Background: an optimization exercise with open tools, aiming at small area, a short achievable clock period and few clock cycles per item. Do not read the settings as production practice. At most, simulation tests tie the RTL to the original design; equivalence was not proved. The series may have gaps, and a smaller design here may also do less where the tests do not look. No functional check of the RTL was part of runs 2 to 7. Power figures rest on the tool's default switching activity, not on a simulated workload.

### Wires at chosen ports, followed through buffers, run 1

(2 px per um)
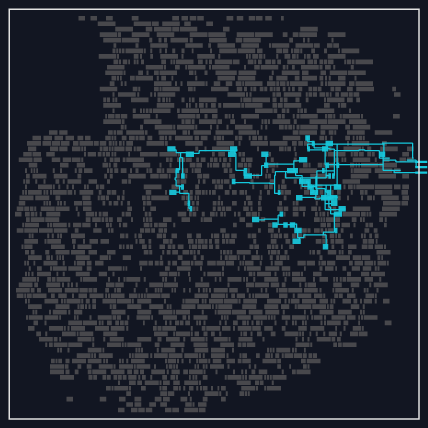
### M3 wires, run 1

(2 px per um) Cells faint in the background.
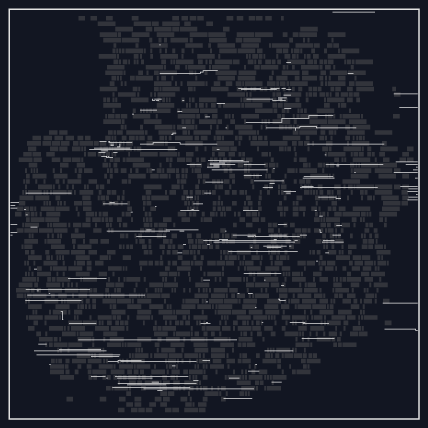
### Clock network drawn from the DEF, run 1

(3 px per um)
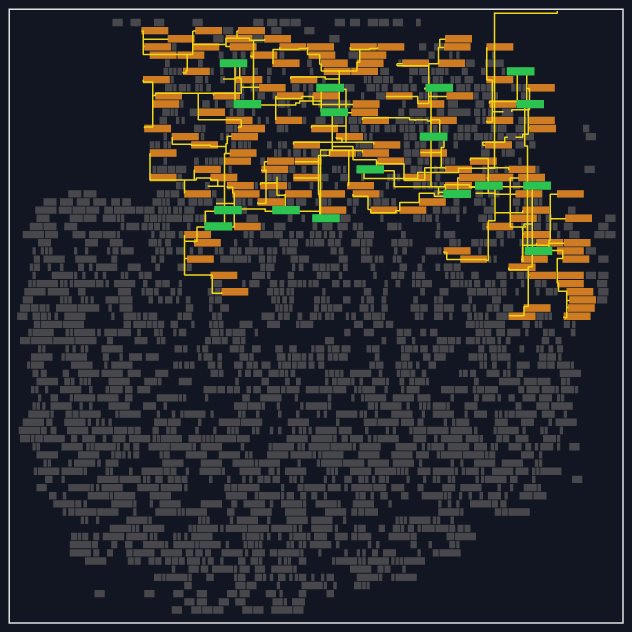
==> flow/design.v <==
module alu_design(clock,reset,A,B,start_op,op_sel,result,end_op);
	localparam IN_WIDTH = 16;
	localparam OUT_WIDTH = 32;
	localparam OP_WIDTH = 3;
	input logic clock,reset;
	input logic [IN_WIDTH - 1 : 0] A;
	input logic [IN_WIDTH - 1 : 0] B;
	input logic start_op;
	input [OP_WIDTH - 1 : 0] op_sel;
	output logic [OUT_WIDTH - 1 : 0] result;
	output logic end_op;
	logic [OUT_WIDTH - 1 : 0] mul_done1,mul_done2;
	int counter;
	always_ff @(posedge clock or posedge reset)
	begin
		if(reset) begin
			result <= 0;
			end_op <= 0;
			counter <= 0;
			mul_done1 <= 0;
			mul_done2 <= 0;
		end
		else if(start_op) begin
			unique case(op_sel)
				3'b000	:	begin
								result <= 0;
								end_op <= 1;
							end
				3'b001		:	begin
								result <= A + B;
								end_op <= 1;
							end
				3'b010		:	begin
								result <= A - B;
								end_op <= 1;
							end
				3'b011		:	begin
								result <= A ^ B;
								end_op <= 1;
							end
				3'b100		:	begin
								mul_done1 <= A * B;
								mul_done2 <= mul_done1;
								result <= mul_done2;
								if(counter >= 2) begin
									counter <= 0;
									end_op <= 1;
								end
								else begin
									counter <= counter + 1;
									end_op <= 0;
								end
							end
				3'b101		:	begin
								result <= A & B;
								end_op <= 1;
							end
				default	:	begin
								result <= 0;
								end_op <= 0;
							end
			endcase
		end
		else begin
			result <= 0;
			end_op <= 0;
			counter <= 0;
			mul_done1 <= 0;
			mul_done2 <= 0;
		end
	end
endmodule
==> flow/run.sh <==
#!/bin/bash
# synth_recipe.tcl (not shown) runs the flow's synth.tcl, then flattens the netlist and writes it again
# the make line also repeats each setting of config.mk as NAME=value (left out here)
make -C /OpenROAD-flow-scripts/flow DESIGN_CONFIG=/design/flow/config.mk WORK_HOME=/design/flow/orfs CLKGATE_MAP_FILE= SYNTH_SCRIPT=/design/flow/synth_recipe.tcl finish
==> flow/config.mk <==
export PLATFORM = sky130hd
export DESIGN_NAME = alu_design
export DESIGN_NICKNAME = alu_design
export VERILOG_FILES = /design/flow/design.v
export SDC_FILE = /design/flow/constraint.sdc
export NUM_CORES = 4
export LEC_CHECK = 0
export CAP_MARGIN = 20
export CORE_MARGIN = 2
export CORE_UTILIZATION = 40
export SLEW_MARGIN = 20
==> flow/constraint.sdc <==
create_clock -name core_clock -period 8.5 [get_ports {clock}]
set_input_delay 1.7000 -clock core_clock [delete_from_list [all_inputs] [get_ports {clock}]]
set_output_delay 1.7000 -clock core_clock [all_outputs]
set_load 0.01 [all_outputs]
==> summary.txt, run 1 <==
Nets = 2283
Max rail drop VDD = 335 uV
Layout cells sized above 1 = 5.51%
Pwr Total = 0.00632 W
Hold Crit Endpoint = mul_done1[20]
Setup slack at placement = 0.210 ns
Well-Tap Cells = 525
Top Layer Used = met4
Compound-Gate Fraction of Synth Area = 12.3%
CP most frequent cell = fa_1
EDFF count, synth = 0
Internal Power = 0.00292 W
Flop pwr share = 10.6%
Worst-skew pair later-pin latency = 0.42 ns
Number of gates resized after CTS = 0
Final non-clock buffer share = 6.08%
Adder-cell share of the synthesized area = 35.3%
Hold Crit Start = mul_done1[20]
CP arrival = 8.25 ns
Status = no timing/DRC/antenna violations
Initial antenna violation count = 0
Synth Area in XOR/XNOR = 3.28%
DR iter-0 viols = 764
Setup-violating endpoint count in the final report = 0
Period utilisation layout = 93.4%
First-pass GRT wire length = 73700 um
Most frequent cell after synthesis = nand2_1
Register area share after synthesis = 20.2%
Reg area = 3230 um^2
Horiz. Die Dim = 204 um
Critical Path Start = A[5]
CP Buf/Inv Count = 5
Non-clock inverters = 279
Clock-pin transition on the worst setup and hold timing paths = 0.06 ns
Biggest consumer = combinational cells
Reg2reg path depth = 9
R2r endpoint = counter[29]
DRT met1 WL = 19100 um
CP Class = in2reg
Clkbuf count = 19
Fraction of area in multi-input gates = 63.3%
Worst path cell trace = clkdlybuf4s50_1 > ha_1 > fa_1 > inv_1 > fa_1 > fa_1 > inv_1 > ha_1 > fa_1 > inv_1 > fa_1 > inv_1 > ha_1 > a2111oi_0 > a21o_1 > a21oi_1 > o31ai_1 > nand3_1 > a32o_1
CP max stage delay = 0.68 ns
Most frequent cells in the layout = nand2_1, inv_1, fa_1, ha_1, dfrtp_1
Setup TNS = 0 ns
Total setup buffers inserted after CTS = 0
Total CTS buffers = 17
Synth top cells by count = nand2_1, inv_1, fa_1, ha_1, dfrtp_1
CTS HTree Levels = 4
Max-slew headroom = 39.3%
Largest family of logic cells by synthesized area = adder cells
Post-synthesis mux area share = 1.36%
CTS Hold Bufs = 0
Delay-heaviest family, CP = adder cells
Count of cell types in the netlist = 73
Vias per cell = 5.34
Avg Cell Area, Syn = 8.62 um^2
DP Cell Count = 2417
Overflow after GRT = 0
Footprint of the multi-input gates = 11400 um^2
DRC viols = 0
Fin area = 18000 um^2
Cell count of the worst hold path = 2
Worst Setup EP = mul_done1[29]
Average wire per standard cell = 18.1 um
Cell Area, Placed = 17400 um^2
Simple logic cell fraction of the synthesized area = 18.8%
Count of warnings emitted by yosys = 1
Switch Pwr = 0.00340 W
Post-route non-filler standard cell count = 2449
Post-Syn Instances = 1858
Clock-cell share = 3.12%
Gr busiest metal = met2
Element type at the critical path start = primary input
Die area = 41600 um^2
Vias in the first global route = 13700
CTS tree = yes
Unrepaired setup endpoints after global routing = no
Clk sinks = 129
Yosys top cell by area = fa_1
Fillers = 3963
Final Hold Violating Endpoints = 0
Fin crit period = 7.94 ns
Maximum buffer depth of the clock tree = 2
Power per Cell Area = 352 nW/um^2
Slew @ Worst Pin = 0.910 ns
Testbench counts for the RTL of run 1, summed over its fixed seeds: cycles 32,024, items 24,000.
Back to the opening pictures, 'Wires at chosen ports, followed through buffers':
Key: cyan = op_sel [bits 3, direction input, end cells 56, buffers 4, wire 714 um]
Port-buffer cells: 70
Ports: 71

Back to the opening pictures, 'M3 wires':
The wires run mostly horizontal. The layer carries 1940 um of wire. 137 nets have wire on it.
GR Util met3: 2.61%
final WL: 44200 um
via count: 13100

Back to the opening pictures, 'Clock network drawn from the DEF':
Key: yellow = clock wires [length 1760 um]; green = clock drivers [count 17]; orange = flip-flops [count 129]
There are 18 routed clock nets.
Clk pwr share: 11.1%
clock skew: 0.00921 ns
clock network power: 0.000701 W

==> run 2: changes to the inputs <==
==> flow/design.v (replaced) <==
module alu_design(clock,reset,A,B,start_op,op_sel,result,end_op);
	localparam IN_WIDTH = 16;
	localparam OUT_WIDTH = 32;
	localparam OP_WIDTH = 3;
	input logic clock,reset;
	input logic [IN_WIDTH - 1 : 0] A;
	input logic [IN_WIDTH - 1 : 0] B;
	input logic start_op;
	input [OP_WIDTH - 1 : 0] op_sel;
	output logic [OUT_WIDTH - 1 : 0] result;
	output logic end_op;
	logic [2:0] cnt;           
	wire is_add = (op_sel == 3'b001);
	wire is_sub = (op_sel == 3'b010);
	wire is_mul = (op_sel == 3'b100);
	wire [1:0] dig = B[{cnt, 1'b0} +: 2];
	wire [15:0] hi  = (cnt == 3'd0) ? 16'd0 : result[31:16];
	wire [15:0] x   = is_mul ? hi : (is_sub ? ~B : B);
	wire [15:0] y   = A & {16{~is_mul | dig[0]}};
	wire [16:0] z   = {A, 1'b0} & {17{is_mul & dig[1]}};
	wire [17:0] sum = {2'b00, x} + {2'b00, y} + {1'b0, z} + {17'd0, is_sub};
	logic [31:0] res_d;
	always_comb begin
		case (op_sel)
			3'b001:  res_d = {15'd0, sum[16:0]};
			3'b010:  res_d = {{16{~sum[16]}}, sum[15:0]};
			3'b011:  res_d = {16'd0, A ^ B};
			3'b100:  res_d = {sum, result[15:2]};
			3'b101:  res_d = {16'd0, A & B};
			default: res_d = 32'd0;
		endcase
	end
	always_ff @(posedge clock)
		result <= res_d;
	always_ff @(posedge clock or posedge reset)
	begin
		if (reset) begin
			end_op <= 1'b0;
			cnt    <= 3'd0;
		end
		else if (start_op) begin
			end_op <= ~is_mul | (cnt == 3'd7);
			cnt    <= is_mul ? cnt + 3'd1 : 3'd0;
		end
		else begin
			end_op <= 1'b0;
			cnt    <= 3'd0;
		end
	end
endmodule
### Clock network drawn from the DEF, run 2

(6 px per um)
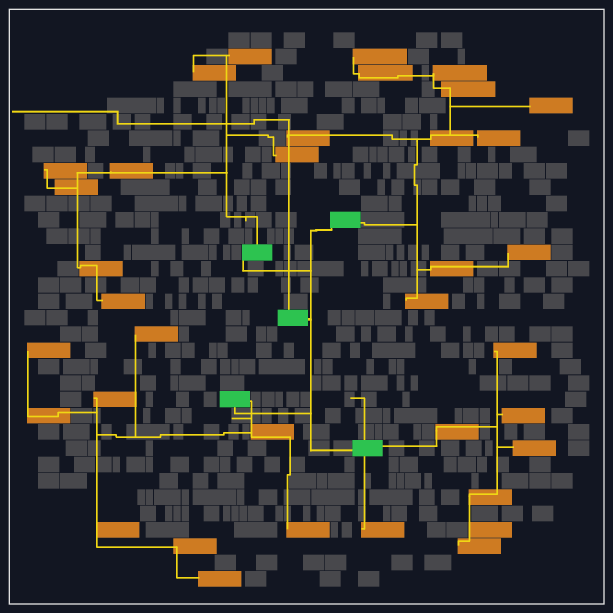
Key: orange = flip-flops [count 36]; green = clock drivers [count 5]; yellow = clock wires [length 660 um]
There are 6 routed clock nets. Position of the flops: all over the die.
Clk pwr share: 20.7%
worst-skew pair later-pin latency: 0.30 ns

### Wires at chosen ports, followed through buffers, run 2

(4 px per um)
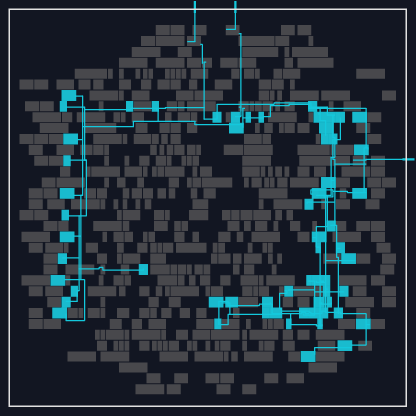
Key: cyan = op_sel [bits 3, direction input, end cells 63, buffers 5, wire 770 um]

### Routing congestion, run 2

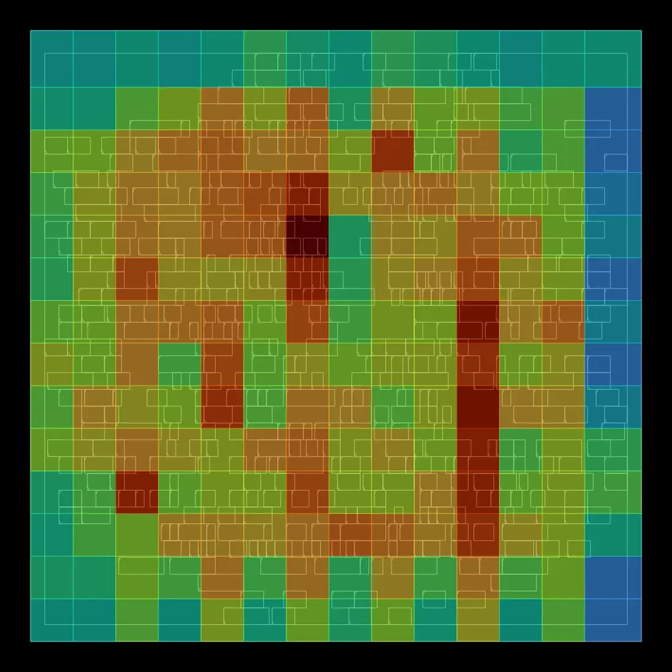
GRT Util Overall: 22.5%
average wire per standard cell: 18.4 um
GR Util met3: 3.83%
Global Route met2 Usage: 37.4%
met1 global-route usage: 30.5%

### M3 wires, run 2

(4 px per um) Cells faint in the background.
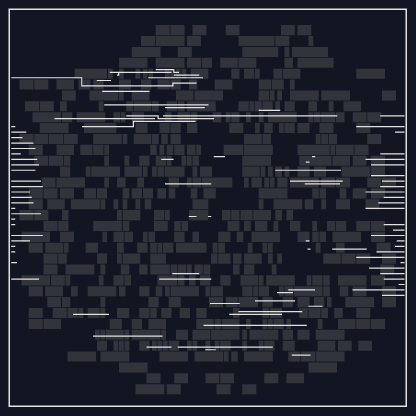
77 nets have wire on it. The layer holds 7.0% of the routed length.
via count: 3440
final WL: 11000 um

==> run 2 against run 1 <==
  * Critical path depth is 3 lower
  * Clock power fell by about 80%
  * Area after synthesis down 78%
  * Global-route usage barely moved
  * Combinational power down 94%
  * Design area down 75%
  * Largest cell class unchanged
  * Sequential share of layout area shrank 1.3 points
  * Register-to-register slack got worse by 1.8 ns
==> summary.txt, run 2 <==
Vias per cell = 5.77
Max rail drop VDD = 80.7 uV
Footprint of the multi-input gates = 2580 um^2
Count of cell types in the netlist = 53
Synth top cells by count = nand2_1, inv_1, ha_1, dfxtp_1, o21ai_0
Die area = 9780 um^2
Synth Area in XOR/XNOR = 5.11%
Overflow after GRT = 0
Setup slack at placement = 1.62 ns
Cell count of the worst hold path = 2
Layout cells sized above 1 = 5.94%
Register bit total from synthesis = 36
Setup-violating endpoint count in the final report = 0
Worst path cell trace = clkdlybuf4s50_1 > buf_4 > nand2b_1 > buf_4 > or2_2 > a21oi_2 > a22oi_1 > fa_1 > inv_1 > ha_1 > a21o_1 > and4_1 > nor4_4 > o21ai_1 > nand4_4 > o221ai_1
Pwr Total = 0.000663 W
Yosys top cell by area = dfxtp_1
Power per Cell Area = 149 nW/um^2
Ports = 71
Largest Register = result
CP max stage delay = 0.76 ns
CTS tree = yes
CP Class = in2reg
Top Layer Used = met4
Slew @ Worst Pin = 0.937 ns
Unrepaired setup endpoints after global routing = no
Worst Setup EP = result[31]
DP Cell Count = 588
Post-Syn Instances = 428
Multi-input comb cells = 324
Simple logic cell fraction of the synthesized area = 15.3%
Internal Power = 0.000405 W
Compound-Gate Fraction of Synth Area = 22.1%
CP Buf/Inv Count = 4
First-pass GRT wire length = 17400 um
Clock network power = 0.000137 W
CP arrival = 6.74 ns
Fin area = 4460 um^2
Crit. path cell count = 16
Post-synthesis mux area share = 7.51%
Flop pwr share = 31.2%
DR iter-0 viols = 190
Initial antenna violation count = 0
Adder-cell share of the synthesized area = 21.6%
Status = no timing/DRC/antenna violations
R2r endpoint = result[31]
Final Hold Violating Endpoints = 0
Total setup buffers inserted after CTS = 0
Reg area = 741 um^2
Finished Core Util = 51.1%
DRT met1 WL = 4910 um
Vias in the first global route = 3368
Well-Tap Cells = 108
RePlAce Congestion = 0.862
Post-route non-filler standard cell count = 596
EDFF count, synth = 0
Most frequent cell after synthesis = nand2_1
Fraction of area in multi-input gates = 57.9%
Biggest consumer = combinational cells
Horiz. Die Dim = 98.9 um
Non-clock inverters = 45
Critical Path Start = op_sel[1]
Cell Area, Placed = 4360 um^2
Avg Cell Area, Syn = 8.41 um^2
Register area share after synthesis = 20.6%
Clkbuf count = 6
Element type at the critical path start = primary input
Final non-clock buffer share = 16.6%
Most frequent cells in the layout = clkdlybuf4s50_1, nand2_1, inv_1, ha_1, dfxtp_1
Setup TNS = 0 ns
Biggest regs = result (32), cnt (3), end_op (1)
Gr busiest metal = met2
Hold Crit Start = result[3]
Port-buffer cells = 70
Number of gates resized after CTS = 0
CP most frequent cell = buf_4
Delay-heaviest family, CP = simple AND/OR/NAND/NOR gates
Hold Crit Endpoint = result[1]
Count of warnings emitted by yosys = 1
Period utilisation layout = 77.6%
Max-slew headroom = 37.4%
Clock-pin transition on the worst setup and hold timing paths = 0.08 ns
Fin crit period = 6.60 ns
Total CTS buffers = 5
Reg2reg path depth = 13
Largest family of logic cells by synthesized area = compound AO/OA/AOI/OAI gates
Clock-cell share = 2.08%
Switch Pwr = 0.000257 W
Worst R2R Setup Slack = 3.94 ns
Fillers = 854
Clock skew = 0.0102 ns
Clk sinks = 36
Synth area leaders = dfxtp_1, ha_1, fa_1, nand2_1, mux2i_1
Comb group = 0.000318 W
DRC viols = 0
CTS HTree Levels = 2
Nets = 577
Maximum buffer depth of the clock tree = 2
==> run 3: changes to the inputs <==
--- a/flow/config.mk
+++ b/flow/config.mk
@@ -5,7 +5,9 @@
 export SDC_FILE = /design/flow/constraint.sdc
 export NUM_CORES = 4
 export LEC_CHECK = 0
+export ABC_CLOCK_PERIOD_IN_PS = 3500
 export CAP_MARGIN = 20
 export CORE_MARGIN = 2
 export CORE_UTILIZATION = 40
+export SETUP_SLACK_MARGIN = 5
 export SLEW_MARGIN = 20
### Routing congestion, run 3

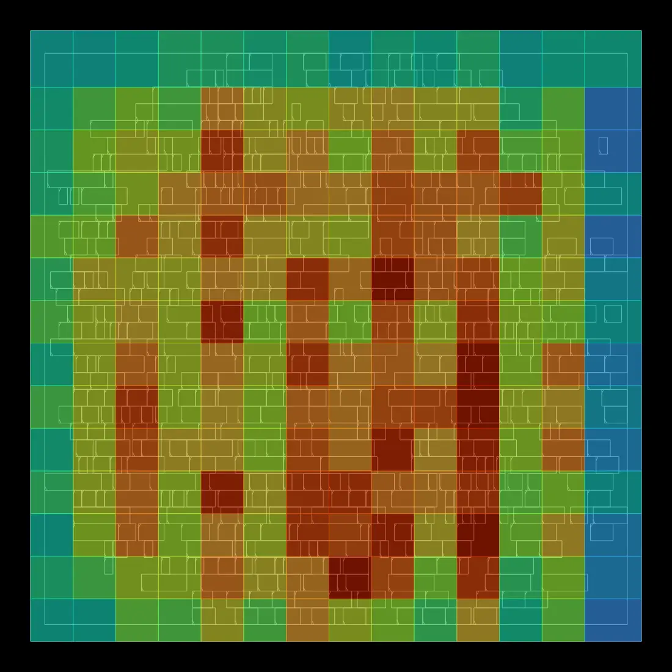
gr busiest metal: met2
Global Route met2 Usage: 44.2%
met1 global-route usage: 37.1%
Finished Core Util: 63.3%
average wire per standard cell: 20.3 um

### M3 wires, run 3

(4 px per um) Cells faint in the background.
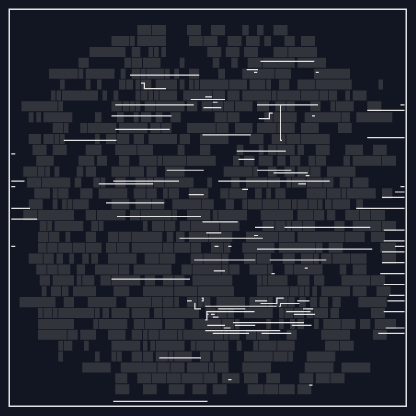
The layer carries 722 um of wire. 75 nets have wire on it. The longest straight run is 28.5 um. The wires run mostly horizontal. The layer holds 5.4% of the routed length.
GR Util met3: 3.48%
final WL: 13300 um

### Metal 1, run 3

(6 px per um) Supply wires on this layer in grey.
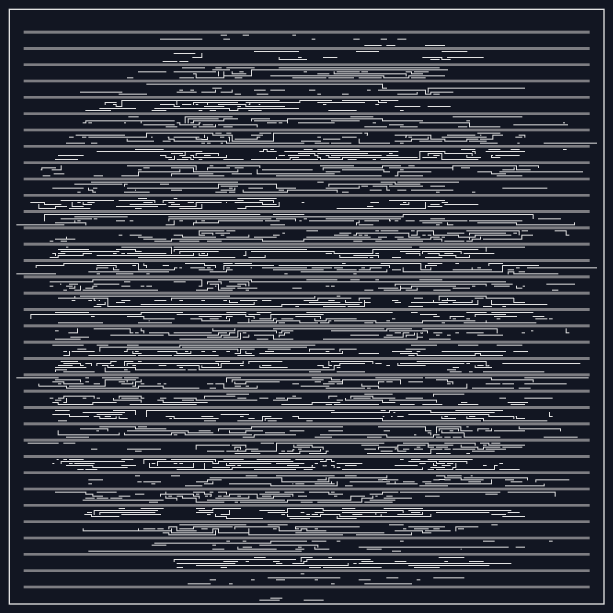
The wires run mostly horizontal. The longest straight run is 42.3 um. The layer holds 45% of the routed length.
via count: 3804

### Wires at chosen ports, followed through buffers, run 3

(4 px per um)
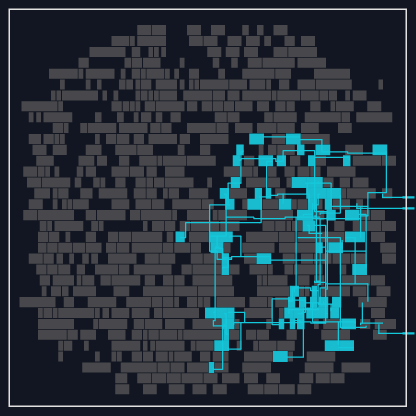
Key: cyan = op_sel [bits 3, direction input, end cells 64, buffers 9, wire 802 um]

==> run 3 against run 2 <==
  * Still clean
  * Highest routed layer unchanged
  * Combinational power is about 50% higher
  * Area after synthesis unchanged
  * Design area rose by 24%
==> summary.txt, run 3 <==
Status = no timing/DRC/antenna violations
Biggest regs = result (32), cnt (3), end_op (1)
Pwr Total = 0.000817 W
Layout cells sized above 1 = 33.1%
DR iter-0 viols = 199
Ys flop type = dfxtp_1
Largest family of logic cells by synthesized area = compound AO/OA/AOI/OAI gates
Power per Cell Area = 148 nW/um^2
Synth area leaders = dfxtp_1, ha_1, fa_1, nand2_1, mux2i_1
Cell Area, Placed = 4450 um^2
DRC viols = 0
Fin crit period = 4.86 ns
Biggest consumer = combinational cells
DR pass1 iterations = 5
Most frequent cell after synthesis = nand2_1
CTS HTree Levels = 2
R2r endpoint = result[15]
EDFF count, synth = 0
Clock-pin transition on the worst setup and hold timing paths = 0.07 ns
Nets = 636
Max rail drop VDD = 83.4 uV
Final non-clock buffer share = 23.3%
Crit. path cell count = 18
CP most frequent cell = buf_12
Internal Power = 0.000499 W
Reg area = 741 um^2
Number of non-clock buffers = 132
Hold Crit Endpoint = result[1]
DRT met1 WL = 5970 um
Worst R2R Setup Slack = 4.52 ns
Unrepaired setup endpoints after global routing = yes
Simple logic cell fraction of the synthesized area = 15.3%
Synth Net Count = 518
Dpl hpwl = 9020 um
Multi-input comb cells = 326
First-pass GRT wire length = 20200 um
Compound-Gate Fraction of Synth Area = 22.1%
Synth Area in XOR/XNOR = 5.11%
Ports = 71
Setup slack at placement = 1.94 ns
Overflow after GRT = 0
Avg Cell Area, Syn = 8.41 um^2
Total setup buffers inserted after CTS = 41
Cell count of the worst hold path = 2
Hold Path Class = reg2reg
Vias per cell = 5.81
Switching Share = 38.9%
DP Cell Count = 586
Row cnt = 34
Clkbuf count = 8
Area Overhead vs Synth = 53.3%
Post-Syn Instances = 428
Number of gates resized after CTS = 164
CTS Hold Bufs = 0
Element type at the critical path start = primary input
Maximum buffer depth of the clock tree = 2
Root buf cell = clkbuf_8
Critical Path Start = op_sel[1]
Switch Pwr = 0.000318 W
Delay-heaviest family, CP = simple AND/OR/NAND/NOR gates
Met2 wire length = 6270 um
Flop pwr share = 25.5%
Reg2reg path depth = 15
Synth async-reset ratio = 11.1%
Clk pwr share = 16.1%
Worst-skew pair later-pin latency = 0.29 ns
Clk sinks = 36
Share of the synthesized area in the top cell type = 17.8%
Adder-cell share of the synthesized area = 21.6%
CP arrival = 5.07 ns
Fin area = 5520 um^2
Max-slew headroom = 58.0%
Final Hold Violating Endpoints = 0
CP Data Required Time = 8.71 ns
Most frequent cells in the layout = clkdlybuf4s50_1, buf_4, nand2_1, inv_1, dfxtp_1
Die area = 9780 um^2
GRT Util Overall = 26.7%
Fraction of area in multi-input gates = 56.1%
RePlAce Congestion = 0.899
Total CTS buffers = 5
Hold WS = 0.562 ns
Clock skew = 0.00921 ns
Sequential cell area share = 13.4%
CP Class = in2reg
Initial antenna violation count = 0
CP max stage delay = 0.52 ns
CP Buf/Inv Count = 6
Largest Register = result
Top Layer Used = met4
Non-clock inverters = 45
Post-route non-filler standard cell count = 655
Yosys top cell by area = dfxtp_1
Horiz. Die Dim = 98.9 um
Footprint of the multi-input gates = 3100 um^2
Register area share after synthesis = 20.6%
Sequential-cell power consumption = 0.000208 W
Count of cell types in the netlist = 53
Clock-cell share = 1.63%
Synth top cells by count = nand2_1, inv_1, ha_1, dfxtp_1, o21ai_0
Clock network power = 0.000131 W
CTS tree = yes
Leading cell type in the layout, fill and taps excluded = clkdlybuf4s50_1
Core area = 8720 um^2
Count of warnings emitted by yosys = 1
Slew @ Worst Pin = 0.629 ns
Well-Tap Cells = 108
Setup-violating endpoint count in the final report = 0
Register bit total from synthesis = 36
Critical R2R Launch = cnt[0]
Worst Setup EP = result[16]
Fillers = 710
Period utilisation layout = 57.1%
Port-buffer cells = 70
Worst path cell trace = buf_8 > buf_12 > nand2b_4 > or2_4 > a21oi_4 > buf_12 > buf_16 > a22oi_2 > fa_1 > inv_2 > ha_4 > a21o_1 > a31o_4 > nor4_4 > buf_4 > or3_4 > nand4_4 > o211ai_1
CP max FO = 8
Setup TNS = 0 ns
Post-synthesis mux area share = 7.51%
Comb group = 0.000477 W
Vias in the first global route = 3668
Hold Crit Start = result[3]
==> run 4: changes to the inputs <==
--- a/flow/config.mk
+++ b/flow/config.mk
@@ -5,9 +5,9 @@
 export SDC_FILE = /design/flow/constraint.sdc
 export NUM_CORES = 4
 export LEC_CHECK = 0
-export ABC_CLOCK_PERIOD_IN_PS = 3500
+export ABC_CLOCK_PERIOD_IN_PS = 4500
 export CAP_MARGIN = 20
 export CORE_MARGIN = 2
 export CORE_UTILIZATION = 40
-export SETUP_SLACK_MARGIN = 5
+export SETUP_SLACK_MARGIN = 4
 export SLEW_MARGIN = 20
### Metal 1, run 4

(6 px per um) Supply wires on this layer in grey.
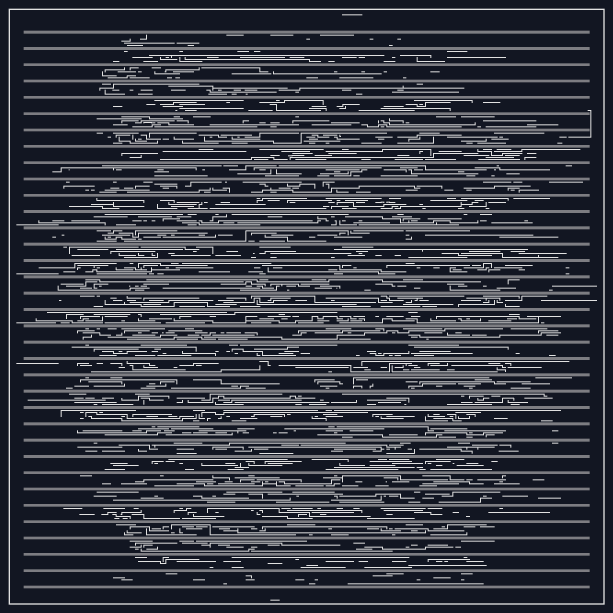
The wires run mostly horizontal. 569 nets have wire on it. The longest straight run is 39.1 um. The layer carries 5870 um of wire. The layer holds 45% of the routed length.
met1 global-route usage: 38.4%
final WL: 13100 um

### Wires at chosen ports, followed through buffers, run 4

(4 px per um)
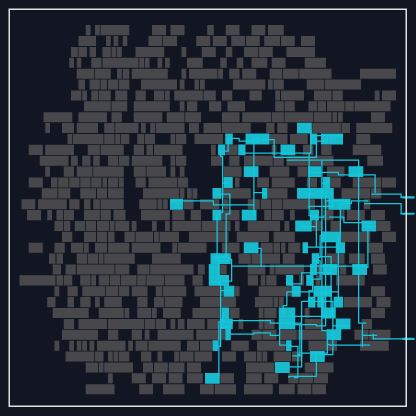
Key: cyan = op_sel [bits 3, direction input, end cells 64, buffers 9, wire 840 um]

### Routing congestion, run 4

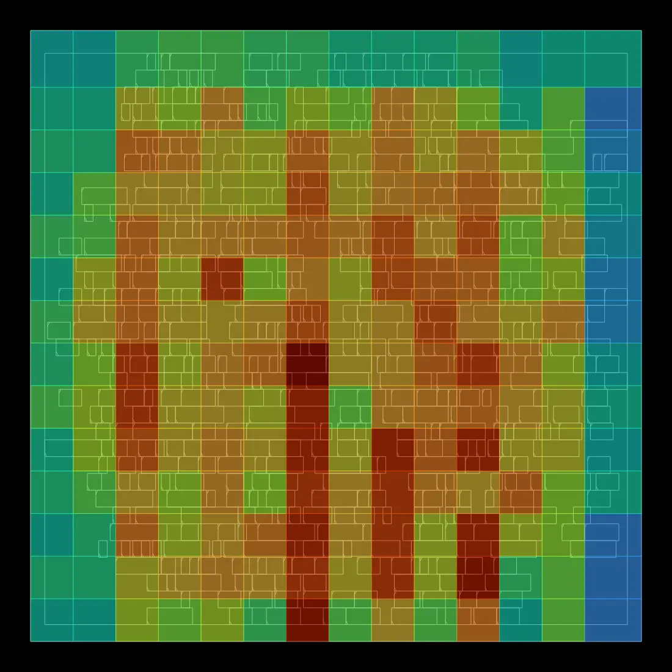
Global Route met2 Usage: 44.3%
Finished Core Util: 62.4%
GR Util met3: 2.20%
average wire per standard cell: 20.2 um

### Clock network drawn from the DEF, run 4

(6 px per um)
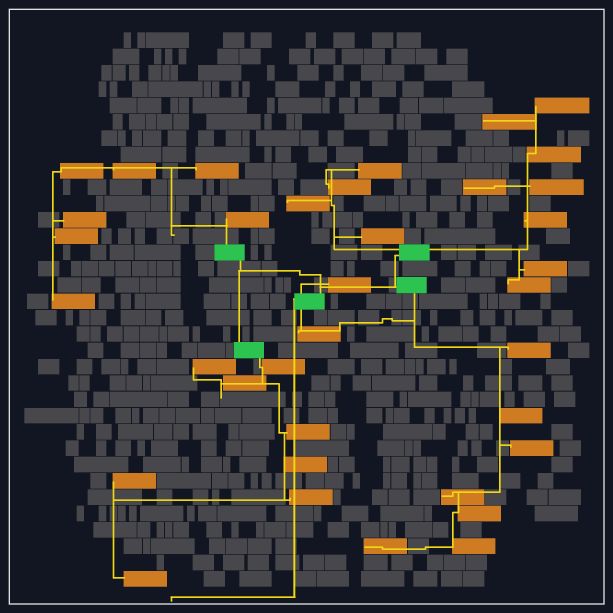
Key: green = clock drivers [count 5]; orange = flip-flops [count 36]; yellow = clock wires [length 552 um]
There are 6 routed clock nets.
Clk pwr share: 19.0%
clock skew: 0.0104 ns

==> run 4 against run 3 <==
  * Critical endpoint is now result[13]
  * Area after synthesis stayed put
  * Critical path type unchanged
  * Largest power group unchanged
  * Count of clock-buffer cells in the layout is 3 lower
  * First-iteration DRC count is 18% higher
==> summary.txt, run 4 <==
CP Buf/Inv Count = 6
Overflow after GRT = 0
Flop pwr share = 25.4%
Period utilisation layout = 56.9%
Switching Share = 38.2%
Final Hold Violating Endpoints = 0
Unrepaired setup endpoints after global routing = yes
Cell count of the worst hold path = 2
Final non-clock buffer share = 22.2%
Status = no timing/DRC/antenna violations
Setup TNS = 0 ns
Max rail drop VDD = 71.2 uV
Ports = 71
Core area = 8720 um^2
CP max stage delay = 0.54 ns
Initial antenna violation count = 0
Fin area = 5440 um^2
Reg2reg path depth = 16
Cell Area, Placed = 4450 um^2
Hold Crit Start = result[3]
Register bit total from synthesis = 36
Count of cell types in the netlist = 53
Biggest consumer = combinational cells
Total setup buffers inserted after CTS = 43
CP Class = in2reg
Horiz. Die Dim = 98.9 um
Layout cells sized above 1 = 31.4%
Adder-cell share of the synthesized area = 21.6%
DRC viols = 0
R2r endpoint = result[11]
Hold Crit Endpoint = result[1]
Yosys top cell by area = dfxtp_1
Dpl hpwl = 9010 um
CTS Hold Bufs = 0
Pwr Total = 0.000821 W
Vias per cell = 5.77
Largest family of logic cells by synthesized area = compound AO/OA/AOI/OAI gates
CP arrival = 5.00 ns
Clock network power = 0.000156 W
Clk sinks = 36
Multi-input comb cells = 326
Element type at the critical path start = primary input
Number of non-clock buffers = 124
DR iter-0 viols = 235
Synth Net Count = 518
Register area share after synthesis = 20.6%
EDFF count, synth = 0
Switch Pwr = 0.000314 W
Worst-skew pair later-pin latency = 0.29 ns
Post-route non-filler standard cell count = 647
Non-clock inverters = 45
Port-buffer cells = 70
Hold Path Class = reg2reg
DP Cell Count = 586
Biggest regs = result (32), cnt (3), end_op (1)
Clkbuf count = 5
Footprint of the multi-input gates = 3070 um^2
Synth Area in XOR/XNOR = 5.11%
Total CTS buffers = 5
Hold WS = 0.565 ns
Most frequent cells in the layout = clkdlybuf4s50_1, nand2_1, buf_4, inv_1, dfxtp_1
Setup-violating endpoint count in the final report = 0
Simple logic cell fraction of the synthesized area = 15.3%
Clock-pin transition on the worst setup and hold timing paths = 0.09 ns
First-pass GRT wire length = 20400 um
Post-Syn Instances = 428
Fillers = 747
Share of the synthesized area in the top cell type = 17.8%
CP Data Required Time = 8.66 ns
Top Layer Used = met4
Slew @ Worst Pin = 0.634 ns
Well-Tap Cells = 108
Sequential-cell power consumption = 0.000209 W
Power per Cell Area = 151 nW/um^2
Ys flop type = dfxtp_1
CTS HTree Levels = 2
==> run 5: changes to the inputs <==
==> flow/design.v (replaced) <==
module alu_design(clock,reset,A,B,start_op,op_sel,result,end_op);
	localparam IN_WIDTH = 16;
	localparam OUT_WIDTH = 32;
	localparam OP_WIDTH = 3;
	input logic clock,reset;
	input logic [IN_WIDTH - 1 : 0] A;
	input logic [IN_WIDTH - 1 : 0] B;
	input logic start_op;
	input [OP_WIDTH - 1 : 0] op_sel;
	output logic [OUT_WIDTH - 1 : 0] result;
	output logic end_op;
	logic [1:0] cnt;           
	wire is_mul = op_sel[2] & ~op_sel[0];
	wire is_sub = ~op_sel[2] & op_sel[1] & ~op_sel[0];
	wire [3:0] dig = B[cnt * 4 +: 4];
	wire [15:0] hi = (cnt == 2'd0) ? 16'd0 : result[31:16];
	wire [15:0] x  = is_mul ? hi : (B ^ {16{is_sub}});
	wire [15:0] y  = A & {16{~is_mul | dig[0]}};
	wire [16:0] z  = ({A, 1'b0} & {17{is_mul & dig[1]}});
	wire [16:0] s  = {1'b0, x ^ y} ^ z;
	wire [16:0] c  = ({1'b0, x & y}) | ({1'b0, x ^ y} & z);
	wire [19:0] sum = {3'd0, s} + {2'd0, c, is_sub} + ({20'd0} | ({A, 2'd0} & {18{is_mul & dig[2]}})) + ({20'd0} | ({A, 3'd0} & {19{is_mul & dig[3]}}));
	logic [31:0] res_d;
	always_comb begin
		if (op_sel[2])
			res_d = op_sel[0] ? {16'd0, c[15:0]} : {sum, result[15:4]};
		else if (op_sel[1] & op_sel[0])
			res_d = {16'd0, s[15:0]};
		else if (op_sel[1])
			res_d = {{16{~sum[16]}}, sum[15:0]};
		else if (op_sel[0])
			res_d = {15'd0, sum[16:0]};
		else
			res_d = 32'd0;
	end
	always_ff @(posedge clock)
		result <= res_d;
	always_ff @(posedge clock or posedge reset)
	begin
		if (reset) begin
			end_op <= 1'b0;
			cnt    <= 2'd0;
		end
		else if (start_op) begin
			end_op <= ~is_mul | (cnt == 2'd3);
			cnt    <= (is_mul && cnt != 2'd3) ? cnt + 2'd1 : 2'd0;
		end
		else begin
			end_op <= 1'b0;
			cnt    <= 2'd0;
		end
	end
endmodule
--- a/flow/config.mk
+++ b/flow/config.mk
@@ -5,9 +5,9 @@
 export SDC_FILE = /design/flow/constraint.sdc
 export NUM_CORES = 4
 export LEC_CHECK = 0
-export ABC_CLOCK_PERIOD_IN_PS = 4500
+export ABC_CLOCK_PERIOD_IN_PS = 3500
 export CAP_MARGIN = 20
 export CORE_MARGIN = 2
 export CORE_UTILIZATION = 40
-export SETUP_SLACK_MARGIN = 4
+export SETUP_SLACK_MARGIN = 5
 export SLEW_MARGIN = 20
### M3 wires, run 5

(4 px per um) Cells faint in the background.
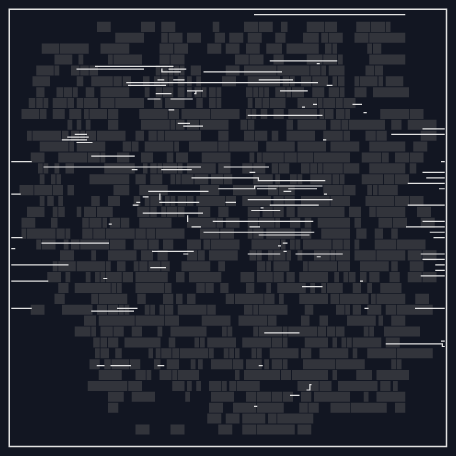
The layer carries 806 um of wire. The wires run mostly horizontal. The layer holds 5.2% of the routed length. 80 nets have wire on it.
via count: 4544
final WL: 15600 um
GR Util met3: 3.83%

### Routing congestion, run 5

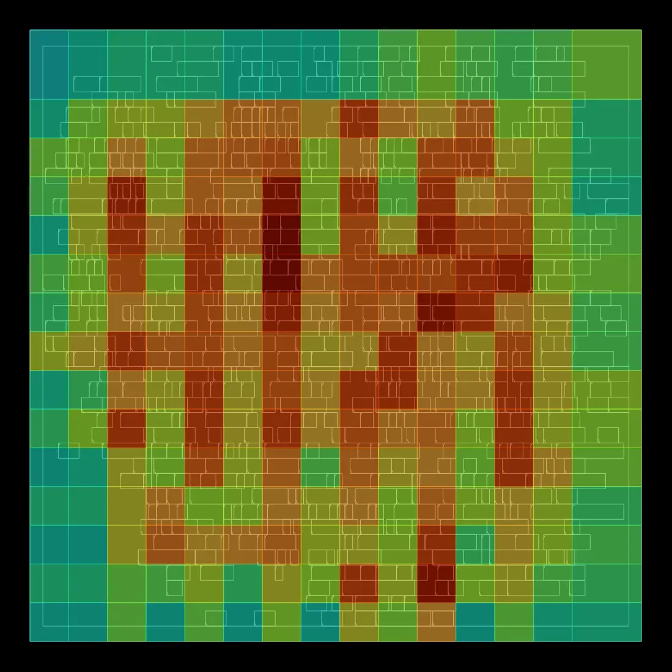
Global Route met2 Usage: 44.5%
Finished Core Util: 61.0%
met1 global-route usage: 34.2%
GRT Util Overall: 26.7%
average wire per standard cell: 19.1 um

### Clock network drawn from the DEF, run 5

(4 px per um)
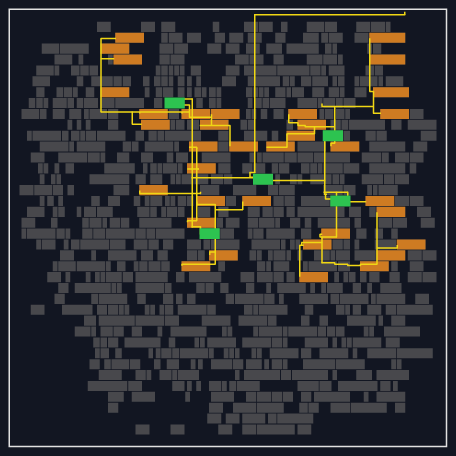
Key: green = clock drivers [count 5]; orange = flip-flops [count 35]; yellow = clock wires [length 500 um]
There are 6 routed clock nets.
clock network power: 0.000136 W
Clk pwr share: 11.4%
clock skew: 0.00553 ns

### Metal 1, run 5

(4 px per um) Supply wires on this layer in grey.
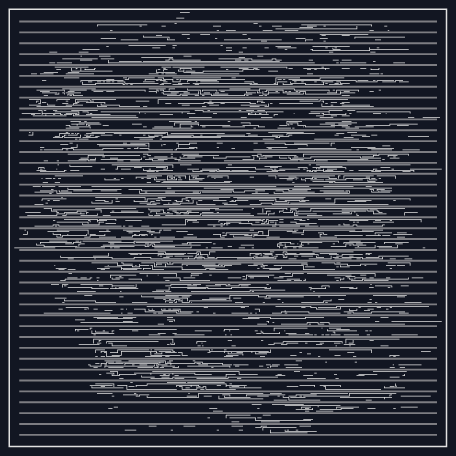
The wires run mostly horizontal. The layer holds 41% of the routed length. The layer carries 6370 um of wire.

==> run 5 against run 4 <==
  * Combinational power up 82%
  * Highest routed layer unchanged
  * Sequential power up 9.6%
  * Utilization down 1.4 points
  * Hold slack worse by 0.0046 ns
  * Wire length up 19%
  * Still clean
  * Sequential share of layout area down 2.7 points
  * Largest power group unchanged
  * Non-clock buffer count up 18
==> summary.txt, run 5 <==
Status = no timing/DRC/antenna violations
Final Hold Violating Endpoints = 0
CP max-delay cell = fa_1
Post-synthesis mux area share = 5.03%
Simple logic cell fraction of the synthesized area = 20.9%
LEAKAGE = 3.00 nW
Dpl hpwl = 11300 um
Delay-heaviest family, CP = adder cells
Horiz. Die Dim = 109 um
Critical Path Start = B[12]
Well-Tap Cells = 140
CP max FO = 8
Unrepaired setup endpoints after global routing = yes
Synth top cells by count = nand2_1, inv_1, a21oi_1, fa_1, and3_1
Register area share after synthesis = 16.2%
Top Layer Used = met4
Footprint of the multi-input gates = 3970 um^2
FF+latch count = 35
Avg Cell Area, Syn = 8.05 um^2
Fraction of area in multi-input gates = 60.3%
Max-cap viol count = 0
Clk sinks = 35
Overflow after GRT = 0
Synth Area in XOR/XNOR = 1.79%
Worst R2R Setup Slack = 3.34 ns
Clkbuf count = 8
DR iter-0 viols = 246
CTS HTree Levels = 2
Fillers = 942
Synth Net Count = 657
CTS Hold Bufs = 0
Ys flop type = dfxtp_1
Hold WS = 0.561 ns
Pwr Total = 0.00120 W
Number of gates resized after CTS = 116
DRC viols = 0
Post-DRT Antenna Nets = 0
Maximum buffer depth of the clock tree = 2
Register bit total from synthesis = 35
Biggest consumer = combinational cells
Setup TNS = 0 ns
Most frequent cells in the layout = nand2_1, inv_1, buf_4, clkdlybuf4s50_1
Core area = 10800 um^2
Non-clock inverters = 71
Worst path cell trace = buf_6 > mux4_2 > buf_6 > or2_4 > and2_4 > fa_1 > fa_1 > inv_1 > fa_1 > inv_2 > ha_4 > and4_4 > nand3_2 > a21o_1 > and4_4 > o41ai_4 > buf_4 > buf_12 > o211ai_2
Internal Power = 0.000692 W
Crit. path cell count = 19
Fin crit period = 6.05 ns
Flop pwr share = 19.2%
Reg area = 716 um^2
CP Class = in2reg
Vias per cell = 5.59
Hold Crit Endpoint = result[1]
Hold Crit Start = result[5]
Ports = 71
Largest Register = result
Synthesized cell area = 4410 um^2
Reg2reg path depth = 18
Nets = 782
Critical R2R Launch = cnt[0]
R2r endpoint = result[30]
Post-route non-filler standard cell count = 813
Count of warnings emitted by yosys = 1
First-pass GRT wire length = 23600 um
Met2 wire length = 7750 um
DR pass1 iterations = 5
Clock-pin transition on the worst setup and hold timing paths = 0.07 ns
Compound-Gate Fraction of Synth Area = 19.3%
Sequential cell area share = 10.9%
Synth async-reset ratio = 8.57%
Initial Utilization = 40.8%
Setup WS post-layout = 2.45 ns
Period utilisation layout = 71.2%
Count of cell types in the netlist = 63
Root buf cell = clkbuf_8
Element type at the critical path start = primary input
Comb group = 0.000831 W
Top cell category = multi-input gates
DP Cell Count = 733
Worst-skew pair later-pin latency = 0.30 ns
Biggest regs = result (32), cnt (2), end_op (1)
Port-buffer cells = 70
Total setup buffers inserted after CTS = 36
Adder-cell share of the synthesized area = 28.1%
EDFF count, synth = 0
Area Overhead vs Synth = 49.4%
Die height = 109 um
Post-Syn Instances = 547
Die area = 11900 um^2
Multi-input comb cells = 417
RePlAce Congestion = 0.835
Initial antenna violation count = 0
Clock-cell share = 1.52%
Combinational share of power = 69.5%
Total CTS buffers = 5
Sequential-cell power consumption = 0.000229 W
CP arrival = 6.21 ns
Number of non-clock buffers = 142
CTS tree = yes
Layout cells sized above 1 = 32.2%
Leading cell type in the layout, fill and taps excluded = nand2_1
Yosys top cell by area = fa_1
Max rail drop VDD = 97.9 uV
CP Buf/Inv Count = 6
Slew Limit Fails = 0
CP most frequent cell = fa_1
Cell Area, Placed = 5450 um^2
Switch Pwr = 0.000505 W
Worst Setup EP = result[30]
CP Data Required Time = 8.66 ns
WL met3 = 806 um
Cell count of the worst hold path = 2
Most frequent cell after synthesis = nand2_1
Share of the synthesized area in the top cell type = 20.4%
Final non-clock buffer share = 20.4%
Max FFs per register = 32
Largest family of logic cells by synthesized area = adder cells
Switching Share = 42.2%
Largest net degree at the start of global routing = 30
Fin area = 6580 um^2
Row cnt = 38
Power per Cell Area = 182 nW/um^2
CP Capture Type = flop
Setup slack at placement = 0.981 ns
Max-slew headroom = 54.9%
FMAX = 165 MHz
ANT cells = 0
Setup-violating endpoint count in the final report = 0
Slew @ Worst Pin = 0.676 ns
Vias in the first global route = 4361
DRT met1 WL = 6370 um
Synth area leaders = fa_1, dfxtp_1, ha_1, nand2_1, inv_1
Gr busiest metal = met2
CP max stage delay = 0.51 ns
Hold Path Class = reg2reg
==> run 6: changes to the inputs <==
--- a/flow/design.v
+++ b/flow/design.v
@@ -12,18 +12,19 @@
 	logic [1:0] cnt;           
 	wire is_mul = op_sel[2] & ~op_sel[0];
 	wire is_sub = ~op_sel[2] & op_sel[1] & ~op_sel[0];
-	wire [3:0] dig = B[cnt * 4 +: 4];
+	wire [15:0] src = (cnt == 2'd0) ? B : result[15:0];
+	wire [3:0] dig = src[3:0];
 	wire [15:0] hi = (cnt == 2'd0) ? 16'd0 : result[31:16];
 	wire [15:0] x  = is_mul ? hi : (B ^ {16{is_sub}});
 	wire [15:0] y  = A & {16{~is_mul | dig[0]}};
 	wire [16:0] z  = ({A, 1'b0} & {17{is_mul & dig[1]}});
 	wire [16:0] s  = {1'b0, x ^ y} ^ z;
 	wire [16:0] c  = ({1'b0, x & y}) | ({1'b0, x ^ y} & z);
-	wire [19:0] sum = {3'd0, s} + {2'd0, c, is_sub} + ({20'd0} | ({A, 2'd0} & {18{is_mul & dig[2]}})) + ({20'd0} | ({A, 3'd0} & {19{is_mul & dig[3]}}));
+	wire [19:0] sum = 20'(s) + 20'({c, is_sub}) + ({20'd0} | ({A, 2'd0} & {18{is_mul & dig[2]}})) + ({20'd0} | ({A, 3'd0} & {19{is_mul & dig[3]}}));
 	logic [31:0] res_d;
 	always_comb begin
 		if (op_sel[2])
-			res_d = op_sel[0] ? {16'd0, c[15:0]} : {sum, result[15:4]};
+			res_d = op_sel[0] ? {16'd0, c[15:0]} : {sum, src[15:4]};
 		else if (op_sel[1] & op_sel[0])
 			res_d = {16'd0, s[15:0]};
 		else if (op_sel[1])
### M3 wires, run 6

(4 px per um) Cells faint in the background.
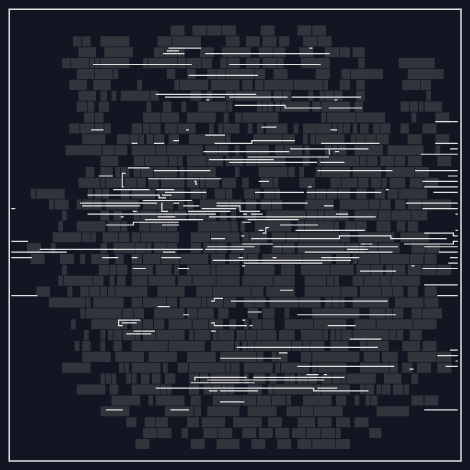
115 nets have wire on it. The layer holds 8.8% of the routed length. The wires run mostly horizontal.
via count: 4991
GR Util met3: 4.70%
final WL: 18300 um

### Routing congestion, run 6

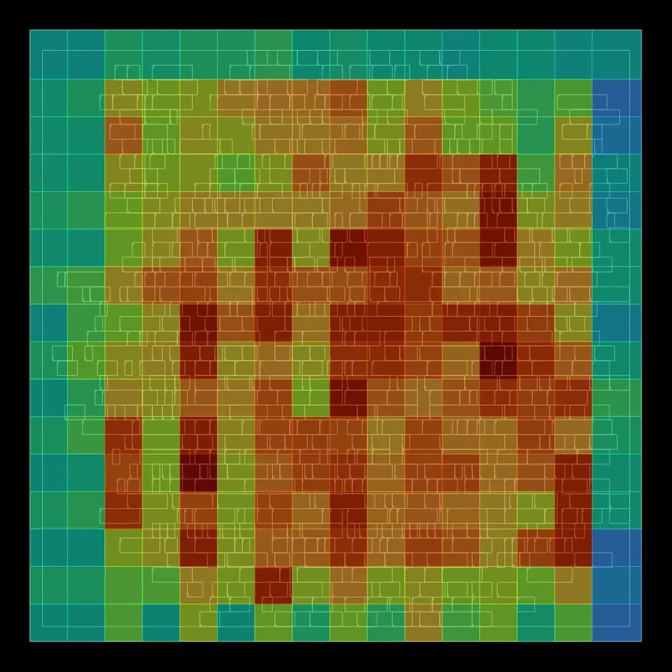
Global Route met2 Usage: 44.2%
met1 global-route usage: 38.6%
average wire per standard cell: 21.9 um
GRT Util Overall: 28.1%

### Wires at chosen ports, followed through buffers, run 6

(4 px per um)
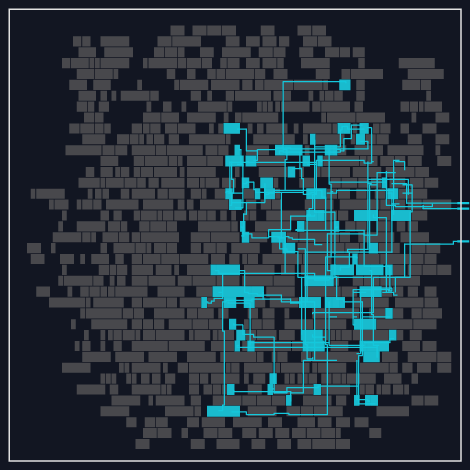
Key: cyan = op_sel [bits 3, direction input, end cells 80, buffers 14, wire 1520 um]

### Metal 1, run 6

(4 px per um) Supply wires on this layer in grey.
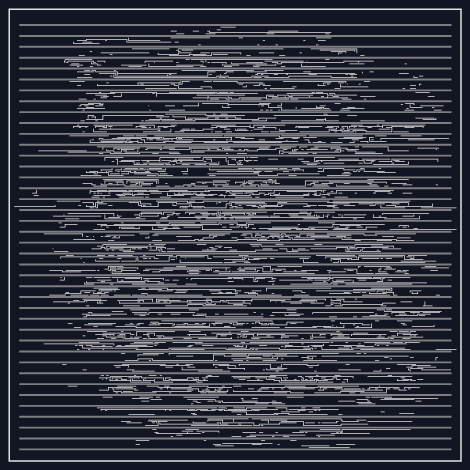
The layer carries 7430 um of wire. 731 nets have wire on it. The wires run mostly horizontal. The longest straight run is 42.3 um. The layer holds 41% of the routed length.

==> run 6 against run 5 <==
  * Still clean
  * Setup slack better by 0.21 ns
  * Global-route usage up 1.3 points
  * Sequential power about the same
  * Design area up 10%
  * Clock power up 37%
  * Count of clock-buffer cells in the layout down 1
  * Wire length up 18%
  * Power up 23%
  * Utilization up 2.2 points
  * Area after synthesis up 7.0%
  * Die area up 6.8%
  * Combinational power up 26%
==> summary.txt, run 6 <==
Finished Core Util = 63.1%
FMAX = 171 MHz
Post-route non-filler standard cell count = 838
Clk sinks = 35
Reg area = 716 um^2
Hold WS = 0.580 ns
CP Data Required Time = 8.70 ns
Core area = 11500 um^2
Max FFs per register = 32
Number of gates resized after CTS = 129
Hold Path Class = reg2reg
Layout cells sized above 1 = 31.5%
Biggest regs = result (32), cnt (2), end_op (1)
Footprint of the multi-input gates = 4330 um^2
Largest Register = result
Status = no timing/DRC/antenna violations
Slew Limit Fails = 0
Dpl hpwl = 11400 um
LEAKAGE = 3.19 nW
Comb group = 0.00105 W
Horiz. Die Dim = 113 um
Ys flop type = dfxtp_1
Maximum buffer depth of the clock tree = 2
Setup TNS = 0 ns
Synth Area in XOR/XNOR = 4.09%
WL met3 = 1610 um
Overflow after GRT = 0
Root buf cell = clkbuf_16
CP Buf/Inv Count = 8
Clock-cell share = 1.90%
Initial antenna violation count = 0
Delay-heaviest family, CP = adder cells
Switch Pwr = 0.000637 W
CP Capture Type = flop
Power per Cell Area = 203 nW/um^2
Top Layer Used = met4
Count of cell types in the netlist = 67
Worst R2R Setup Slack = 3.30 ns
Clock-pin transition on the worst setup and hold timing paths = 0.06 ns
EDFF count, synth = 0
Largest family of logic cells by synthesized area = adder cells
Synth async-reset ratio = 8.57%
Synthesized cell area = 4710 um^2
Die height = 113 um
Unrepaired setup endpoints after global routing = yes
Nets = 804
Period utilisation layout = 68.7%
Non-clock inverters = 68
Crit. path cell count = 21
Number of non-clock buffers = 154
Met2 wire length = 8650 um
Clkbuf count = 7
DR iter-0 viols = 406
Clock network power = 0.000187 W
Row cnt = 39
DR pass1 iterations = 5
Adder-cell share of the synthesized area = 26.3%
First-pass GRT wire length = 27500 um
Largest net degree at the start of global routing = 33
Max-slew headroom = 46.9%
Yosys top cell by area = fa_1
Final Hold Violating Endpoints = 0
Cell Area, Placed = 5650 um^2
CP max stage delay = 0.57 ns
Clk pwr share = 12.8%
CTS Hold Bufs = 0
DP Cell Count = 755
Reg2reg path depth = 22
DRT met1 WL = 7430 um
Fillers = 910
Die area = 12700 um^2
Most frequent cells in the layout = clkdlybuf4s50_1, inv_1, buf_4, and2_1, fa_1
Synth area leaders = fa_1, dfxtp_1, ha_1, and2_1, inv_1
Setup-violating endpoint count in the final report = 0
CP most frequent cell = fa_1
Worst-skew pair later-pin latency = 0.29 ns
Area Overhead vs Synth = 53.6%
Synth Net Count = 675
Flop pwr share = 15.6%
Biggest consumer = combinational cells
Sequential cell area share = 9.89%
Combinational share of power = 71.6%
Switching Share = 43.4%
Initial Utilization = 41.1%
Register bit total from synthesis = 35
Critical R2R Launch = cnt[0]
Fin crit period = 5.84 ns
ANT cells = 0
DRC viols = 0
Post-synthesis mux area share = 5.73%
Fin area = 7240 um^2
Setup WS post-layout = 2.66 ns
Share of the synthesized area in the top cell type = 19.1%
Well-Tap Cells = 143
Total setup buffers inserted after CTS = 51
Element type at the critical path start = primary input
CP Class = in2reg
Hold Crit Start = cnt[0]
CTS HTree Levels = 2
Clock skew = 0.00517 ns
RePlAce Congestion = 0.899
Final non-clock buffer share = 22.2%
Gr busiest metal = met2
Slew @ Worst Pin = 0.790 ns
Vias in the first global route = 4863
Post-Syn Instances = 565
Internal Power = 0.000829 W
Vias per cell = 5.96
==> run 7: changes to the inputs <==
==> flow/design.v (replaced) <==
module alu_design(clock,reset,A,B,start_op,op_sel,result,end_op);
	localparam IN_WIDTH = 16;
	localparam OUT_WIDTH = 32;
	localparam OP_WIDTH = 3;
	input logic clock,reset;
	input logic [IN_WIDTH - 1 : 0] A;
	input logic [IN_WIDTH - 1 : 0] B;
	input logic start_op;
	input [OP_WIDTH - 1 : 0] op_sel;
	output logic [OUT_WIDTH - 1 : 0] result;
	output logic end_op;
	logic [2:0] cnt;           
	wire is_mul = op_sel[2] & ~op_sel[0];
	wire is_sub = ~op_sel[2] & op_sel[1] & ~op_sel[0];
	wire [1:0] dig = B[cnt * 2 +: 2];
	wire [15:0] hi = (cnt == 3'd0) ? 16'd0 : result[31:16];
	wire [15:0] x  = is_mul ? hi : (B ^ {16{is_sub}});
	wire [15:0] y  = A & {16{~is_mul | dig[0]}};
	wire [16:0] z  = ({A, 1'b0} & {17{is_mul & dig[1]}});
	wire [16:0] s  = {1'b0, x ^ y} ^ z;
	wire [16:0] c  = ({1'b0, x & y}) | ({1'b0, x ^ y} & z);
	wire [17:0] sum = 18'(s) + 18'({c, is_sub});
	logic [31:0] res_d;
	always_comb begin
		if (op_sel[2])
			res_d = op_sel[0] ? {16'd0, c[15:0]} : {sum, result[15:2]};
		else if (op_sel[1] & op_sel[0])
			res_d = {16'd0, s[15:0]};
		else if (op_sel[1])
			res_d = {{16{~sum[16]}}, sum[15:0]};
		else if (op_sel[0])
			res_d = {15'd0, sum[16:0]};
		else
			res_d = 32'd0;
	end
	always_ff @(posedge clock)
		result <= res_d;
	always_ff @(posedge clock or posedge reset)
	begin
		if (reset) begin
			end_op <= 1'b0;
			cnt    <= 3'd0;
		end
		else if (start_op) begin
			end_op <= ~is_mul | (cnt == 3'd7);
			cnt    <= (is_mul && cnt != 3'd7) ? cnt + 3'd1 : 3'd0;
		end
		else begin
			end_op <= 1'b0;
			cnt    <= 3'd0;
		end
	end
endmodule
### Clock network drawn from the DEF, run 7

(6 px per um)
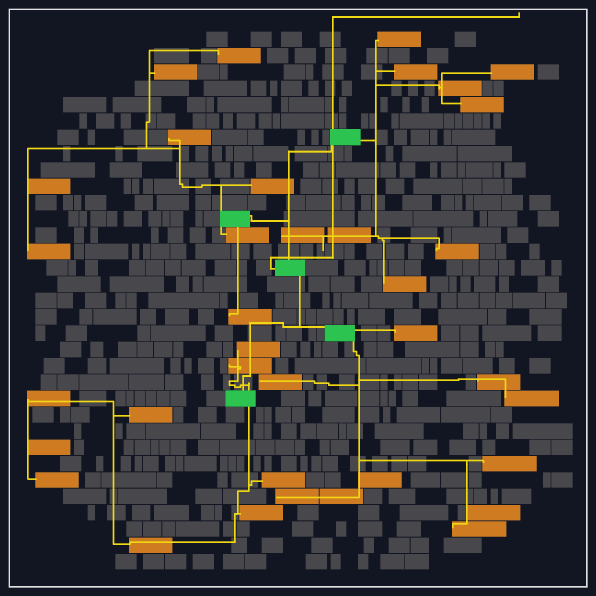
Key: orange = flip-flops [count 36]; green = clock drivers [count 5]; yellow = clock wires [length 659 um]
There are 6 routed clock nets. Position of the flops: all over the die.
Clk pwr share: 15.0%
clock network power: 0.000137 W
clock skew: 0.00651 ns

### M3 wires, run 7

(4 px per um) Cells faint in the background.
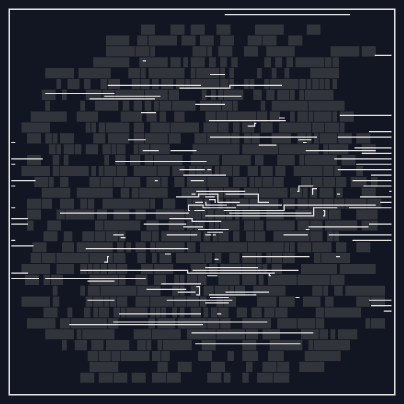
The longest straight run is 38.2 um. The layer carries 1180 um of wire. The layer holds 8.9% of the routed length. The wires run mostly horizontal. 96 nets have wire on it.
via count: 3731
GR Util met3: 5.09%
final WL: 13300 um

### Wires at chosen ports, followed through buffers, run 7

(4 px per um)
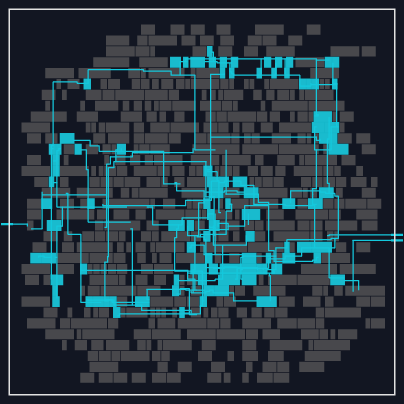
Key: cyan = op_sel [bits 3, direction input, end cells 95, buffers 15, wire 1430 um]

### Routing congestion, run 7

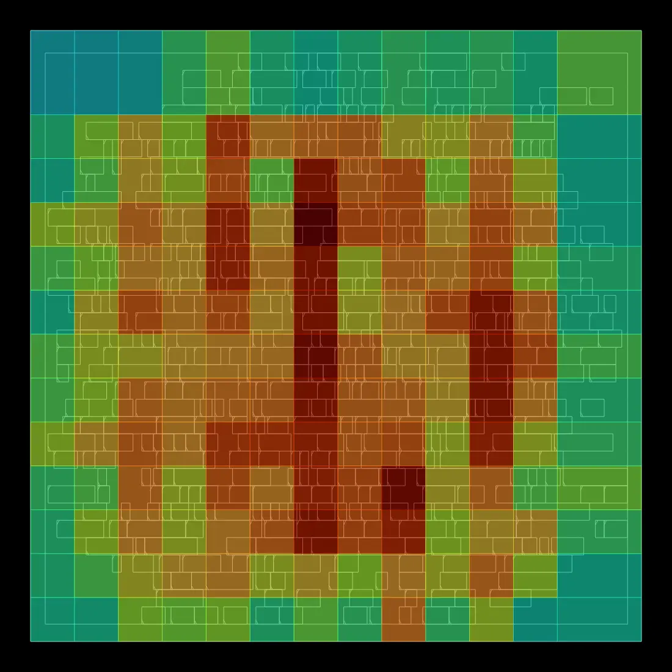
Finished Core Util: 65.6%
GRT Util Overall: 28.5%
average wire per standard cell: 20.7 um
met1 global-route usage: 37.1%
Global Route met2 Usage: 47.5%

==> run 7 against run 6 <==
  * Still clean on timing, DRC and antenna
  * Largest cell class unchanged
  * Register-to-register slack improved by 0.96 ns
  * Setup slack gained 0.85 ns
  * Critical path depth decreased by 5
  * Sequential share of layout area up 3.9 points
  * Power shrank 38%
  * Wire length down 27%
  * Hold slack got worse by 0.027 ns
==> summary.txt, run 7 <==
Port-buffer cells = 70
Hold WS = 0.553 ns
Most frequent cell after synthesis = nand2_1
Synthesized cell area = 3390 um^2
ANT cells = 0
Synth async-reset ratio = 11.1%
Initial antenna violation count = 0
Biggest regs = result (32), cnt (3), end_op (1)
Leading cell type in the layout, fill and taps excluded = buf_4
Cell Area, Placed = 4260 um^2
Well-Tap Cells = 105
Unrepaired setup endpoints after global routing = yes
Vias per cell = 5.80
Vias in the first global route = 3623
Switching Share = 39.7%
Met2 wire length = 6480 um
Die area = 9220 um^2
DR iter-0 viols = 440
Reg2reg path depth = 16
Yosys top cell by area = dfxtp_1
CP Class = in2reg
Max FFs per register = 32
Slew Limit Fails = 0
Flop pwr share = 24.2%
Max-cap viol count = 0
CP most frequent cell = a21oi_2
Max rail drop VDD = 98.7 uV
Area Overhead vs Synth = 59.1%
Register area share after synthesis = 21.9%
CP Buf/Inv Count = 3
EDFF count, synth = 0
Number of gates resized after CTS = 137
Total setup buffers inserted after CTS = 38
Worst path cell trace = buf_8 > mux4_2 > nor2b_4 > a211o_4 > nand2_2 > fa_2 > inv_1 > ha_1 > a21oi_2 > nor2b_2 > a311o_1 > a21oi_4 > buf_4 > o21ai_2 > xnor2_2 > a21oi_2
Worst R2R Setup Slack = 4.26 ns
Final Hold Violating Endpoints = 0
CP Capture Type = flop
Fraction of area in multi-input gates = 55.3%
CTS HTree Levels = 2
Worst-skew pair later-pin latency = 0.30 ns
Critical R2R Launch = cnt[0]
RePlAce Congestion = 0.968
Largest net degree at the start of global routing = 29
Clkbuf count = 8
Root buf cell = clkbuf_8
Largest family of logic cells by synthesized area = compound AO/OA/AOI/OAI gates
FMAX = 200 MHz
Internal Power = 0.000551 W
Post-synthesis mux area share = 7.09%
Clock-pin transition on the worst setup and hold timing paths = 0.08 ns
Largest Register = result
Cell count of the worst hold path = 2
Sequential-cell power consumption = 0.000220 W
Delay-heaviest family, CP = compound AO/OA/AOI/OAI gates
Non-clock inverters = 36
Synth top cells by count = nand2_1, a21oi_1, inv_1, dfxtp_1, nor2_1
DP Cell Count = 571
CTS tree = yes
Final non-clock buffer share = 24.3%
Row cnt = 33
Synth Net Count = 491
DR pass1 iterations = 6
Initial Utilization = 41.2%
Clk sinks = 36
Nets = 612
Avg Cell Area, Syn = 8.14 um^2
Dpl hpwl = 8220 um
Multi-input comb cells = 325
Layout cells sized above 1 = 37.7%
Pwr Total = 0.000913 W
Clock-cell share = 1.67%
CTS Hold Bufs = 0
Horiz. Die Dim = 96.0 um
Post-route non-filler standard cell count = 643
Synth area leaders = dfxtp_1, fa_1, ha_1, a21oi_1, nand2_1
Combinational share of power = 60.9%
Ys flop type = dfxtp_1
Count of cell types in the netlist = 54
Adder-cell share of the synthesized area = 17.2%
Core area = 8220 um^2
First-pass GRT wire length = 19500 um
Simple logic cell fraction of the synthesized area = 16.1%
Register bit total from synthesis = 36
DRC viols = 0
CP max stage delay = 0.47 ns
Synth Area in XOR/XNOR = 5.17%
CP Data Required Time = 8.73 ns
Worst Setup EP = result[15]
Top cell category = multi-input gates
Compound-Gate Fraction of Synth Area = 24.8%
Status = no timing/DRC/antenna violations
==> run 8: changes to the inputs <==
--- a/flow/design.v
+++ b/flow/design.v
@@ -12,7 +12,8 @@
 	logic [2:0] cnt;           
 	wire is_mul = op_sel[2] & ~op_sel[0];
 	wire is_sub = ~op_sel[2] & op_sel[1] & ~op_sel[0];
-	wire [1:0] dig = B[cnt * 2 +: 2];
+	wire [15:0] src = (cnt == 3'd0) ? B : result[15:0];
+	wire [1:0] dig = src[1:0];
 	wire [15:0] hi = (cnt == 3'd0) ? 16'd0 : result[31:16];
 	wire [15:0] x  = is_mul ? hi : (B ^ {16{is_sub}});
 	wire [15:0] y  = A & {16{~is_mul | dig[0]}};
@@ -23,7 +24,7 @@
 	logic [31:0] res_d;
 	always_comb begin
 		if (op_sel[2])
-			res_d = op_sel[0] ? {16'd0, c[15:0]} : {sum, result[15:2]};
+			res_d = op_sel[0] ? {16'd0, c[15:0]} : {sum, src[15:2]};
 		else if (op_sel[1] & op_sel[0])
 			res_d = {16'd0, s[15:0]};
 		else if (op_sel[1])
--- a/flow/config.mk
+++ b/flow/config.mk
@@ -8,6 +8,6 @@
 export ABC_CLOCK_PERIOD_IN_PS = 3500
 export CAP_MARGIN = 20
 export CORE_MARGIN = 2
-export CORE_UTILIZATION = 40
+export CORE_UTILIZATION = 60
 export SETUP_SLACK_MARGIN = 5
 export SLEW_MARGIN = 20
==> run 8 against run 7 <==
  * The run now fails in global routing
  * Area after synthesis rose by 1.0%
  * Synthesized cell count rose by 5.3%
==> summary.txt, run 8 <==
Most frequent cell after synthesis = a21oi_1
Synth top cells by count = a21oi_1, nand2_1, o21ai_0, dfxtp_1, nor2_1
Count of cell types in the netlist = 49
Ports = 71
Total CTS buffers = 5
Number of gates resized after CTS = 98
Worst EP Category = register data pin
Clk sinks = 36
Horiz. Die Dim = 79.5 um
Dpl hpwl = 7110 um
Synth async-reset ratio = 11.1%
Synth Area in XOR/XNOR = 5.63%
Post-Syn Instances = 438
CTS Hold Bufs = 0
Row cnt = 27
Register bit total from synthesis = 36
Largest net degree at the start of global routing = 45
Maximum buffer depth of the clock tree = 2
Adder-cell share of the synthesized area = 17.0%
DP Cell Count = 556
Status = aborted with a tool error
Avg Cell Area, Syn = 7.81 um^2
Share of the synthesized area in the top cell type = 18.7%
Post-synthesis mux area share = 6.69%
Port-buffer cells = 70
Total setup buffers inserted after CTS = 36
Ys flop type = dfxtp_1
Yosys top cell by area = dfxtp_1
Simple logic cell fraction of the synthesized area = 18.6%
Initial Utilization = 62.1%
Run Error = [ERROR DPL-0038] Utilization greater than 100%, impossible to legalize
Setup slack at placement = 2.34 ns
RePlAce Congestion = 0.884
Largest family of logic cells by synthesized area = compound AO/OA/AOI/OAI gates
Synthesized cell area = 3420 um^2
EDFF count, synth = 0
Synth Net Count = 513
CTS HTree Levels = 2
Register area share after synthesis = 21.6%
Synth area leaders = dfxtp_1, fa_1, a21oi_1, ha_1, o21ai_0
Count of warnings emitted by yosys = 1
Die height = 79.5 um
Compound-Gate Fraction of Synth Area = 23.2%
Grt repair worst endpoint = result[20]$_DFF_P_/D
Cell Area, Placed = 4190 um^2
Stopping stage = global routing
Root buf cell = clkbuf_8
Testbench counts for the RTL of run 8, summed over its fixed seeds: cycles 52,084, items 24,000.
==> run 9: changes to the inputs <==
==> flow/config.mk (replaced) <==
export PLATFORM = sky130hd
export DESIGN_NAME = alu_design
export DESIGN_NICKNAME = alu_design
export VERILOG_FILES = /design/flow/design.v
export SDC_FILE = /design/flow/constraint.sdc
export NUM_CORES = 4
export LEC_CHECK = 0
export ABC_CLOCK_PERIOD_IN_PS = 5000
export CAP_MARGIN = 20
export CORE_MARGIN = 2
export CORE_UTILIZATION = 40
export SETUP_SLACK_MARGIN = 3
export SLEW_MARGIN = 20
### Wires at chosen ports, followed through buffers, run 9

(4 px per um)
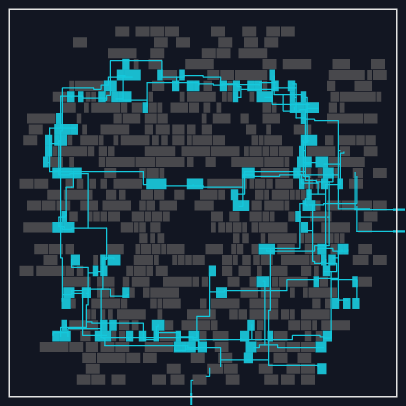
Key: cyan = op_sel [bits 3, direction input, end cells 111, buffers 6, wire 1240 um]

### Metal 1, run 9

(6 px per um) Supply wires on this layer in grey.
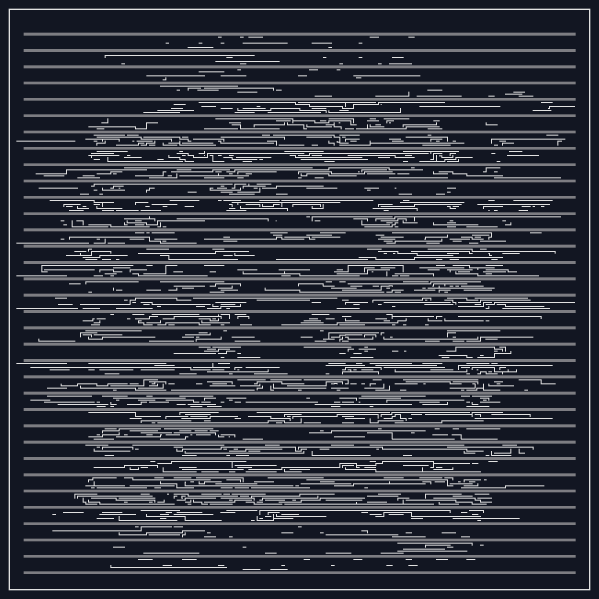
The wires run mostly horizontal. The longest straight run is 31.7 um. The layer carries 4820 um of wire. 510 nets have wire on it. The layer holds 46% of the routed length.
final WL: 10400 um
met1 global-route usage: 31.4%
via count: 3343

### M3 wires, run 9

(4 px per um) Cells faint in the background.
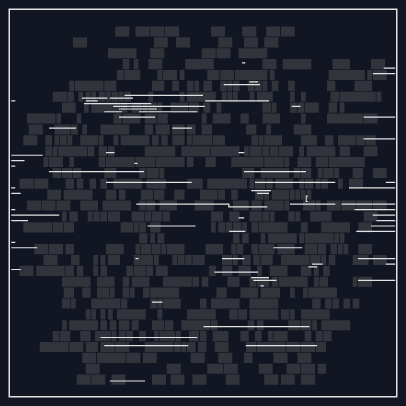
The wires run mostly horizontal. The layer holds 5.6% of the routed length. 58 nets have wire on it.
GR Util met3: 3.26%

### Clock network drawn from the DEF, run 9

(6 px per um)
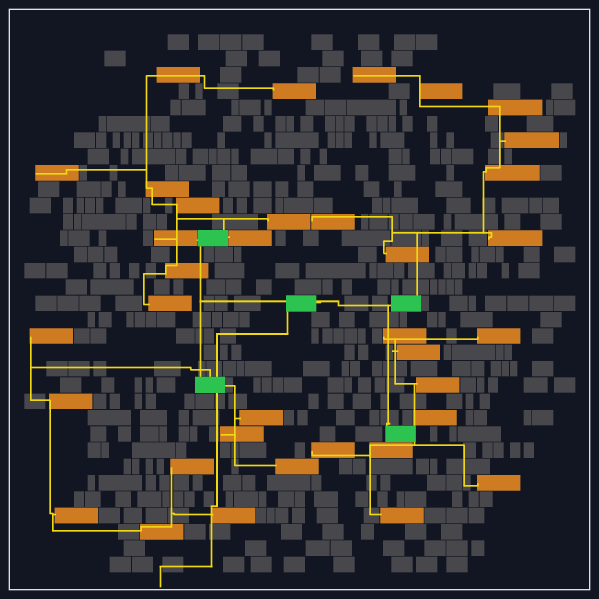
Key: yellow = clock wires [length 595 um]; orange = flip-flops [count 36]; green = clock drivers [count 5]
Position of the flops: all over the die. There are 6 routed clock nets.
clock network power: 0.000133 W
clock skew: 0.00755 ns
worst-skew pair later-pin latency: 0.29 ns

==> run 9 against run 8 <==
  * The run now finishes clean
  * Area after synthesis stayed put
  * Synthesized cell count stayed put
==> summary.txt, run 9 <==
EDFF count, synth = 0
Max-slew headroom = 39.2%
Comb group = 0.000374 W
Worst Setup EP = result[31]
Die area = 9310 um^2
Biggest regs = result (32), cnt (3), end_op (1)
CP Class = in2reg
R2r endpoint = result[31]
FF+latch count = 36
FMAX = 188 MHz
CP Data Required Time = 8.72 ns
Synth Area in XOR/XNOR = 5.63%
Synth async-reset ratio = 11.1%
Sequential cell area share = 17.0%
Largest Register = result
Max rail drop VDD = 65.1 uV
Post-route non-filler standard cell count = 605
Worst R2R Setup Slack = 4.15 ns
Port-buffer cells = 70
Synth top cells by count = a21oi_1, nand2_1, o21ai_0, dfxtp_1, nor2_1
Slew Limit Fails = 0
Compound-Gate Fraction of Synth Area = 23.2%
Crit. path cell count = 15
CP arrival = 5.54 ns
Root buf cell = clkbuf_8
Top Layer Used = met4
Worst path cell trace = clkdlybuf4s50_1 > buf_6 > or2b_4 > xnor2_1 > a22oi_1 > fa_1 > inv_1 > ha_1 > o211a_1 > o31ai_4 > a31oi_2 > nor4_2 > o32ai_4 > or3_4 > o211ai_1
Total setup buffers inserted after CTS = 0
Critical R2R Launch = cnt[0]
Dpl hpwl = 7500 um
Delay-heaviest family, CP = simple AND/OR/NAND/NOR gates
Status = no timing/DRC/antenna violations
Horiz. Die Dim = 96.5 um
Layout cells sized above 1 = 8.80%
Setup TNS = 0 ns
Setup slack at placement = 2.24 ns
DRC viols = 0
Hold Crit Start = cnt[0]
Synth area leaders = dfxtp_1, fa_1, a21oi_1, ha_1, o21ai_0
Clk sinks = 36
Switching Share = 38.7%
CP max-delay cell = fa_1
Share of the synthesized area in the top cell type = 18.7%
Clkbuf count = 8
Row cnt = 33
Ys flop type = dfxtp_1
Top cell category = multi-input gates
Yosys top cell by area = dfxtp_1
Pwr Total = 0.000724 W
Setup-violating endpoint count in the final report = 0
DP Cell Count = 591
Final Hold Violating Endpoints = 0
Combinational share of power = 51.7%
Area Overhead vs Synth = 27.7%
Post-DRT Antenna Nets = 0
Non-clock inverters = 31
Internal Power = 0.000444 W
Hold WS = 0.579 ns
Total CTS buffers = 5
Die height = 96.5 um
CP Buf/Inv Count = 3
Cell count of the worst hold path = 2
DR iter-0 viols = 203
CP max FO = 19
Setup WS post-layout = 3.18 ns
Overflow after GRT = 0
Count of cell types in the netlist = 49
Avg Cell Area, Syn = 7.81 um^2
Clk pwr share = 18.3%
Power per Cell Area = 166 nW/um^2
Well-Tap Cells = 105
Initial antenna violation count = 0
Fin area = 4370 um^2
Critical Path Start = op_sel[1]
Simple logic cell fraction of the synthesized area = 18.6%
ANT cells = 0
Clock-cell share = 2.06%
Switch Pwr = 0.000280 W
First-pass GRT wire length = 16500 um
Fraction of area in multi-input gates = 57.3%
Synthesized cell area = 3420 um^2
Cell Area, Placed = 4160 um^2
Synth Net Count = 513
Fillers = 820
Register area share after synthesis = 21.6%
Biggest consumer = combinational cells
Post-Syn Instances = 438
Count of warnings emitted by yosys = 1
Most frequent cell after synthesis = a21oi_1
Hold Crit Endpoint = cnt[0]
Multi-input comb cells = 345
Period utilisation layout = 62.6%
Initial Utilization = 41.4%
Average wire per standard cell = 17.1 um
Unrepaired setup endpoints after global routing = no
Post-synthesis mux area share = 6.69%
Register bit total from synthesis = 36
Maximum buffer depth of the clock tree = 2
Largest family of logic cells by synthesized area = compound AO/OA/AOI/OAI gates
Slew @ Worst Pin = 0.906 ns
Leading cell type in the layout, fill and taps excluded = clkdlybuf4s50_1
Most frequent cells in the layout = clkdlybuf4s50_1, a21oi_1, nand2_1
Number of gates resized after CTS = 8
Ports = 71
Footprint of the multi-input gates = 2500 um^2
CTS tree = yes
Core area = 8260 um^2
Hold Path Class = reg2reg
Fin crit period = 5.32 ns
Sequential-cell power consumption = 0.000217 W
Vias per cell = 5.53
DRT met1 WL = 4820 um
CTS Hold Bufs = 0
Met2 wire length = 4820 um
Clock-pin transition on the worst setup and hold timing paths = 0.08 ns
Reg2reg path depth = 16
WL met3 = 581 um
CP max stage delay = 0.58 ns
CTS HTree Levels = 2
Gr busiest metal = met2
GRT Util Overall = 22.9%
Number of non-clock buffers = 80
RePlAce Congestion = 0.872
CP Capture Type = flop
Final non-clock buffer share = 18.0%
Global Route met2 Usage = 37.7%
Reg area = 741 um^2
Largest net degree at the start of global routing = 36
Nets = 574
Flop pwr share = 30.0%
DR pass1 iterations = 4
Vias in the first global route = 3351
Finished Core Util = 52.9%
Max FFs per register = 32
Adder-cell share of the synthesized area = 17.0%
Max-cap viol count = 0
LEAKAGE = 1.85 nW
Element type at the critical path start = primary input
==> run 10: changes to the inputs <==
--- a/flow/config.mk
+++ b/flow/config.mk
@@ -9,5 +9,5 @@
 export CAP_MARGIN = 20
 export CORE_MARGIN = 2
 export CORE_UTILIZATION = 40
-export SETUP_SLACK_MARGIN = 3
+export SETUP_SLACK_MARGIN = 2
 export SLEW_MARGIN = 20
### Metal 1, run 10

(6 px per um) Supply wires on this layer in grey.
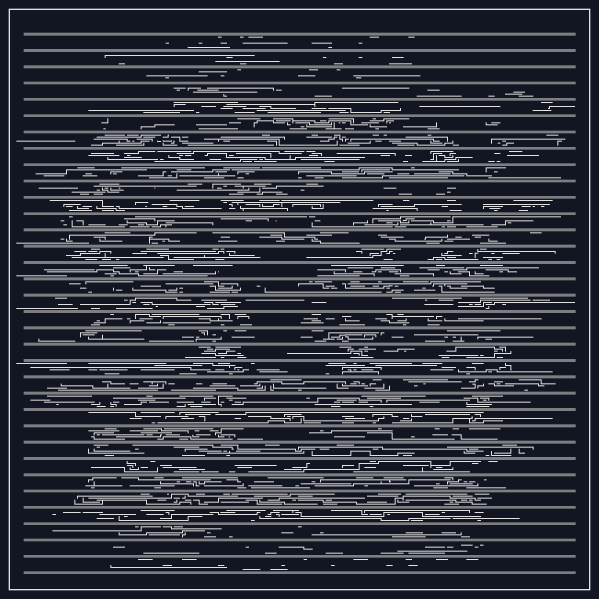
509 nets have wire on it. The wires run mostly horizontal. The longest straight run is 39.6 um.
final WL: 10100 um
met1 global-route usage: 31.3%

### Wires at chosen ports, followed through buffers, run 10

(4 px per um)
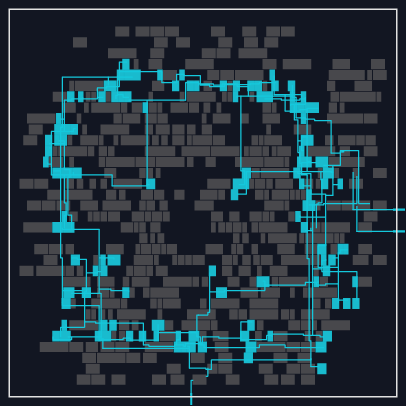
Key: cyan = op_sel [bits 3, direction input, end cells 109, buffers 6, wire 1200 um]

### M3 wires, run 10

(4 px per um) Cells faint in the background.
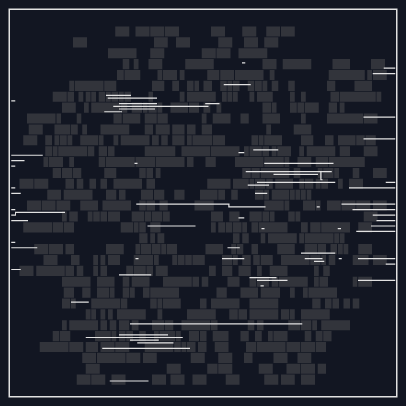
The longest straight run is 42.8 um. The layer holds 5.2% of the routed length. The wires run mostly horizontal.
via count: 3296

### Routing congestion, run 10

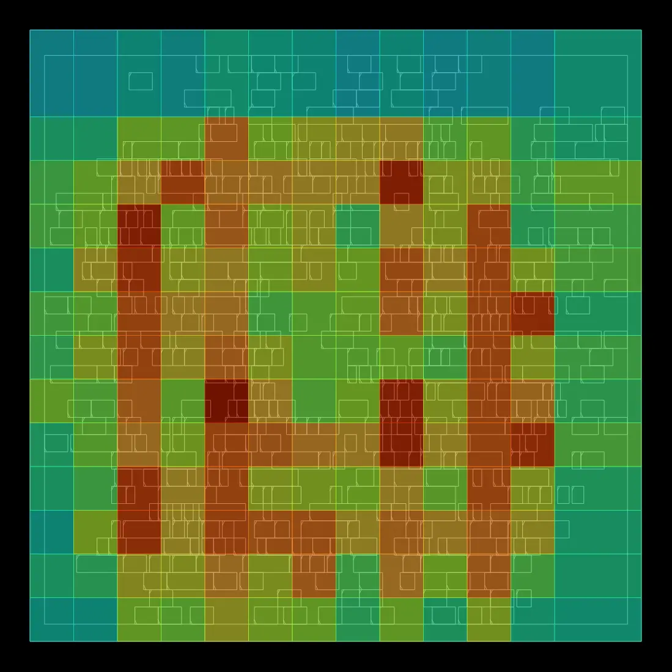
Global Route met2 Usage: 37.7%
average wire per standard cell: 16.9 um
GRT Util Overall: 22.9%
Finished Core Util: 51.5%

==> run 10 against run 9 <==
  * Still clean
  * Die area unchanged
  * Cell count decreased by 0.99%
  * Global-route usage about the same
  * Sequential power about the same
  * First-iteration DRC count decreased by 22%
  * Critical path type unchanged
==> summary.txt, run 10 <==
Status = no timing/DRC/antenna violations
DRC viols = 0
DR iter-0 viols = 158
Die height = 96.5 um
Reg2reg path depth = 16
R2r endpoint = result[29]
Slew @ Worst Pin = 0.894 ns
Setup TNS = 0 ns
Period utilisation layout = 71.4%
Sequential-cell power consumption = 0.000218 W
CP max stage delay = 0.87 ns
Top cell category = multi-input gates
Largest net degree at the start of global routing = 36
CP Class = in2reg
Clkbuf count = 8
Crit. path cell count = 13
Flop pwr share = 30.6%
Register area share after synthesis = 21.6%
Horiz. Die Dim = 96.5 um
Clock-cell share = 2.12%
Delay-heaviest family, CP = compound AO/OA/AOI/OAI gates
CP arrival = 6.23 ns
Hold Crit Start = cnt[0]
Comb group = 0.000363 W
Biggest regs = result (32), cnt (3), end_op (1)
Hold Crit Endpoint = cnt[0]
Nets = 568
Synth async-reset ratio = 11.1%
Slew Limit Fails = 0
CP Buf/Inv Count = 1
Clock skew = 0.0101 ns
Top Layer Used = met4
CP max FO = 17
ANT cells = 0
Simple logic cell fraction of the synthesized area = 18.6%
Leading cell type in the layout, fill and taps excluded = clkdlybuf4s50_1
Post-synthesis mux area share = 6.69%
Cell count of the worst hold path = 2
Count of cell types in the netlist = 49
CTS tree = yes
Root buf cell = clkbuf_8
Total setup buffers inserted after CTS = 0
First-pass GRT wire length = 16500 um
Gr busiest metal = met2
Final non-clock buffer share = 17.4%
Synthesized cell area = 3420 um^2
Synth Area in XOR/XNOR = 5.63%
Fraction of area in multi-input gates = 57.2%
Post-route non-filler standard cell count = 599
DR pass1 iterations = 5
CP max-delay cell = clkdlybuf4s50_1
Reg area = 741 um^2
Compound-Gate Fraction of Synth Area = 23.2%
Most frequent cells in the layout = clkdlybuf4s50_1, a21oi_1, nand2_1, o21ai_0
Ports = 71
Sequential cell area share = 17.4%
Clock-pin transition on the worst setup and hold timing paths = 0.07 ns
Overflow after GRT = 0
RePlAce Congestion = 0.872
Pwr Total = 0.000712 W
Footprint of the multi-input gates = 2430 um^2
WL met3 = 526 um
Total CTS buffers = 5
Fin area = 4250 um^2
GR Util met3 = 3.26%
==> run 11: changes to the inputs <==
--- a/flow/config.mk
+++ b/flow/config.mk
@@ -5,9 +5,9 @@
 export SDC_FILE = /design/flow/constraint.sdc
 export NUM_CORES = 4
 export LEC_CHECK = 0
-export ABC_CLOCK_PERIOD_IN_PS = 5000
+export ABC_CLOCK_PERIOD_IN_PS = 3500
 export CAP_MARGIN = 20
 export CORE_MARGIN = 2
 export CORE_UTILIZATION = 40
-export SETUP_SLACK_MARGIN = 2
+export SETUP_SLACK_MARGIN = 3
 export SLEW_MARGIN = 20
### Routing congestion, run 11

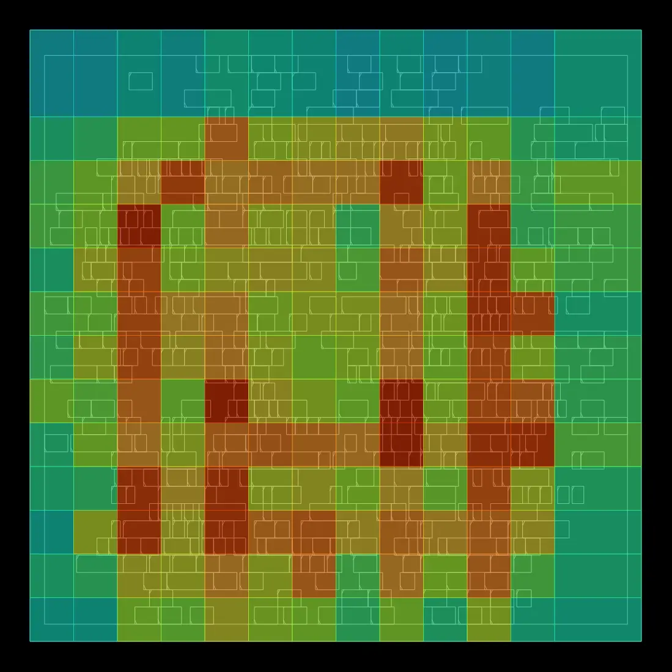
met1 global-route usage: 31.4%
Finished Core Util: 52.9%
average wire per standard cell: 17.1 um

==> run 11 against run 10 <==
  * Still clean on timing, DRC and antenna
  * Cell count rose by 1.0%
  * First-iteration DRC count rose by 28%
  * Critical path depth rose by 2
  * Die area did not move
  * Setup slack improved by 0.75 ns
  * Wire length rose by 2.4%
  * Sequential share of layout area fell by 0.46 points
==> summary.txt, run 11 <==
Status = no timing/DRC/antenna violations
Compound-Gate Fraction of Synth Area = 23.2%
Area Overhead vs Synth = 27.7%
Via count = 3343
Largest family of logic cells by synthesized area = compound AO/OA/AOI/OAI gates
Sequential cell area share = 17.0%
Clock network power = 0.000133 W
Pwr Total = 0.000724 W
Max-slew headroom = 39.2%
Max FFs per register = 32
FF+latch count = 36
Hold Crit Start = cnt[0]
Switch Pwr = 0.000280 W
Die height = 96.5 um
Total setup buffers inserted after CTS = 0
Initial antenna violation count = 0
Synth Net Count = 513
Reg2reg path depth = 16
Hold WS = 0.579 ns
Avg Cell Area, Syn = 7.81 um^2
Critical Path Start = op_sel[1]
Switching Share = 38.7%
Sequential-cell power consumption = 0.000217 W
Share of the synthesized area in the top cell type = 18.7%
Unrepaired setup endpoints after global routing = no
Synthesized cell area = 3420 um^2
Synth area leaders = dfxtp_1, fa_1, a21oi_1, ha_1, o21ai_0
Worst path cell trace = clkdlybuf4s50_1 > buf_6 > or2b_4 > xnor2_1 > a22oi_1 > fa_1 > inv_1 > ha_1 > o211a_1 > o31ai_4 > a31oi_2 > nor4_2 > o32ai_4 > or3_4 > o211ai_1
Max rail drop VDD = 65.1 uV
Register area share after synthesis = 21.6%
Internal Power = 0.000444 W
GRT Util Overall = 22.9%
Largest Register = result
DP Cell Count = 591
Clkbuf count = 8
Post-DRT Antenna Nets = 0
FMAX = 188 MHz
Gr busiest metal = met2
Clk pwr share = 18.3%
Delay-heaviest family, CP = simple AND/OR/NAND/NOR gates
Register bit total from synthesis = 36
WL met3 = 581 um
CP max-delay cell = fa_1
Synth Area in XOR/XNOR = 5.63%
Adder-cell share of the synthesized area = 17.0%
CTS HTree Levels = 2
R2r endpoint = result[31]
Element type at the critical path start = primary input
Worst-skew pair later-pin latency = 0.29 ns
Synth top cells by count = a21oi_1, nand2_1, o21ai_0, dfxtp_1, nor2_1
Top Layer Used = met4
DRC viols = 0
Count of cell types in the netlist = 49
Vias in the first global route = 3351
Clk sinks = 36
Total CTS buffers = 5
Hold Path Class = reg2reg
Setup TNS = 0 ns
Row cnt = 33
CP max FO = 19
Post-Syn Instances = 438
Synth async-reset ratio = 11.1%
ANT cells = 0
Footprint of the multi-input gates = 2500 um^2
DR iter-0 viols = 203
Well-Tap Cells = 105
Ports = 71
Vias per cell = 5.53
GR Util met3 = 3.26%
Multi-input comb cells = 345
Core area = 8260 um^2
Number of gates resized after CTS = 8
Comb group = 0.000374 W
Setup slack at placement = 2.24 ns
Worst Setup EP = result[31]
CP arrival = 5.54 ns
EDFF count, synth = 0
Most frequent cell after synthesis = a21oi_1
Period utilisation layout = 62.6%
Overflow after GRT = 0
Hold Crit Endpoint = cnt[0]
Slew Limit Fails = 0
CP Data Required Time = 8.72 ns
==> run 12: changes to the inputs <==
--- a/flow/config.mk
+++ b/flow/config.mk
@@ -5,7 +5,7 @@
 export SDC_FILE = /design/flow/constraint.sdc
 export NUM_CORES = 4
 export LEC_CHECK = 0
-export ABC_CLOCK_PERIOD_IN_PS = 3500
+export ABC_AREA = 1
 export CAP_MARGIN = 20
 export CORE_MARGIN = 2
 export CORE_UTILIZATION = 40
### Routing congestion, run 12

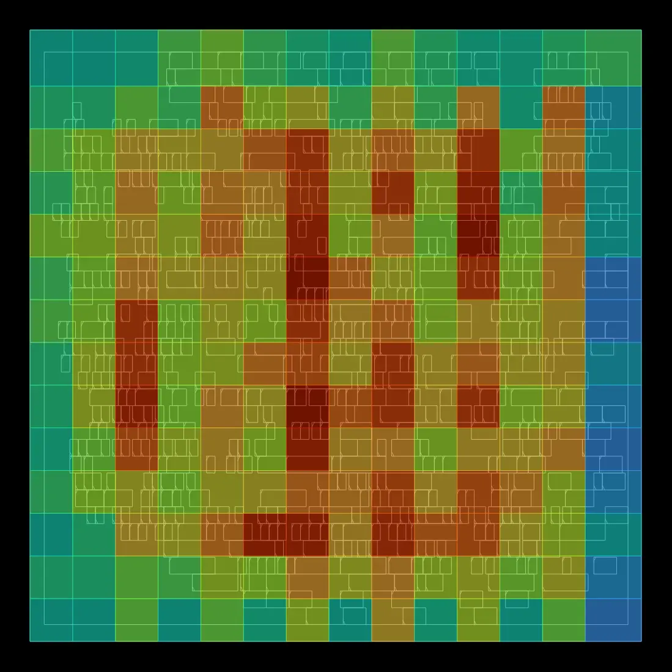
met1 global-route usage: 37.3%
average wire per standard cell: 16.5 um
GR Util met3: 5.53%
Global Route met2 Usage: 39.3%

### Wires at chosen ports, followed through buffers, run 12

(4 px per um)
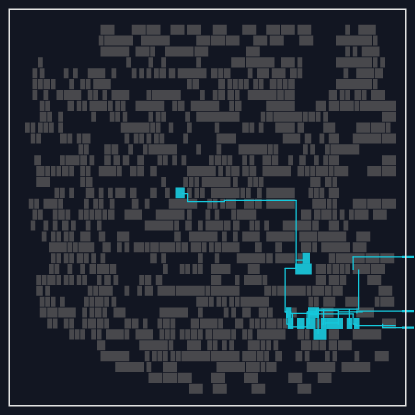
Key: cyan = op_sel [bits 3, direction input, end cells 13, buffers 3, wire 204 um]

### Clock network drawn from the DEF, run 12

(6 px per um)
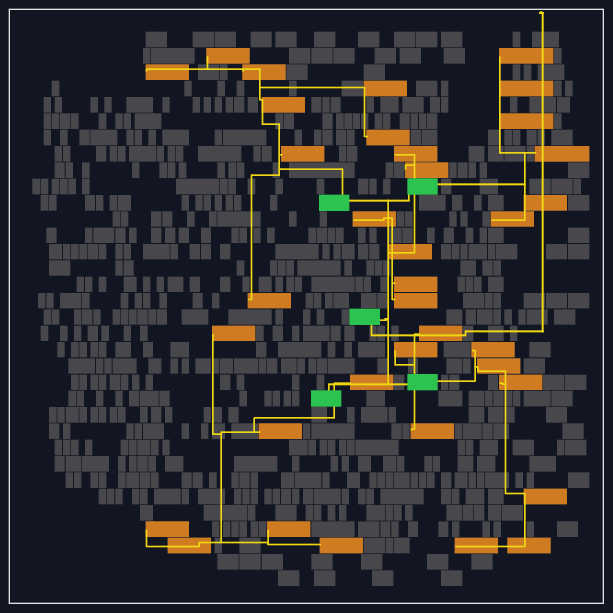
Key: green = clock drivers [count 5]; yellow = clock wires [length 564 um]; orange = flip-flops [count 36]
There are 6 routed clock nets.
clock network power: 0.000155 W
Clk pwr share: 19.8%
clock skew: 0.00500 ns

### Metal 1, run 12

(6 px per um) Supply wires on this layer in grey.
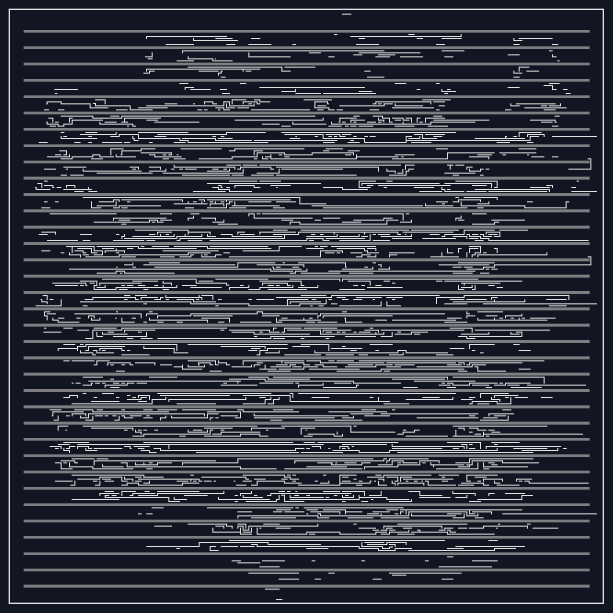
The layer holds 47% of the routed length. 667 nets have wire on it.
final WL: 12700 um
via count: 3970

==> run 12 against run 11 <==
  * Critical endpoint is now result[7]
  * Sequential cell count did not move
  * Global-route usage grew 2.9 points
  * Non-clock buffer count is 3 higher
  * Area after synthesis grew 5.0%
  * Design area increased by 4.7%
  * Count of clock-buffer cells in the layout fell by 3
  * Die area up 4.8%
  * Critical path depth is 5 higher
  * Utilization down 0.44 points
  * Clock power grew 17%
  * Fmax rose by 0.77%
  * Still clean on timing, DRC and antenna
==> summary.txt, run 12 <==
Top cell category = multi-input gates
Hold Path Class = reg2reg
Setup WS post-layout = 3.22 ns
Sequential-cell power consumption = 0.000217 W
Post-DRT Antenna Nets = 0
DP Cell Count = 748
Hold Crit Endpoint = cnt[0]
Hold WS = 0.456 ns
Non-clock inverters = 92
Footprint of the multi-input gates = 2430 um^2
Delay-heaviest family, CP = simple AND/OR/NAND/NOR gates
Synth async-reset ratio = 11.1%
Finished Core Util = 52.5%
Top Layer Used = met4
CP most frequent cell = nand2_1
Sequential cell area share = 16.2%
Root buf cell = clkbuf_8
Element type at the critical path start = primary input
CP Class = in2reg
Horiz. Die Dim = 98.8 um
RePlAce Congestion = 0.940
Count of warnings emitted by yosys = 1
Comb group = 0.000411 W
Ports = 71
Max-cap viol count = 0
Cell count of the worst hold path = 1
Synth Area in XOR/XNOR = 0.975%
Post-synthesis mux area share = 0%
CP Buf/Inv Count = 6
Most frequent cell after synthesis = nand2_1
Clock-cell share = 2.43%
Slew @ Worst Pin = 1.01 ns
Post-route non-filler standard cell count = 768
DRC viols = 0
Setup-violating endpoint count in the final report = 0
Fraction of area in multi-input gates = 53.1%
Vias per cell = 5.17
Biggest consumer = combinational cells
Clk sinks = 36
Status = no timing/DRC/antenna violations
Gr busiest metal = met2
Crit. path cell count = 20
Largest family of logic cells by synthesized area = simple AND/OR/NAND/NOR gates
Pwr Total = 0.000783 W
Post-Syn Instances = 587
Synthesized cell area = 3590 um^2
Fillers = 889
Max-slew headroom = 32.5%
Maximum buffer depth of the clock tree = 2
Synth top cells by count = nand2_1, inv_1, nor2_1
Worst-skew pair later-pin latency = 0.29 ns
Setup TNS = 0 ns
FF+latch count = 36
Switching Share = 42.0%
Flop pwr share = 27.7%
Register area share after synthesis = 20.6%
First-pass GRT wire length = 19600 um
Layout cells sized above 1 = 6.36%
CTS tree = yes
CP Capture Type = flop
Critical Path Start = op_sel[1]
Dpl hpwl = 10100 um
DR iter-0 viols = 280
Slew Limit Fails = 0
Biggest regs = result (32), cnt (3), end_op (1)
Unrepaired setup endpoints after global routing = no
Clkbuf count = 5
Core area = 8720 um^2
CTS Hold Bufs = 0
Worst R2R Setup Slack = 3.56 ns
Multi-input comb cells = 441
Leading cell type in the layout, fill and taps excluded = nand2_1
R2r endpoint = result[30]
CP max stage delay = 0.58 ns
Row cnt = 34
Initial Utilization = 41.2%
Worst path cell trace = clkdlybuf4s50_1 > inv_1 > nor2_1 > inv_1 > nor2_4 > clkinvlp_4 > buf_4 > nand2_1 > a32oi_1 > fa_1 > inv_1 > ha_1 > or2_1 > nand3_1 > nand2_1 > or2_2 > nand3_1 > nand2_1 > nand2_1 > nand2_1
Final non-clock buffer share = 17.6%
Switch Pwr = 0.000329 W
Number of non-clock buffers = 83
CP Data Required Time = 8.68 ns
Simple logic cell fraction of the synthesized area = 37.1%
CP max FO = 9
Overflow after GRT = 0
Clock-pin transition on the worst setup and hold timing paths = 0.08 ns
ANT cells = 0
Largest Register = result
CP arrival = 5.46 ns
Adder-cell share of the synthesized area = 16.2%
CTS HTree Levels = 2
Most frequent cells in the layout = nand2_1, inv_1, clkdlybuf4s50_1, nor2_1
Total CTS buffers = 5
Hold Crit Start = cnt[0]
Fin area = 4580 um^2
Final Hold Violating Endpoints = 0
GRT Util Overall = 25.8%
Number of gates resized after CTS = 2
Setup slack at placement = 2.44 ns
Worst Setup EP = result[7]
==> run 13: changes to the inputs <==
--- a/flow/config.mk
+++ b/flow/config.mk
@@ -5,9 +5,9 @@
 export SDC_FILE = /design/flow/constraint.sdc
 export NUM_CORES = 4
 export LEC_CHECK = 0
-export ABC_AREA = 1
+export ABC_CLOCK_PERIOD_IN_PS = 4500
 export CAP_MARGIN = 20
 export CORE_MARGIN = 2
 export CORE_UTILIZATION = 40
-export SETUP_SLACK_MARGIN = 3
+export SETUP_SLACK_MARGIN = 4
 export SLEW_MARGIN = 20
### Routing congestion, run 13

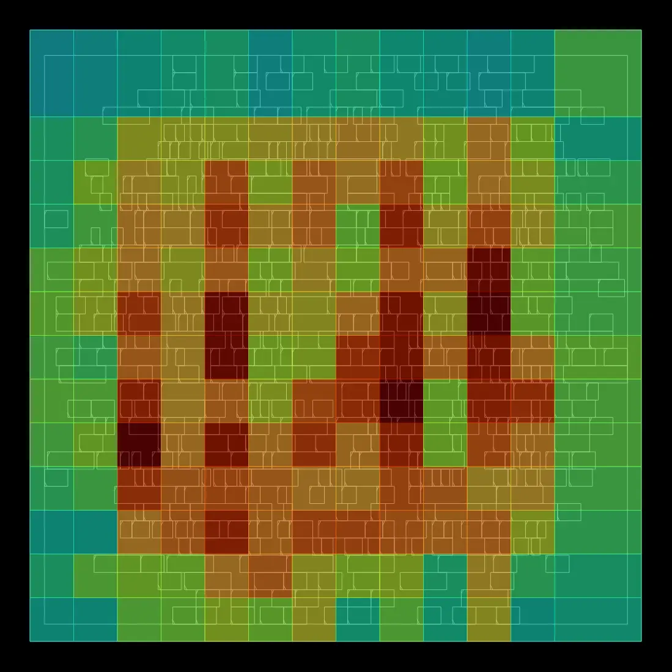
Finished Core Util: 61.6%
average wire per standard cell: 18.9 um

### Clock network drawn from the DEF, run 13

(6 px per um)
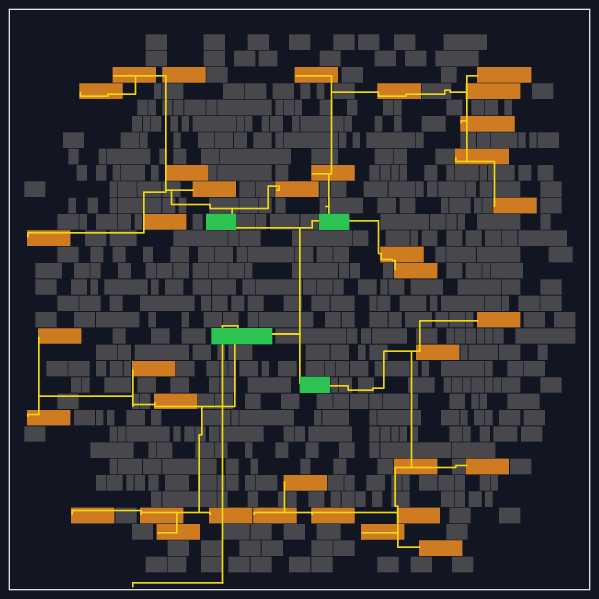
Key: green = clock drivers [count 5]; orange = flip-flops [count 36]; yellow = clock wires [length 581 um]
Position of the flops: all over the die. There are 6 routed clock nets.
Clk pwr share: 17.1%
clock network power: 0.000143 W
clock skew: 0.00526 ns

### M3 wires, run 13

(4 px per um) Cells faint in the background.
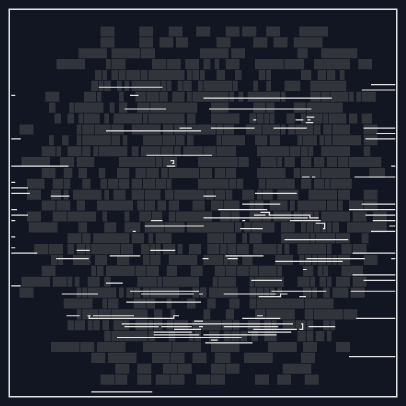
The wires run mostly horizontal. The longest straight run is 42.6 um.
via count: 3647
final WL: 12000 um
GR Util met3: 2.79%

### Metal 1, run 13

(6 px per um) Supply wires on this layer in grey.
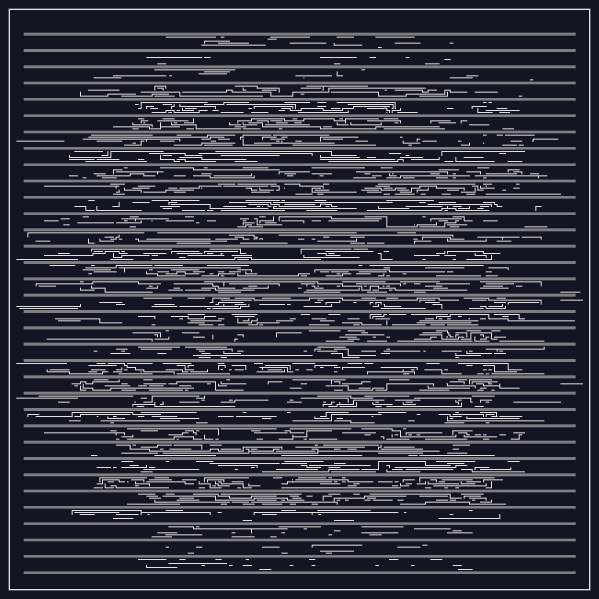
The layer carries 4990 um of wire. The wires run mostly horizontal.
met1 global-route usage: 34.9%

==> run 13 against run 12 <==
  * Sequential share of layout area decreased by 1.6 points
  * Via count decreased by 8.1%
  * Clock power decreased by 8%
  * Utilization increased by 9.1 points
  * Combinational power increased by 16%
  * Critical path depth decreased by 6
  * First-iteration DRC count decreased by 27%
  * Area after synthesis decreased by 4.7%
  * Global-route usage increased by 0.60 points
  * Critical endpoint is now result[16]
==> summary.txt, run 13 <==
Non-clock inverters = 31
DP Cell Count = 590
Max-slew headroom = 34.2%
Compound-Gate Fraction of Synth Area = 23.2%
Largest family of logic cells by synthesized area = compound AO/OA/AOI/OAI gates
FF+latch count = 36
Ys flop type = dfxtp_1
Register bit total from synthesis = 36
WL met3 = 898 um
Slew @ Worst Pin = 0.980 ns
Hold WS = 0.586 ns
Largest Register = result
Number of gates resized after CTS = 84
Reg2reg path depth = 18
Element type at the critical path start = primary input
Synthesized cell area = 3420 um^2
Worst R2R Setup Slack = 4.29 ns
Status = no timing/DRC/antenna violations
Port-buffer cells = 70
CP Capture Type = flop
Worst-skew pair later-pin latency = 0.29 ns
Post-route non-filler standard cell count = 635
Synth top cells by count = a21oi_1, nand2_1, o21ai_0, dfxtp_1, nor2_1
Most frequent cells in the layout = clkdlybuf4s50_1, a21oi_1, nand2_1, dfxtp_1, nor2_1
Register area share after synthesis = 21.6%
Total CTS buffers = 5
Clkbuf count = 8
Synth Area in XOR/XNOR = 5.63%
Top Layer Used = met4
Setup WS post-layout = 3.77 ns
Count of warnings emitted by yosys = 1
Post-DRT Antenna Nets = 0
Gr busiest metal = met2
Layout cells sized above 1 = 23.8%
CTS Hold Bufs = 0
Synth area leaders = dfxtp_1, fa_1, a21oi_1, ha_1, o21ai_0
Setup TNS = 0 ns
Fillers = 715
Sequential cell area share = 14.6%
Count of cell types in the netlist = 49
Met2 wire length = 5830 um
Well-Tap Cells = 105
Comb group = 0.000475 W
Global Route met2 Usage = 44.2%
CP most frequent cell = o211ai_1
Cell count of the worst hold path = 2
Hold Path Class = reg2reg
LEAKAGE = 2.14 nW
Switch Pwr = 0.000325 W
Max-cap viol count = 0
Delay-heaviest family, CP = simple AND/OR/NAND/NOR gates
Most frequent cell after synthesis = a21oi_1
DR iter-0 viols = 204
CP Data Required Time = 8.72 ns
Flop pwr share = 26.1%
Simple logic cell fraction of the synthesized area = 18.6%
Largest net degree at the start of global routing = 49
Post-Syn Instances = 438
Max rail drop VDD = 89.4 uV
Sequential-cell power consumption = 0.000218 W
Dpl hpwl = 7230 um
Critical Path Start = op_sel[0]
Hold Crit Start = cnt[0]
CP max FO = 8
Biggest regs = result (32), cnt (3), end_op (1)
Clock-pin transition on the worst setup and hold timing paths = 0.08 ns
Vias in the first global route = 3699
Power per Cell Area = 164 nW/um^2
Slew Limit Fails = 0
Crit. path cell count = 14
Vias per cell = 5.74
Overflow after GRT = 0
Setup slack at placement = 2.59 ns
Yosys top cell by area = dfxtp_1
Maximum buffer depth of the clock tree = 2
EDFF count, synth = 0
DRC viols = 0
CP arrival = 4.94 ns
Unrepaired setup endpoints after global routing = yes
Total setup buffers inserted after CTS = 27
Switching Share = 38.9%
Cell Area, Placed = 4230 um^2
R2r endpoint = result[16]
Clock-cell share = 1.97%
Ports = 71
CP Buf/Inv Count = 2
Biggest consumer = combinational cells
Avg Cell Area, Syn = 7.81 um^2
Fin crit period = 4.73 ns
CP Class = in2reg
Die height = 96.5 um
Max FFs per register = 32
Reg area = 741 um^2
RePlAce Congestion = 0.882
Initial Utilization = 41.4%
Row cnt = 33
Combinational share of power = 56.9%
Setup-violating endpoint count in the final report = 0
Footprint of the multi-input gates = 2830 um^2
GRT Util Overall = 26.4%
Post-synthesis mux area share = 6.69%
Initial antenna violation count = 0
Nets = 604
Hold Crit Endpoint = cnt[0]
CTS HTree Levels = 2
Number of non-clock buffers = 109
Final Hold Violating Endpoints = 0
FMAX = 212 MHz
Final non-clock buffer share = 22.9%
==> run 14: changes to the inputs <==
--- a/flow/config.mk
+++ b/flow/config.mk
@@ -5,9 +5,8 @@
 export SDC_FILE = /design/flow/constraint.sdc
 export NUM_CORES = 4
 export LEC_CHECK = 0
-export ABC_CLOCK_PERIOD_IN_PS = 4500
 export CAP_MARGIN = 20
 export CORE_MARGIN = 2
 export CORE_UTILIZATION = 40
-export SETUP_SLACK_MARGIN = 4
+export SETUP_SLACK_MARGIN = 3.5
 export SLEW_MARGIN = 20
### Routing congestion, run 14

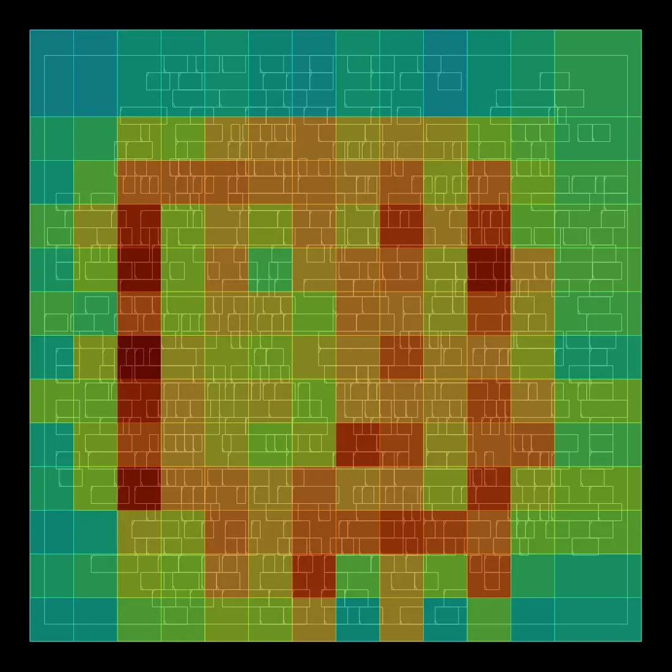
Finished Core Util: 57.0%
average wire per standard cell: 18.7 um
GRT Util Overall: 24.3%

### M3 wires, run 14

(4 px per um) Cells faint in the background.
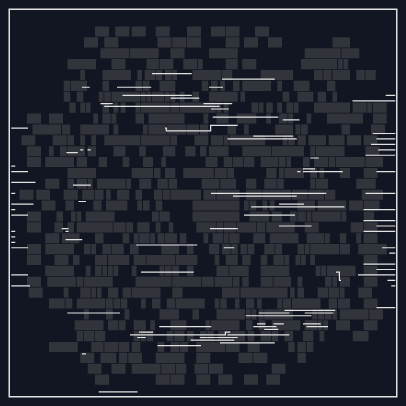
74 nets have wire on it. The layer holds 5.8% of the routed length. The layer carries 669 um of wire. The longest straight run is 28.5 um. The wires run mostly horizontal.
final WL: 11600 um
GR Util met3: 3.10%
via count: 3524

### Wires at chosen ports, followed through buffers, run 14

(4 px per um)
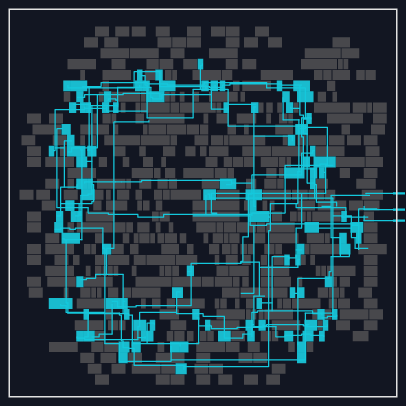
Key: cyan = op_sel [bits 3, direction input, end cells 110, buffers 8, wire 1840 um]

### Clock network drawn from the DEF, run 14

(6 px per um)
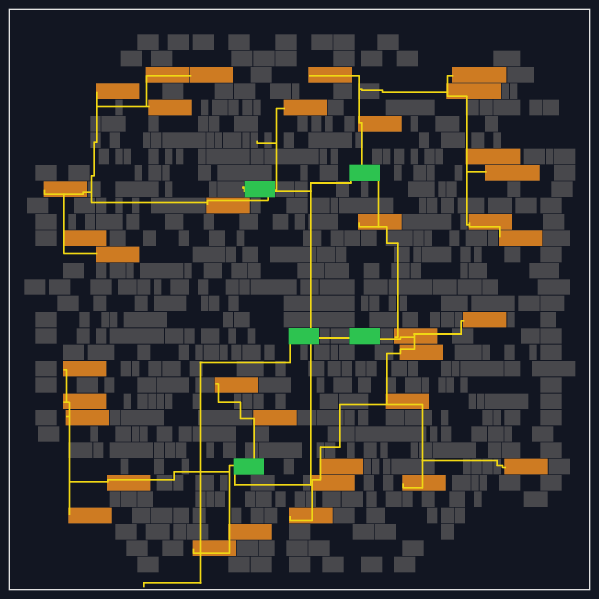
Key: orange = flip-flops [count 36]; yellow = clock wires [length 602 um]; green = clock drivers [count 5]
There are 6 routed clock nets. Position of the flops: all over the die.
Clk pwr share: 17.6%
worst-skew pair later-pin latency: 0.30 ns

==> run 14 against run 13 <==
  * First-iteration DRC count is 14% higher
  * Clock power shrank 6%
  * Sequential cell count unchanged
  * Clock skew is essentially flat
  * Non-clock buffer count fell by 16
  * Utilization fell by 4.5 points
  * Critical path depth decreased by 1
  * Hold slack lost 0.0053 ns
  * Die area unchanged
  * Via count decreased by 3.4%
  * Sequential power about the same
  * Largest cell class unchanged
  * Largest power group unchanged
  * Highest routed layer unchanged
==> summary.txt, run 14 <==
CTS HTree Levels = 2
CP max stage delay = 0.53 ns
Synth async-reset ratio = 11.1%
Max rail drop VDD = 77.1 uV
DR pass1 iterations = 5
Initial Utilization = 41.4%
Synth Area in XOR/XNOR = 5.63%
CP Capture Type = flop
Clkbuf count = 8
Status = no timing/DRC/antenna violations
Crit. path cell count = 13
Most frequent cells in the layout = clkdlybuf4s50_1, a21oi_1, nand2_1, dfxtp_1
Adder-cell share of the synthesized area = 17.0%
Internal Power = 0.000467 W
Gr busiest metal = met2
FMAX = 203 MHz
Non-clock inverters = 31
R2r endpoint = result[28]
Largest Register = result
CP Class = in2reg
Post-route non-filler standard cell count = 617
Nets = 586
Multi-input comb cells = 344
Final non-clock buffer share = 21.6%
Combinational share of power = 53.8%
Setup-violating endpoint count in the final report = 0
Total setup buffers inserted after CTS = 6
Post-synthesis mux area share = 6.69%
Max-slew headroom = 37.6%
Count of cell types in the netlist = 49
Port-buffer cells = 70
Dpl hpwl = 7350 um
Critical Path Start = B[0]
Period utilisation layout = 58.0%
FF+latch count = 36
CP Buf/Inv Count = 1
ANT cells = 0
Top Layer Used = met4
CTS tree = yes
Number of gates resized after CTS = 35
Clock network power = 0.000134 W
Critical R2R Launch = cnt[0]
Worst R2R Setup Slack = 4.29 ns
Final Hold Violating Endpoints = 0
Register area share after synthesis = 21.6%
Most frequent cell after synthesis = a21oi_1
Unrepaired setup endpoints after global routing = no
Die height = 96.5 um
CP Data Required Time = 8.68 ns
Slew Limit Fails = 0
WL met3 = 668 um
Initial antenna violation count = 0
Max-cap viol count = 0
Horiz. Die Dim = 96.5 um
Avg Cell Area, Syn = 7.81 um^2
Global Route met2 Usage = 40.1%
Synth Net Count = 513
Max FFs per register = 32
Core area = 8260 um^2
Biggest consumer = combinational cells
Fin crit period = 4.93 ns
Delay-heaviest family, CP = compound AO/OA/AOI/OAI gates
Maximum buffer depth of the clock tree = 2
Yosys top cell by area = dfxtp_1
CTS Hold Bufs = 0
Cell Area, Placed = 4210 um^2
Leading cell type in the layout, fill and taps excluded = clkdlybuf4s50_1
Layout cells sized above 1 = 14.6%
Setup slack at placement = 2.21 ns
CP max FO = 8
Hold Path Class = reg2reg
Vias in the first global route = 3341
Clk sinks = 36
DRC viols = 0
Power per Cell Area = 161 nW/um^2
Met1 global-route usage = 33.3%
Register bit total from synthesis = 36
Comb group = 0.000408 W
Largest family of logic cells by synthesized area = compound AO/OA/AOI/OAI gates
Biggest regs = result (32), cnt (3), end_op (1)
==> run 15: changes to the inputs <==
--- a/flow/config.mk
+++ b/flow/config.mk
@@ -5,8 +5,9 @@
 export SDC_FILE = /design/flow/constraint.sdc
 export NUM_CORES = 4
 export LEC_CHECK = 0
+export ABC_CLOCK_PERIOD_IN_PS = 3500
 export CAP_MARGIN = 20
 export CORE_MARGIN = 2
 export CORE_UTILIZATION = 40
-export SETUP_SLACK_MARGIN = 3.5
+export SETUP_SLACK_MARGIN = 5
 export SLEW_MARGIN = 20
### Routing congestion, run 15

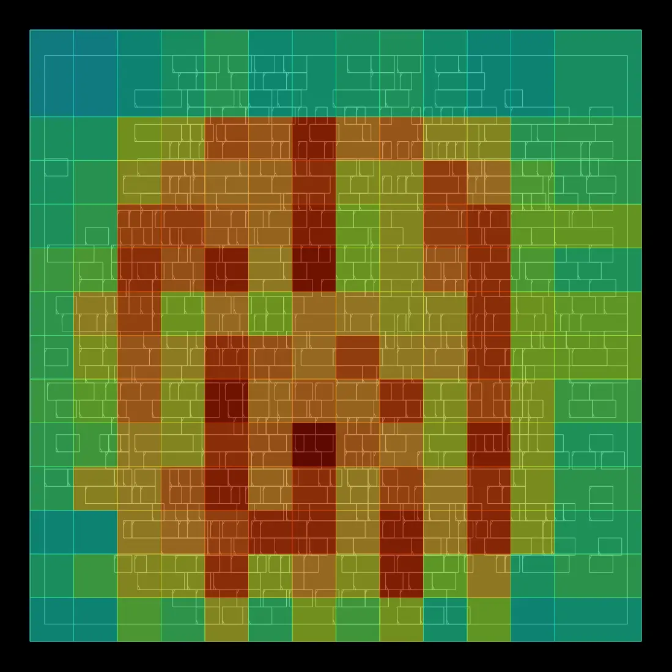
Finished Core Util: 64.9%
GR Util met3: 4.42%
Global Route met2 Usage: 43.5%
met1 global-route usage: 36.1%

### Clock network drawn from the DEF, run 15

(6 px per um)
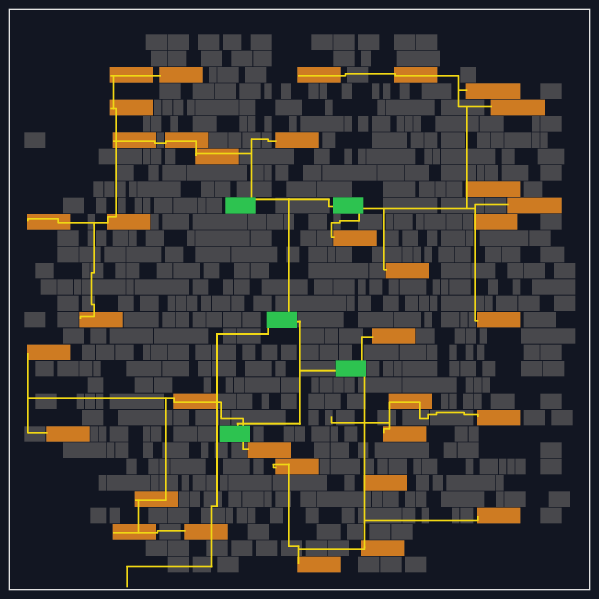
Key: orange = flip-flops [count 36]; green = clock drivers [count 5]; yellow = clock wires [length 612 um]
Position of the flops: all over the die.
Clk pwr share: 14.4%
clock skew: 0.00968 ns
clock network power: 0.000127 W

### Wires at chosen ports, followed through buffers, run 15

(4 px per um)
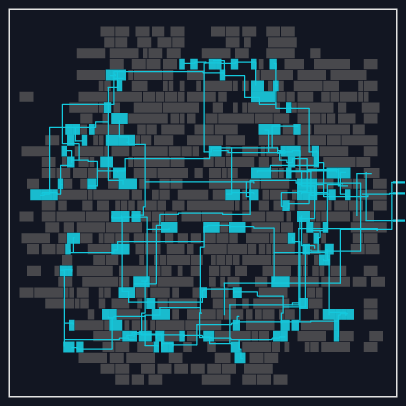
Key: cyan = op_sel [bits 3, direction input, end cells 111, buffers 10, wire 1520 um]

### M3 wires, run 15

(4 px per um) Cells faint in the background.
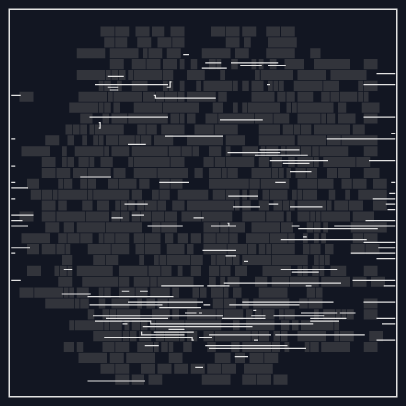
The layer carries 1000 um of wire. The wires run mostly horizontal.
final WL: 12500 um
via count: 3686

==> run 15 against run 14 <==
  * Sequential cell count is the same
  * Still clean on timing, DRC and antenna
  * Clock power down 5%
  * Design area rose by 14%
  * Non-clock buffer count up 26
  * Largest power group unchanged
  * Register-to-register slack worse by 0.27 ns
  * Critical path type unchanged
==> summary.txt, run 15 <==
Status = no timing/DRC/antenna violations
Total CTS buffers = 5
Synthesized cell area = 3420 um^2
Core area = 8260 um^2
Delay-heaviest family, CP = compound AO/OA/AOI/OAI gates
CP max-delay cell = fa_1
Worst-skew pair later-pin latency = 0.30 ns
Reg2reg path depth = 17
Hold WS = 0.586 ns
Final Hold Violating Endpoints = 0
Ys flop type = dfxtp_1
DR pass1 iterations = 6
Reg area = 741 um^2
Fraction of area in multi-input gates = 57.2%
CTS tree = yes
Switching Share = 39.4%
Setup slack at placement = 2.69 ns
CP max FO = 14
Critical Path Start = op_sel[0]
Clock-cell share = 1.52%
CP most frequent cell = a21oi_1
Flop pwr share = 24.9%
Count of warnings emitted by yosys = 1
Footprint of the multi-input gates = 3060 um^2
Power per Cell Area = 164 nW/um^2
EDFF count, synth = 0
DRC viols = 0
GRT Util Overall = 26.6%
Compound-Gate Fraction of Synth Area = 23.2%
Count of cell types in the netlist = 49
WL met3 = 1000 um
Crit. path cell count = 16
Hold Crit Start = cnt[0]
Largest net degree at the start of global routing = 32
Setup-violating endpoint count in the final report = 0
Total setup buffers inserted after CTS = 26
Dpl hpwl = 7550 um
Hold Crit Endpoint = cnt[0]
Layout cells sized above 1 = 30.7%
Register area share after synthesis = 21.6%
Sequential-cell power consumption = 0.000218 W
Worst Setup EP = result[31]
Slew @ Worst Pin = 1.05 ns
Initial antenna violation count = 0
Slew Limit Fails = 0
Number of non-clock buffers = 119
Hold Path Class = reg2reg
Row cnt = 33
Yosys top cell by area = dfxtp_1
Average wire per standard cell = 19.3 um
Share of the synthesized area in the top cell type = 18.7%
R2r endpoint = result[31]
Combinational share of power = 60.7%
CTS Hold Bufs = 0
LEAKAGE = 2.20 nW
Setup WS post-layout = 3.78 ns
Simple logic cell fraction of the synthesized area = 18.6%
Ports = 71
Nets = 614
DR iter-0 viols = 212
Top Layer Used = met4
Unrepaired setup endpoints after global routing = yes
Clock-pin transition on the worst setup and hold timing paths = 0.08 ns
FF+latch count = 36
Worst R2R Setup Slack = 4.02 ns
Most frequent cell after synthesis = a21oi_1
Cell Area, Placed = 4230 um^2
RePlAce Congestion = 0.821
ANT cells = 0
Period utilisation layout = 55.5%
CP Data Required Time = 8.72 ns
Synth Net Count = 513
Die area = 9310 um^2
Overflow after GRT = 0
Synth top cells by count = a21oi_1, nand2_1, o21ai_0, dfxtp_1, nor2_1
Port-buffer cells = 70
Post-route non-filler standard cell count = 645
Max rail drop VDD = 80.1 uV
Post-DRT Antenna Nets = 0
Synth Area in XOR/XNOR = 5.63%
Biggest consumer = combinational cells
Setup TNS = 0 ns
Max-cap viol count = 0
Worst path cell trace = clkbuf_16 > nand2b_4 > buf_12 > a21oi_1 > a21oi_1 > o21ai_2 > fa_1 > inv_1 > ha_4 > o211a_1 > o31ai_4 > a31oi_4 > o31a_1 > o32ai_4 > or3_4 > o211ai_1
Comb group = 0.000532 W
Met2 wire length = 5830 um
Die height = 96.5 um
Vias per cell = 5.71
Adder-cell share of the synthesized area = 17.0%
Leading cell type in the layout, fill and taps excluded = clkdlybuf4s50_1
First-pass GRT wire length = 18900 um
Fin area = 5360 um^2
Largest Register = result
DRT met1 WL = 5310 um
Fin crit period = 4.72 ns
CP Capture Type = flop
Sequential cell area share = 13.8%
FMAX = 212 MHz
Post-Syn Instances = 438
Well-Tap Cells = 105
Pwr Total = 0.000877 W
Internal Power = 0.000532 W
Multi-input comb cells = 346
Gr busiest metal = met2
Max FFs per register = 32
Element type at the critical path start = primary input
==> run 16: changes to the inputs <==
==> flow/flow/run.sh (new file) <==
#!/bin/bash
# The standard layout, with the port buffers made from the smallest
# buffer cell, and adders left to ABC instead of the full/half-adder cells.
set -euo pipefail
bash standard.sh BUFFER_PORTS_ARGS="-buffer_cell sky130_fd_sc_hd__buf_1" ADDER_MAP_FILE= finish > standard_flow.log 2>&1
==> flow/standard.sh (new file) <==
#!/bin/bash
# synth_recipe.tcl (not shown) runs the flow's synth.tcl, then flattens the netlist and writes it again
# the make line also repeats each setting of config.mk as NAME=value (left out here)
make -C /OpenROAD-flow-scripts/flow DESIGN_CONFIG=/design/flow/config.mk WORK_HOME=/design/flow/orfs CLKGATE_MAP_FILE= SYNTH_SCRIPT=/design/flow/synth_recipe.tcl "${@:-finish}"
--- a/flow/config.mk
+++ b/flow/config.mk
@@ -5,9 +5,8 @@
 export SDC_FILE = /design/flow/constraint.sdc
 export NUM_CORES = 4
 export LEC_CHECK = 0
-export ABC_CLOCK_PERIOD_IN_PS = 3500
 export CAP_MARGIN = 20
 export CORE_MARGIN = 2
 export CORE_UTILIZATION = 40
-export SETUP_SLACK_MARGIN = 5
+export SETUP_SLACK_MARGIN = 3
 export SLEW_MARGIN = 20
removed: flow/run.sh
### M3 wires, run 16

(4 px per um) Cells faint in the background.
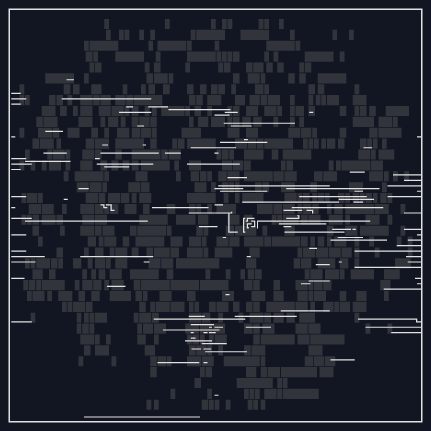
The wires run mostly horizontal. 99 nets have wire on it. The layer holds 6.3% of the routed length. The layer carries 897 um of wire. The longest straight run is 30.4 um.
via count: 4474
final WL: 14200 um
GR Util met3: 3.12%

### Wires at chosen ports, followed through buffers, run 16

(4 px per um)
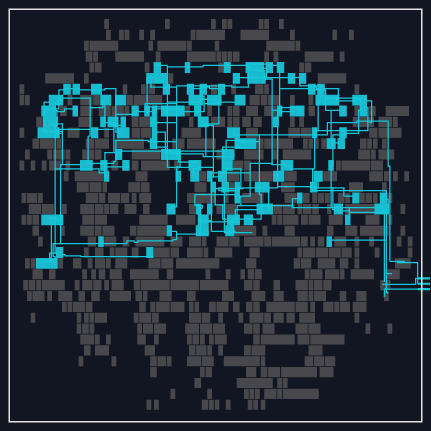
Key: cyan = op_sel [bits 3, direction input, end cells 119, buffers 6, wire 1460 um]

### Metal 1, run 16

(6 px per um) Supply wires on this layer in grey.
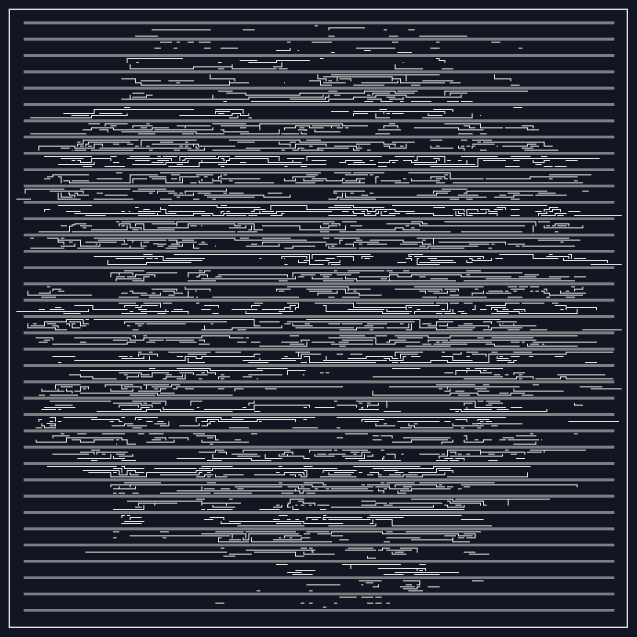
The wires run mostly horizontal. The layer holds 42% of the routed length. 571 nets have wire on it. The longest straight run is 33.6 um. The layer carries 5960 um of wire.
met1 global-route usage: 35.2%

### Clock network drawn from the DEF, run 16

(6 px per um)
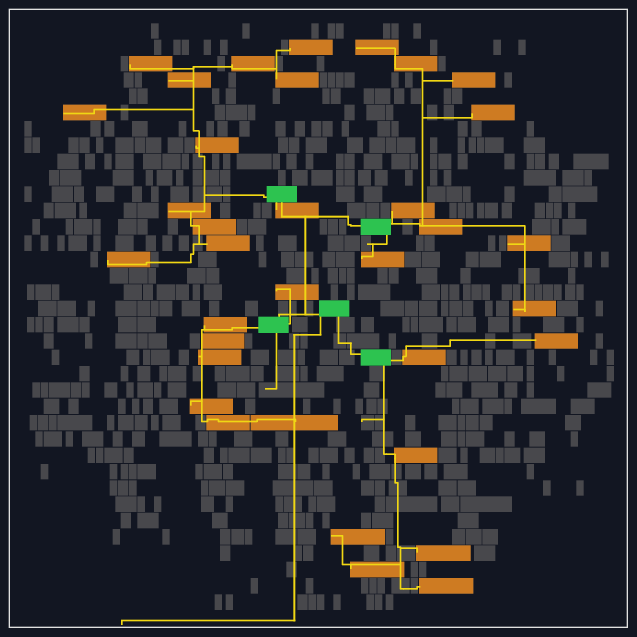
Key: green = clock drivers [count 5]; yellow = clock wires [length 566 um]; orange = flip-flops [count 36]
There are 6 routed clock nets.
clock skew: 0.0137 ns
clock network power: 0.000158 W

==> run 16 against run 15 <==
  * Die area up 13%
  * Area after synthesis up 14%
  * Clock skew up 0.0040 ns
  * Utilization down 19 points
  * First-iteration DRC count up 110%
  * Sequential cell count unchanged
  * Cell count up 15%
  * Combinational power down 36%
  * Power down 18%
  * Register-to-register slack better by 0.10 ns
  * Largest power group unchanged
==> summary.txt, run 16 <==
Status = no timing/DRC/antenna violations
Initial Utilization = 40.5%
CP Class = in2reg
Sequential-cell power consumption = 0.000222 W
CTS tree = yes
Setup TNS = 0 ns
Count of cell types in the netlist = 69
Setup slack at placement = 2.28 ns
Clkbuf count = 5
FF+latch count = 36
Switch Pwr = 0.000313 W
Number of gates resized after CTS = 7
Finished Core Util = 45.6%
CP max-delay cell = a2111o_1
Slew Limit Fails = 0
Hold Path Class = reg2reg
Avg Cell Area, Syn = 6.94 um^2
Pwr Total = 0.000722 W
Core area = 9640 um^2
Register area share after synthesis = 19.0%
Setup-violating endpoint count in the final report = 0
Simple logic cell fraction of the synthesized area = 24.5%
Gr busiest metal = met2
Multi-input comb cells = 477
Max-slew headroom = 45.8%
EDFF count, synth = 0
Largest family of logic cells by synthesized area = compound AO/OA/AOI/OAI gates
Sequential cell area share = 16.9%
Register bit total from synthesis = 36
Internal Power = 0.000409 W
CP max FO = 32
Average wire per standard cell = 19.1 um
Most frequent cell after synthesis = nand2_1
First-pass GRT wire length = 22200 um
DP Cell Count = 732
CTS Hold Bufs = 0
Crit. path cell count = 15
CTS HTree Levels = 2
Largest net degree at the start of global routing = 41
Power per Cell Area = 164 nW/um^2
Max FFs per register = 32
Reg area = 741 um^2
ANT cells = 0
Number of non-clock buffers = 80
Delay-heaviest family, CP = compound AO/OA/AOI/OAI gates
Post-synthesis mux area share = 2.56%
Synthesized cell area = 3900 um^2
Nets = 647
Area Overhead vs Synth = 12.6%
Port-buffer cells = 70
Vias in the first global route = 4236
Fin crit period = 5.28 ns
Fin area = 4390 um^2
Final Hold Violating Endpoints = 0
Biggest consumer = combinational cells
Count of warnings emitted by yosys = 1
Comb group = 0.000342 W
Top cell category = multi-input gates
Switching Share = 43.3%
Hold WS = 0.617 ns
Ports = 71
Post-DRT Antenna Nets = 0
Die height = 103 um
DR pass1 iterations = 5
DR iter-0 viols = 447
Clk pwr share = 21.9%
Most frequent cells in the layout = nand2_1, buf_1, a21oi_1, nor2_1, o21ai_0
Dpl hpwl = 10400 um
Synth Area in XOR/XNOR = 12.0%
CP max stage delay = 0.49 ns
DRC viols = 0
R2r endpoint = result[10]
CP arrival = 5.47 ns
Initial antenna violation count = 0
Worst Setup EP = result[10]
Clock-cell share = 2.51%

==> separate check: timing with driven ports <==
The flow's constraints put no driver on any port. The routed layouts listed below were extracted and timed again, unchanged, in two steps.
Step 1 assumes that a clkbuf_16 drives the clock port and a buf_2 every other input.
Step 2 also shifts input and output timing later by t, the mid clock arrival at the registers, as if the neighbouring blocks saw the same clock.
Three values: ideal, step 1, step 2; two values: the first two.
run | t (ns) | setup WS [ns] | pins driven straight from the clock port
run 1 | 0.462 | 0.562 / 0.582 / 0.120 | 1
run 2 | 0.326 | 1.904 / 1.913 / 1.587 | 1
run 3 | 0.320 | 3.644 / 3.634 / 3.314 | 1
run 4 | 0.319 | 3.660 / 3.651 / 3.332 | 1
run 5 | 0.324 | 2.450 / 2.440 / 2.117 | 1
run 6 | 0.327 | 2.660 / 2.649 / 2.322 | 1
run 7 | 0.326 | 3.510 / 3.484 / 3.158 | 1
run 9 | 0.320 | 3.181 / 3.188 / 2.868 | 1
run 10 | 0.319 | 2.435 / 2.434 / 2.116 | 1
run 11 | 0.320 | 3.181 / 3.188 / 2.868 | 1
run 12 | 0.322 | 3.222 / 3.230 / 2.909 | 1
run 13 | 0.317 | 3.773 / 3.711 / 3.394 | 1
run 14 | 0.324 | 3.567 / 3.572 / 3.248 | 1
run 15 | 0.322 | 3.782 / 3.686 / 3.364 | 1
run 16 | 0.321 | 3.223 / 3.212 / 2.891 | 1
After both steps every run listed still meets setup and hold. For run 1, which loses most, drivers alone change the setup slack by +0.020 ns; drivers and shift together by -0.442 ns.
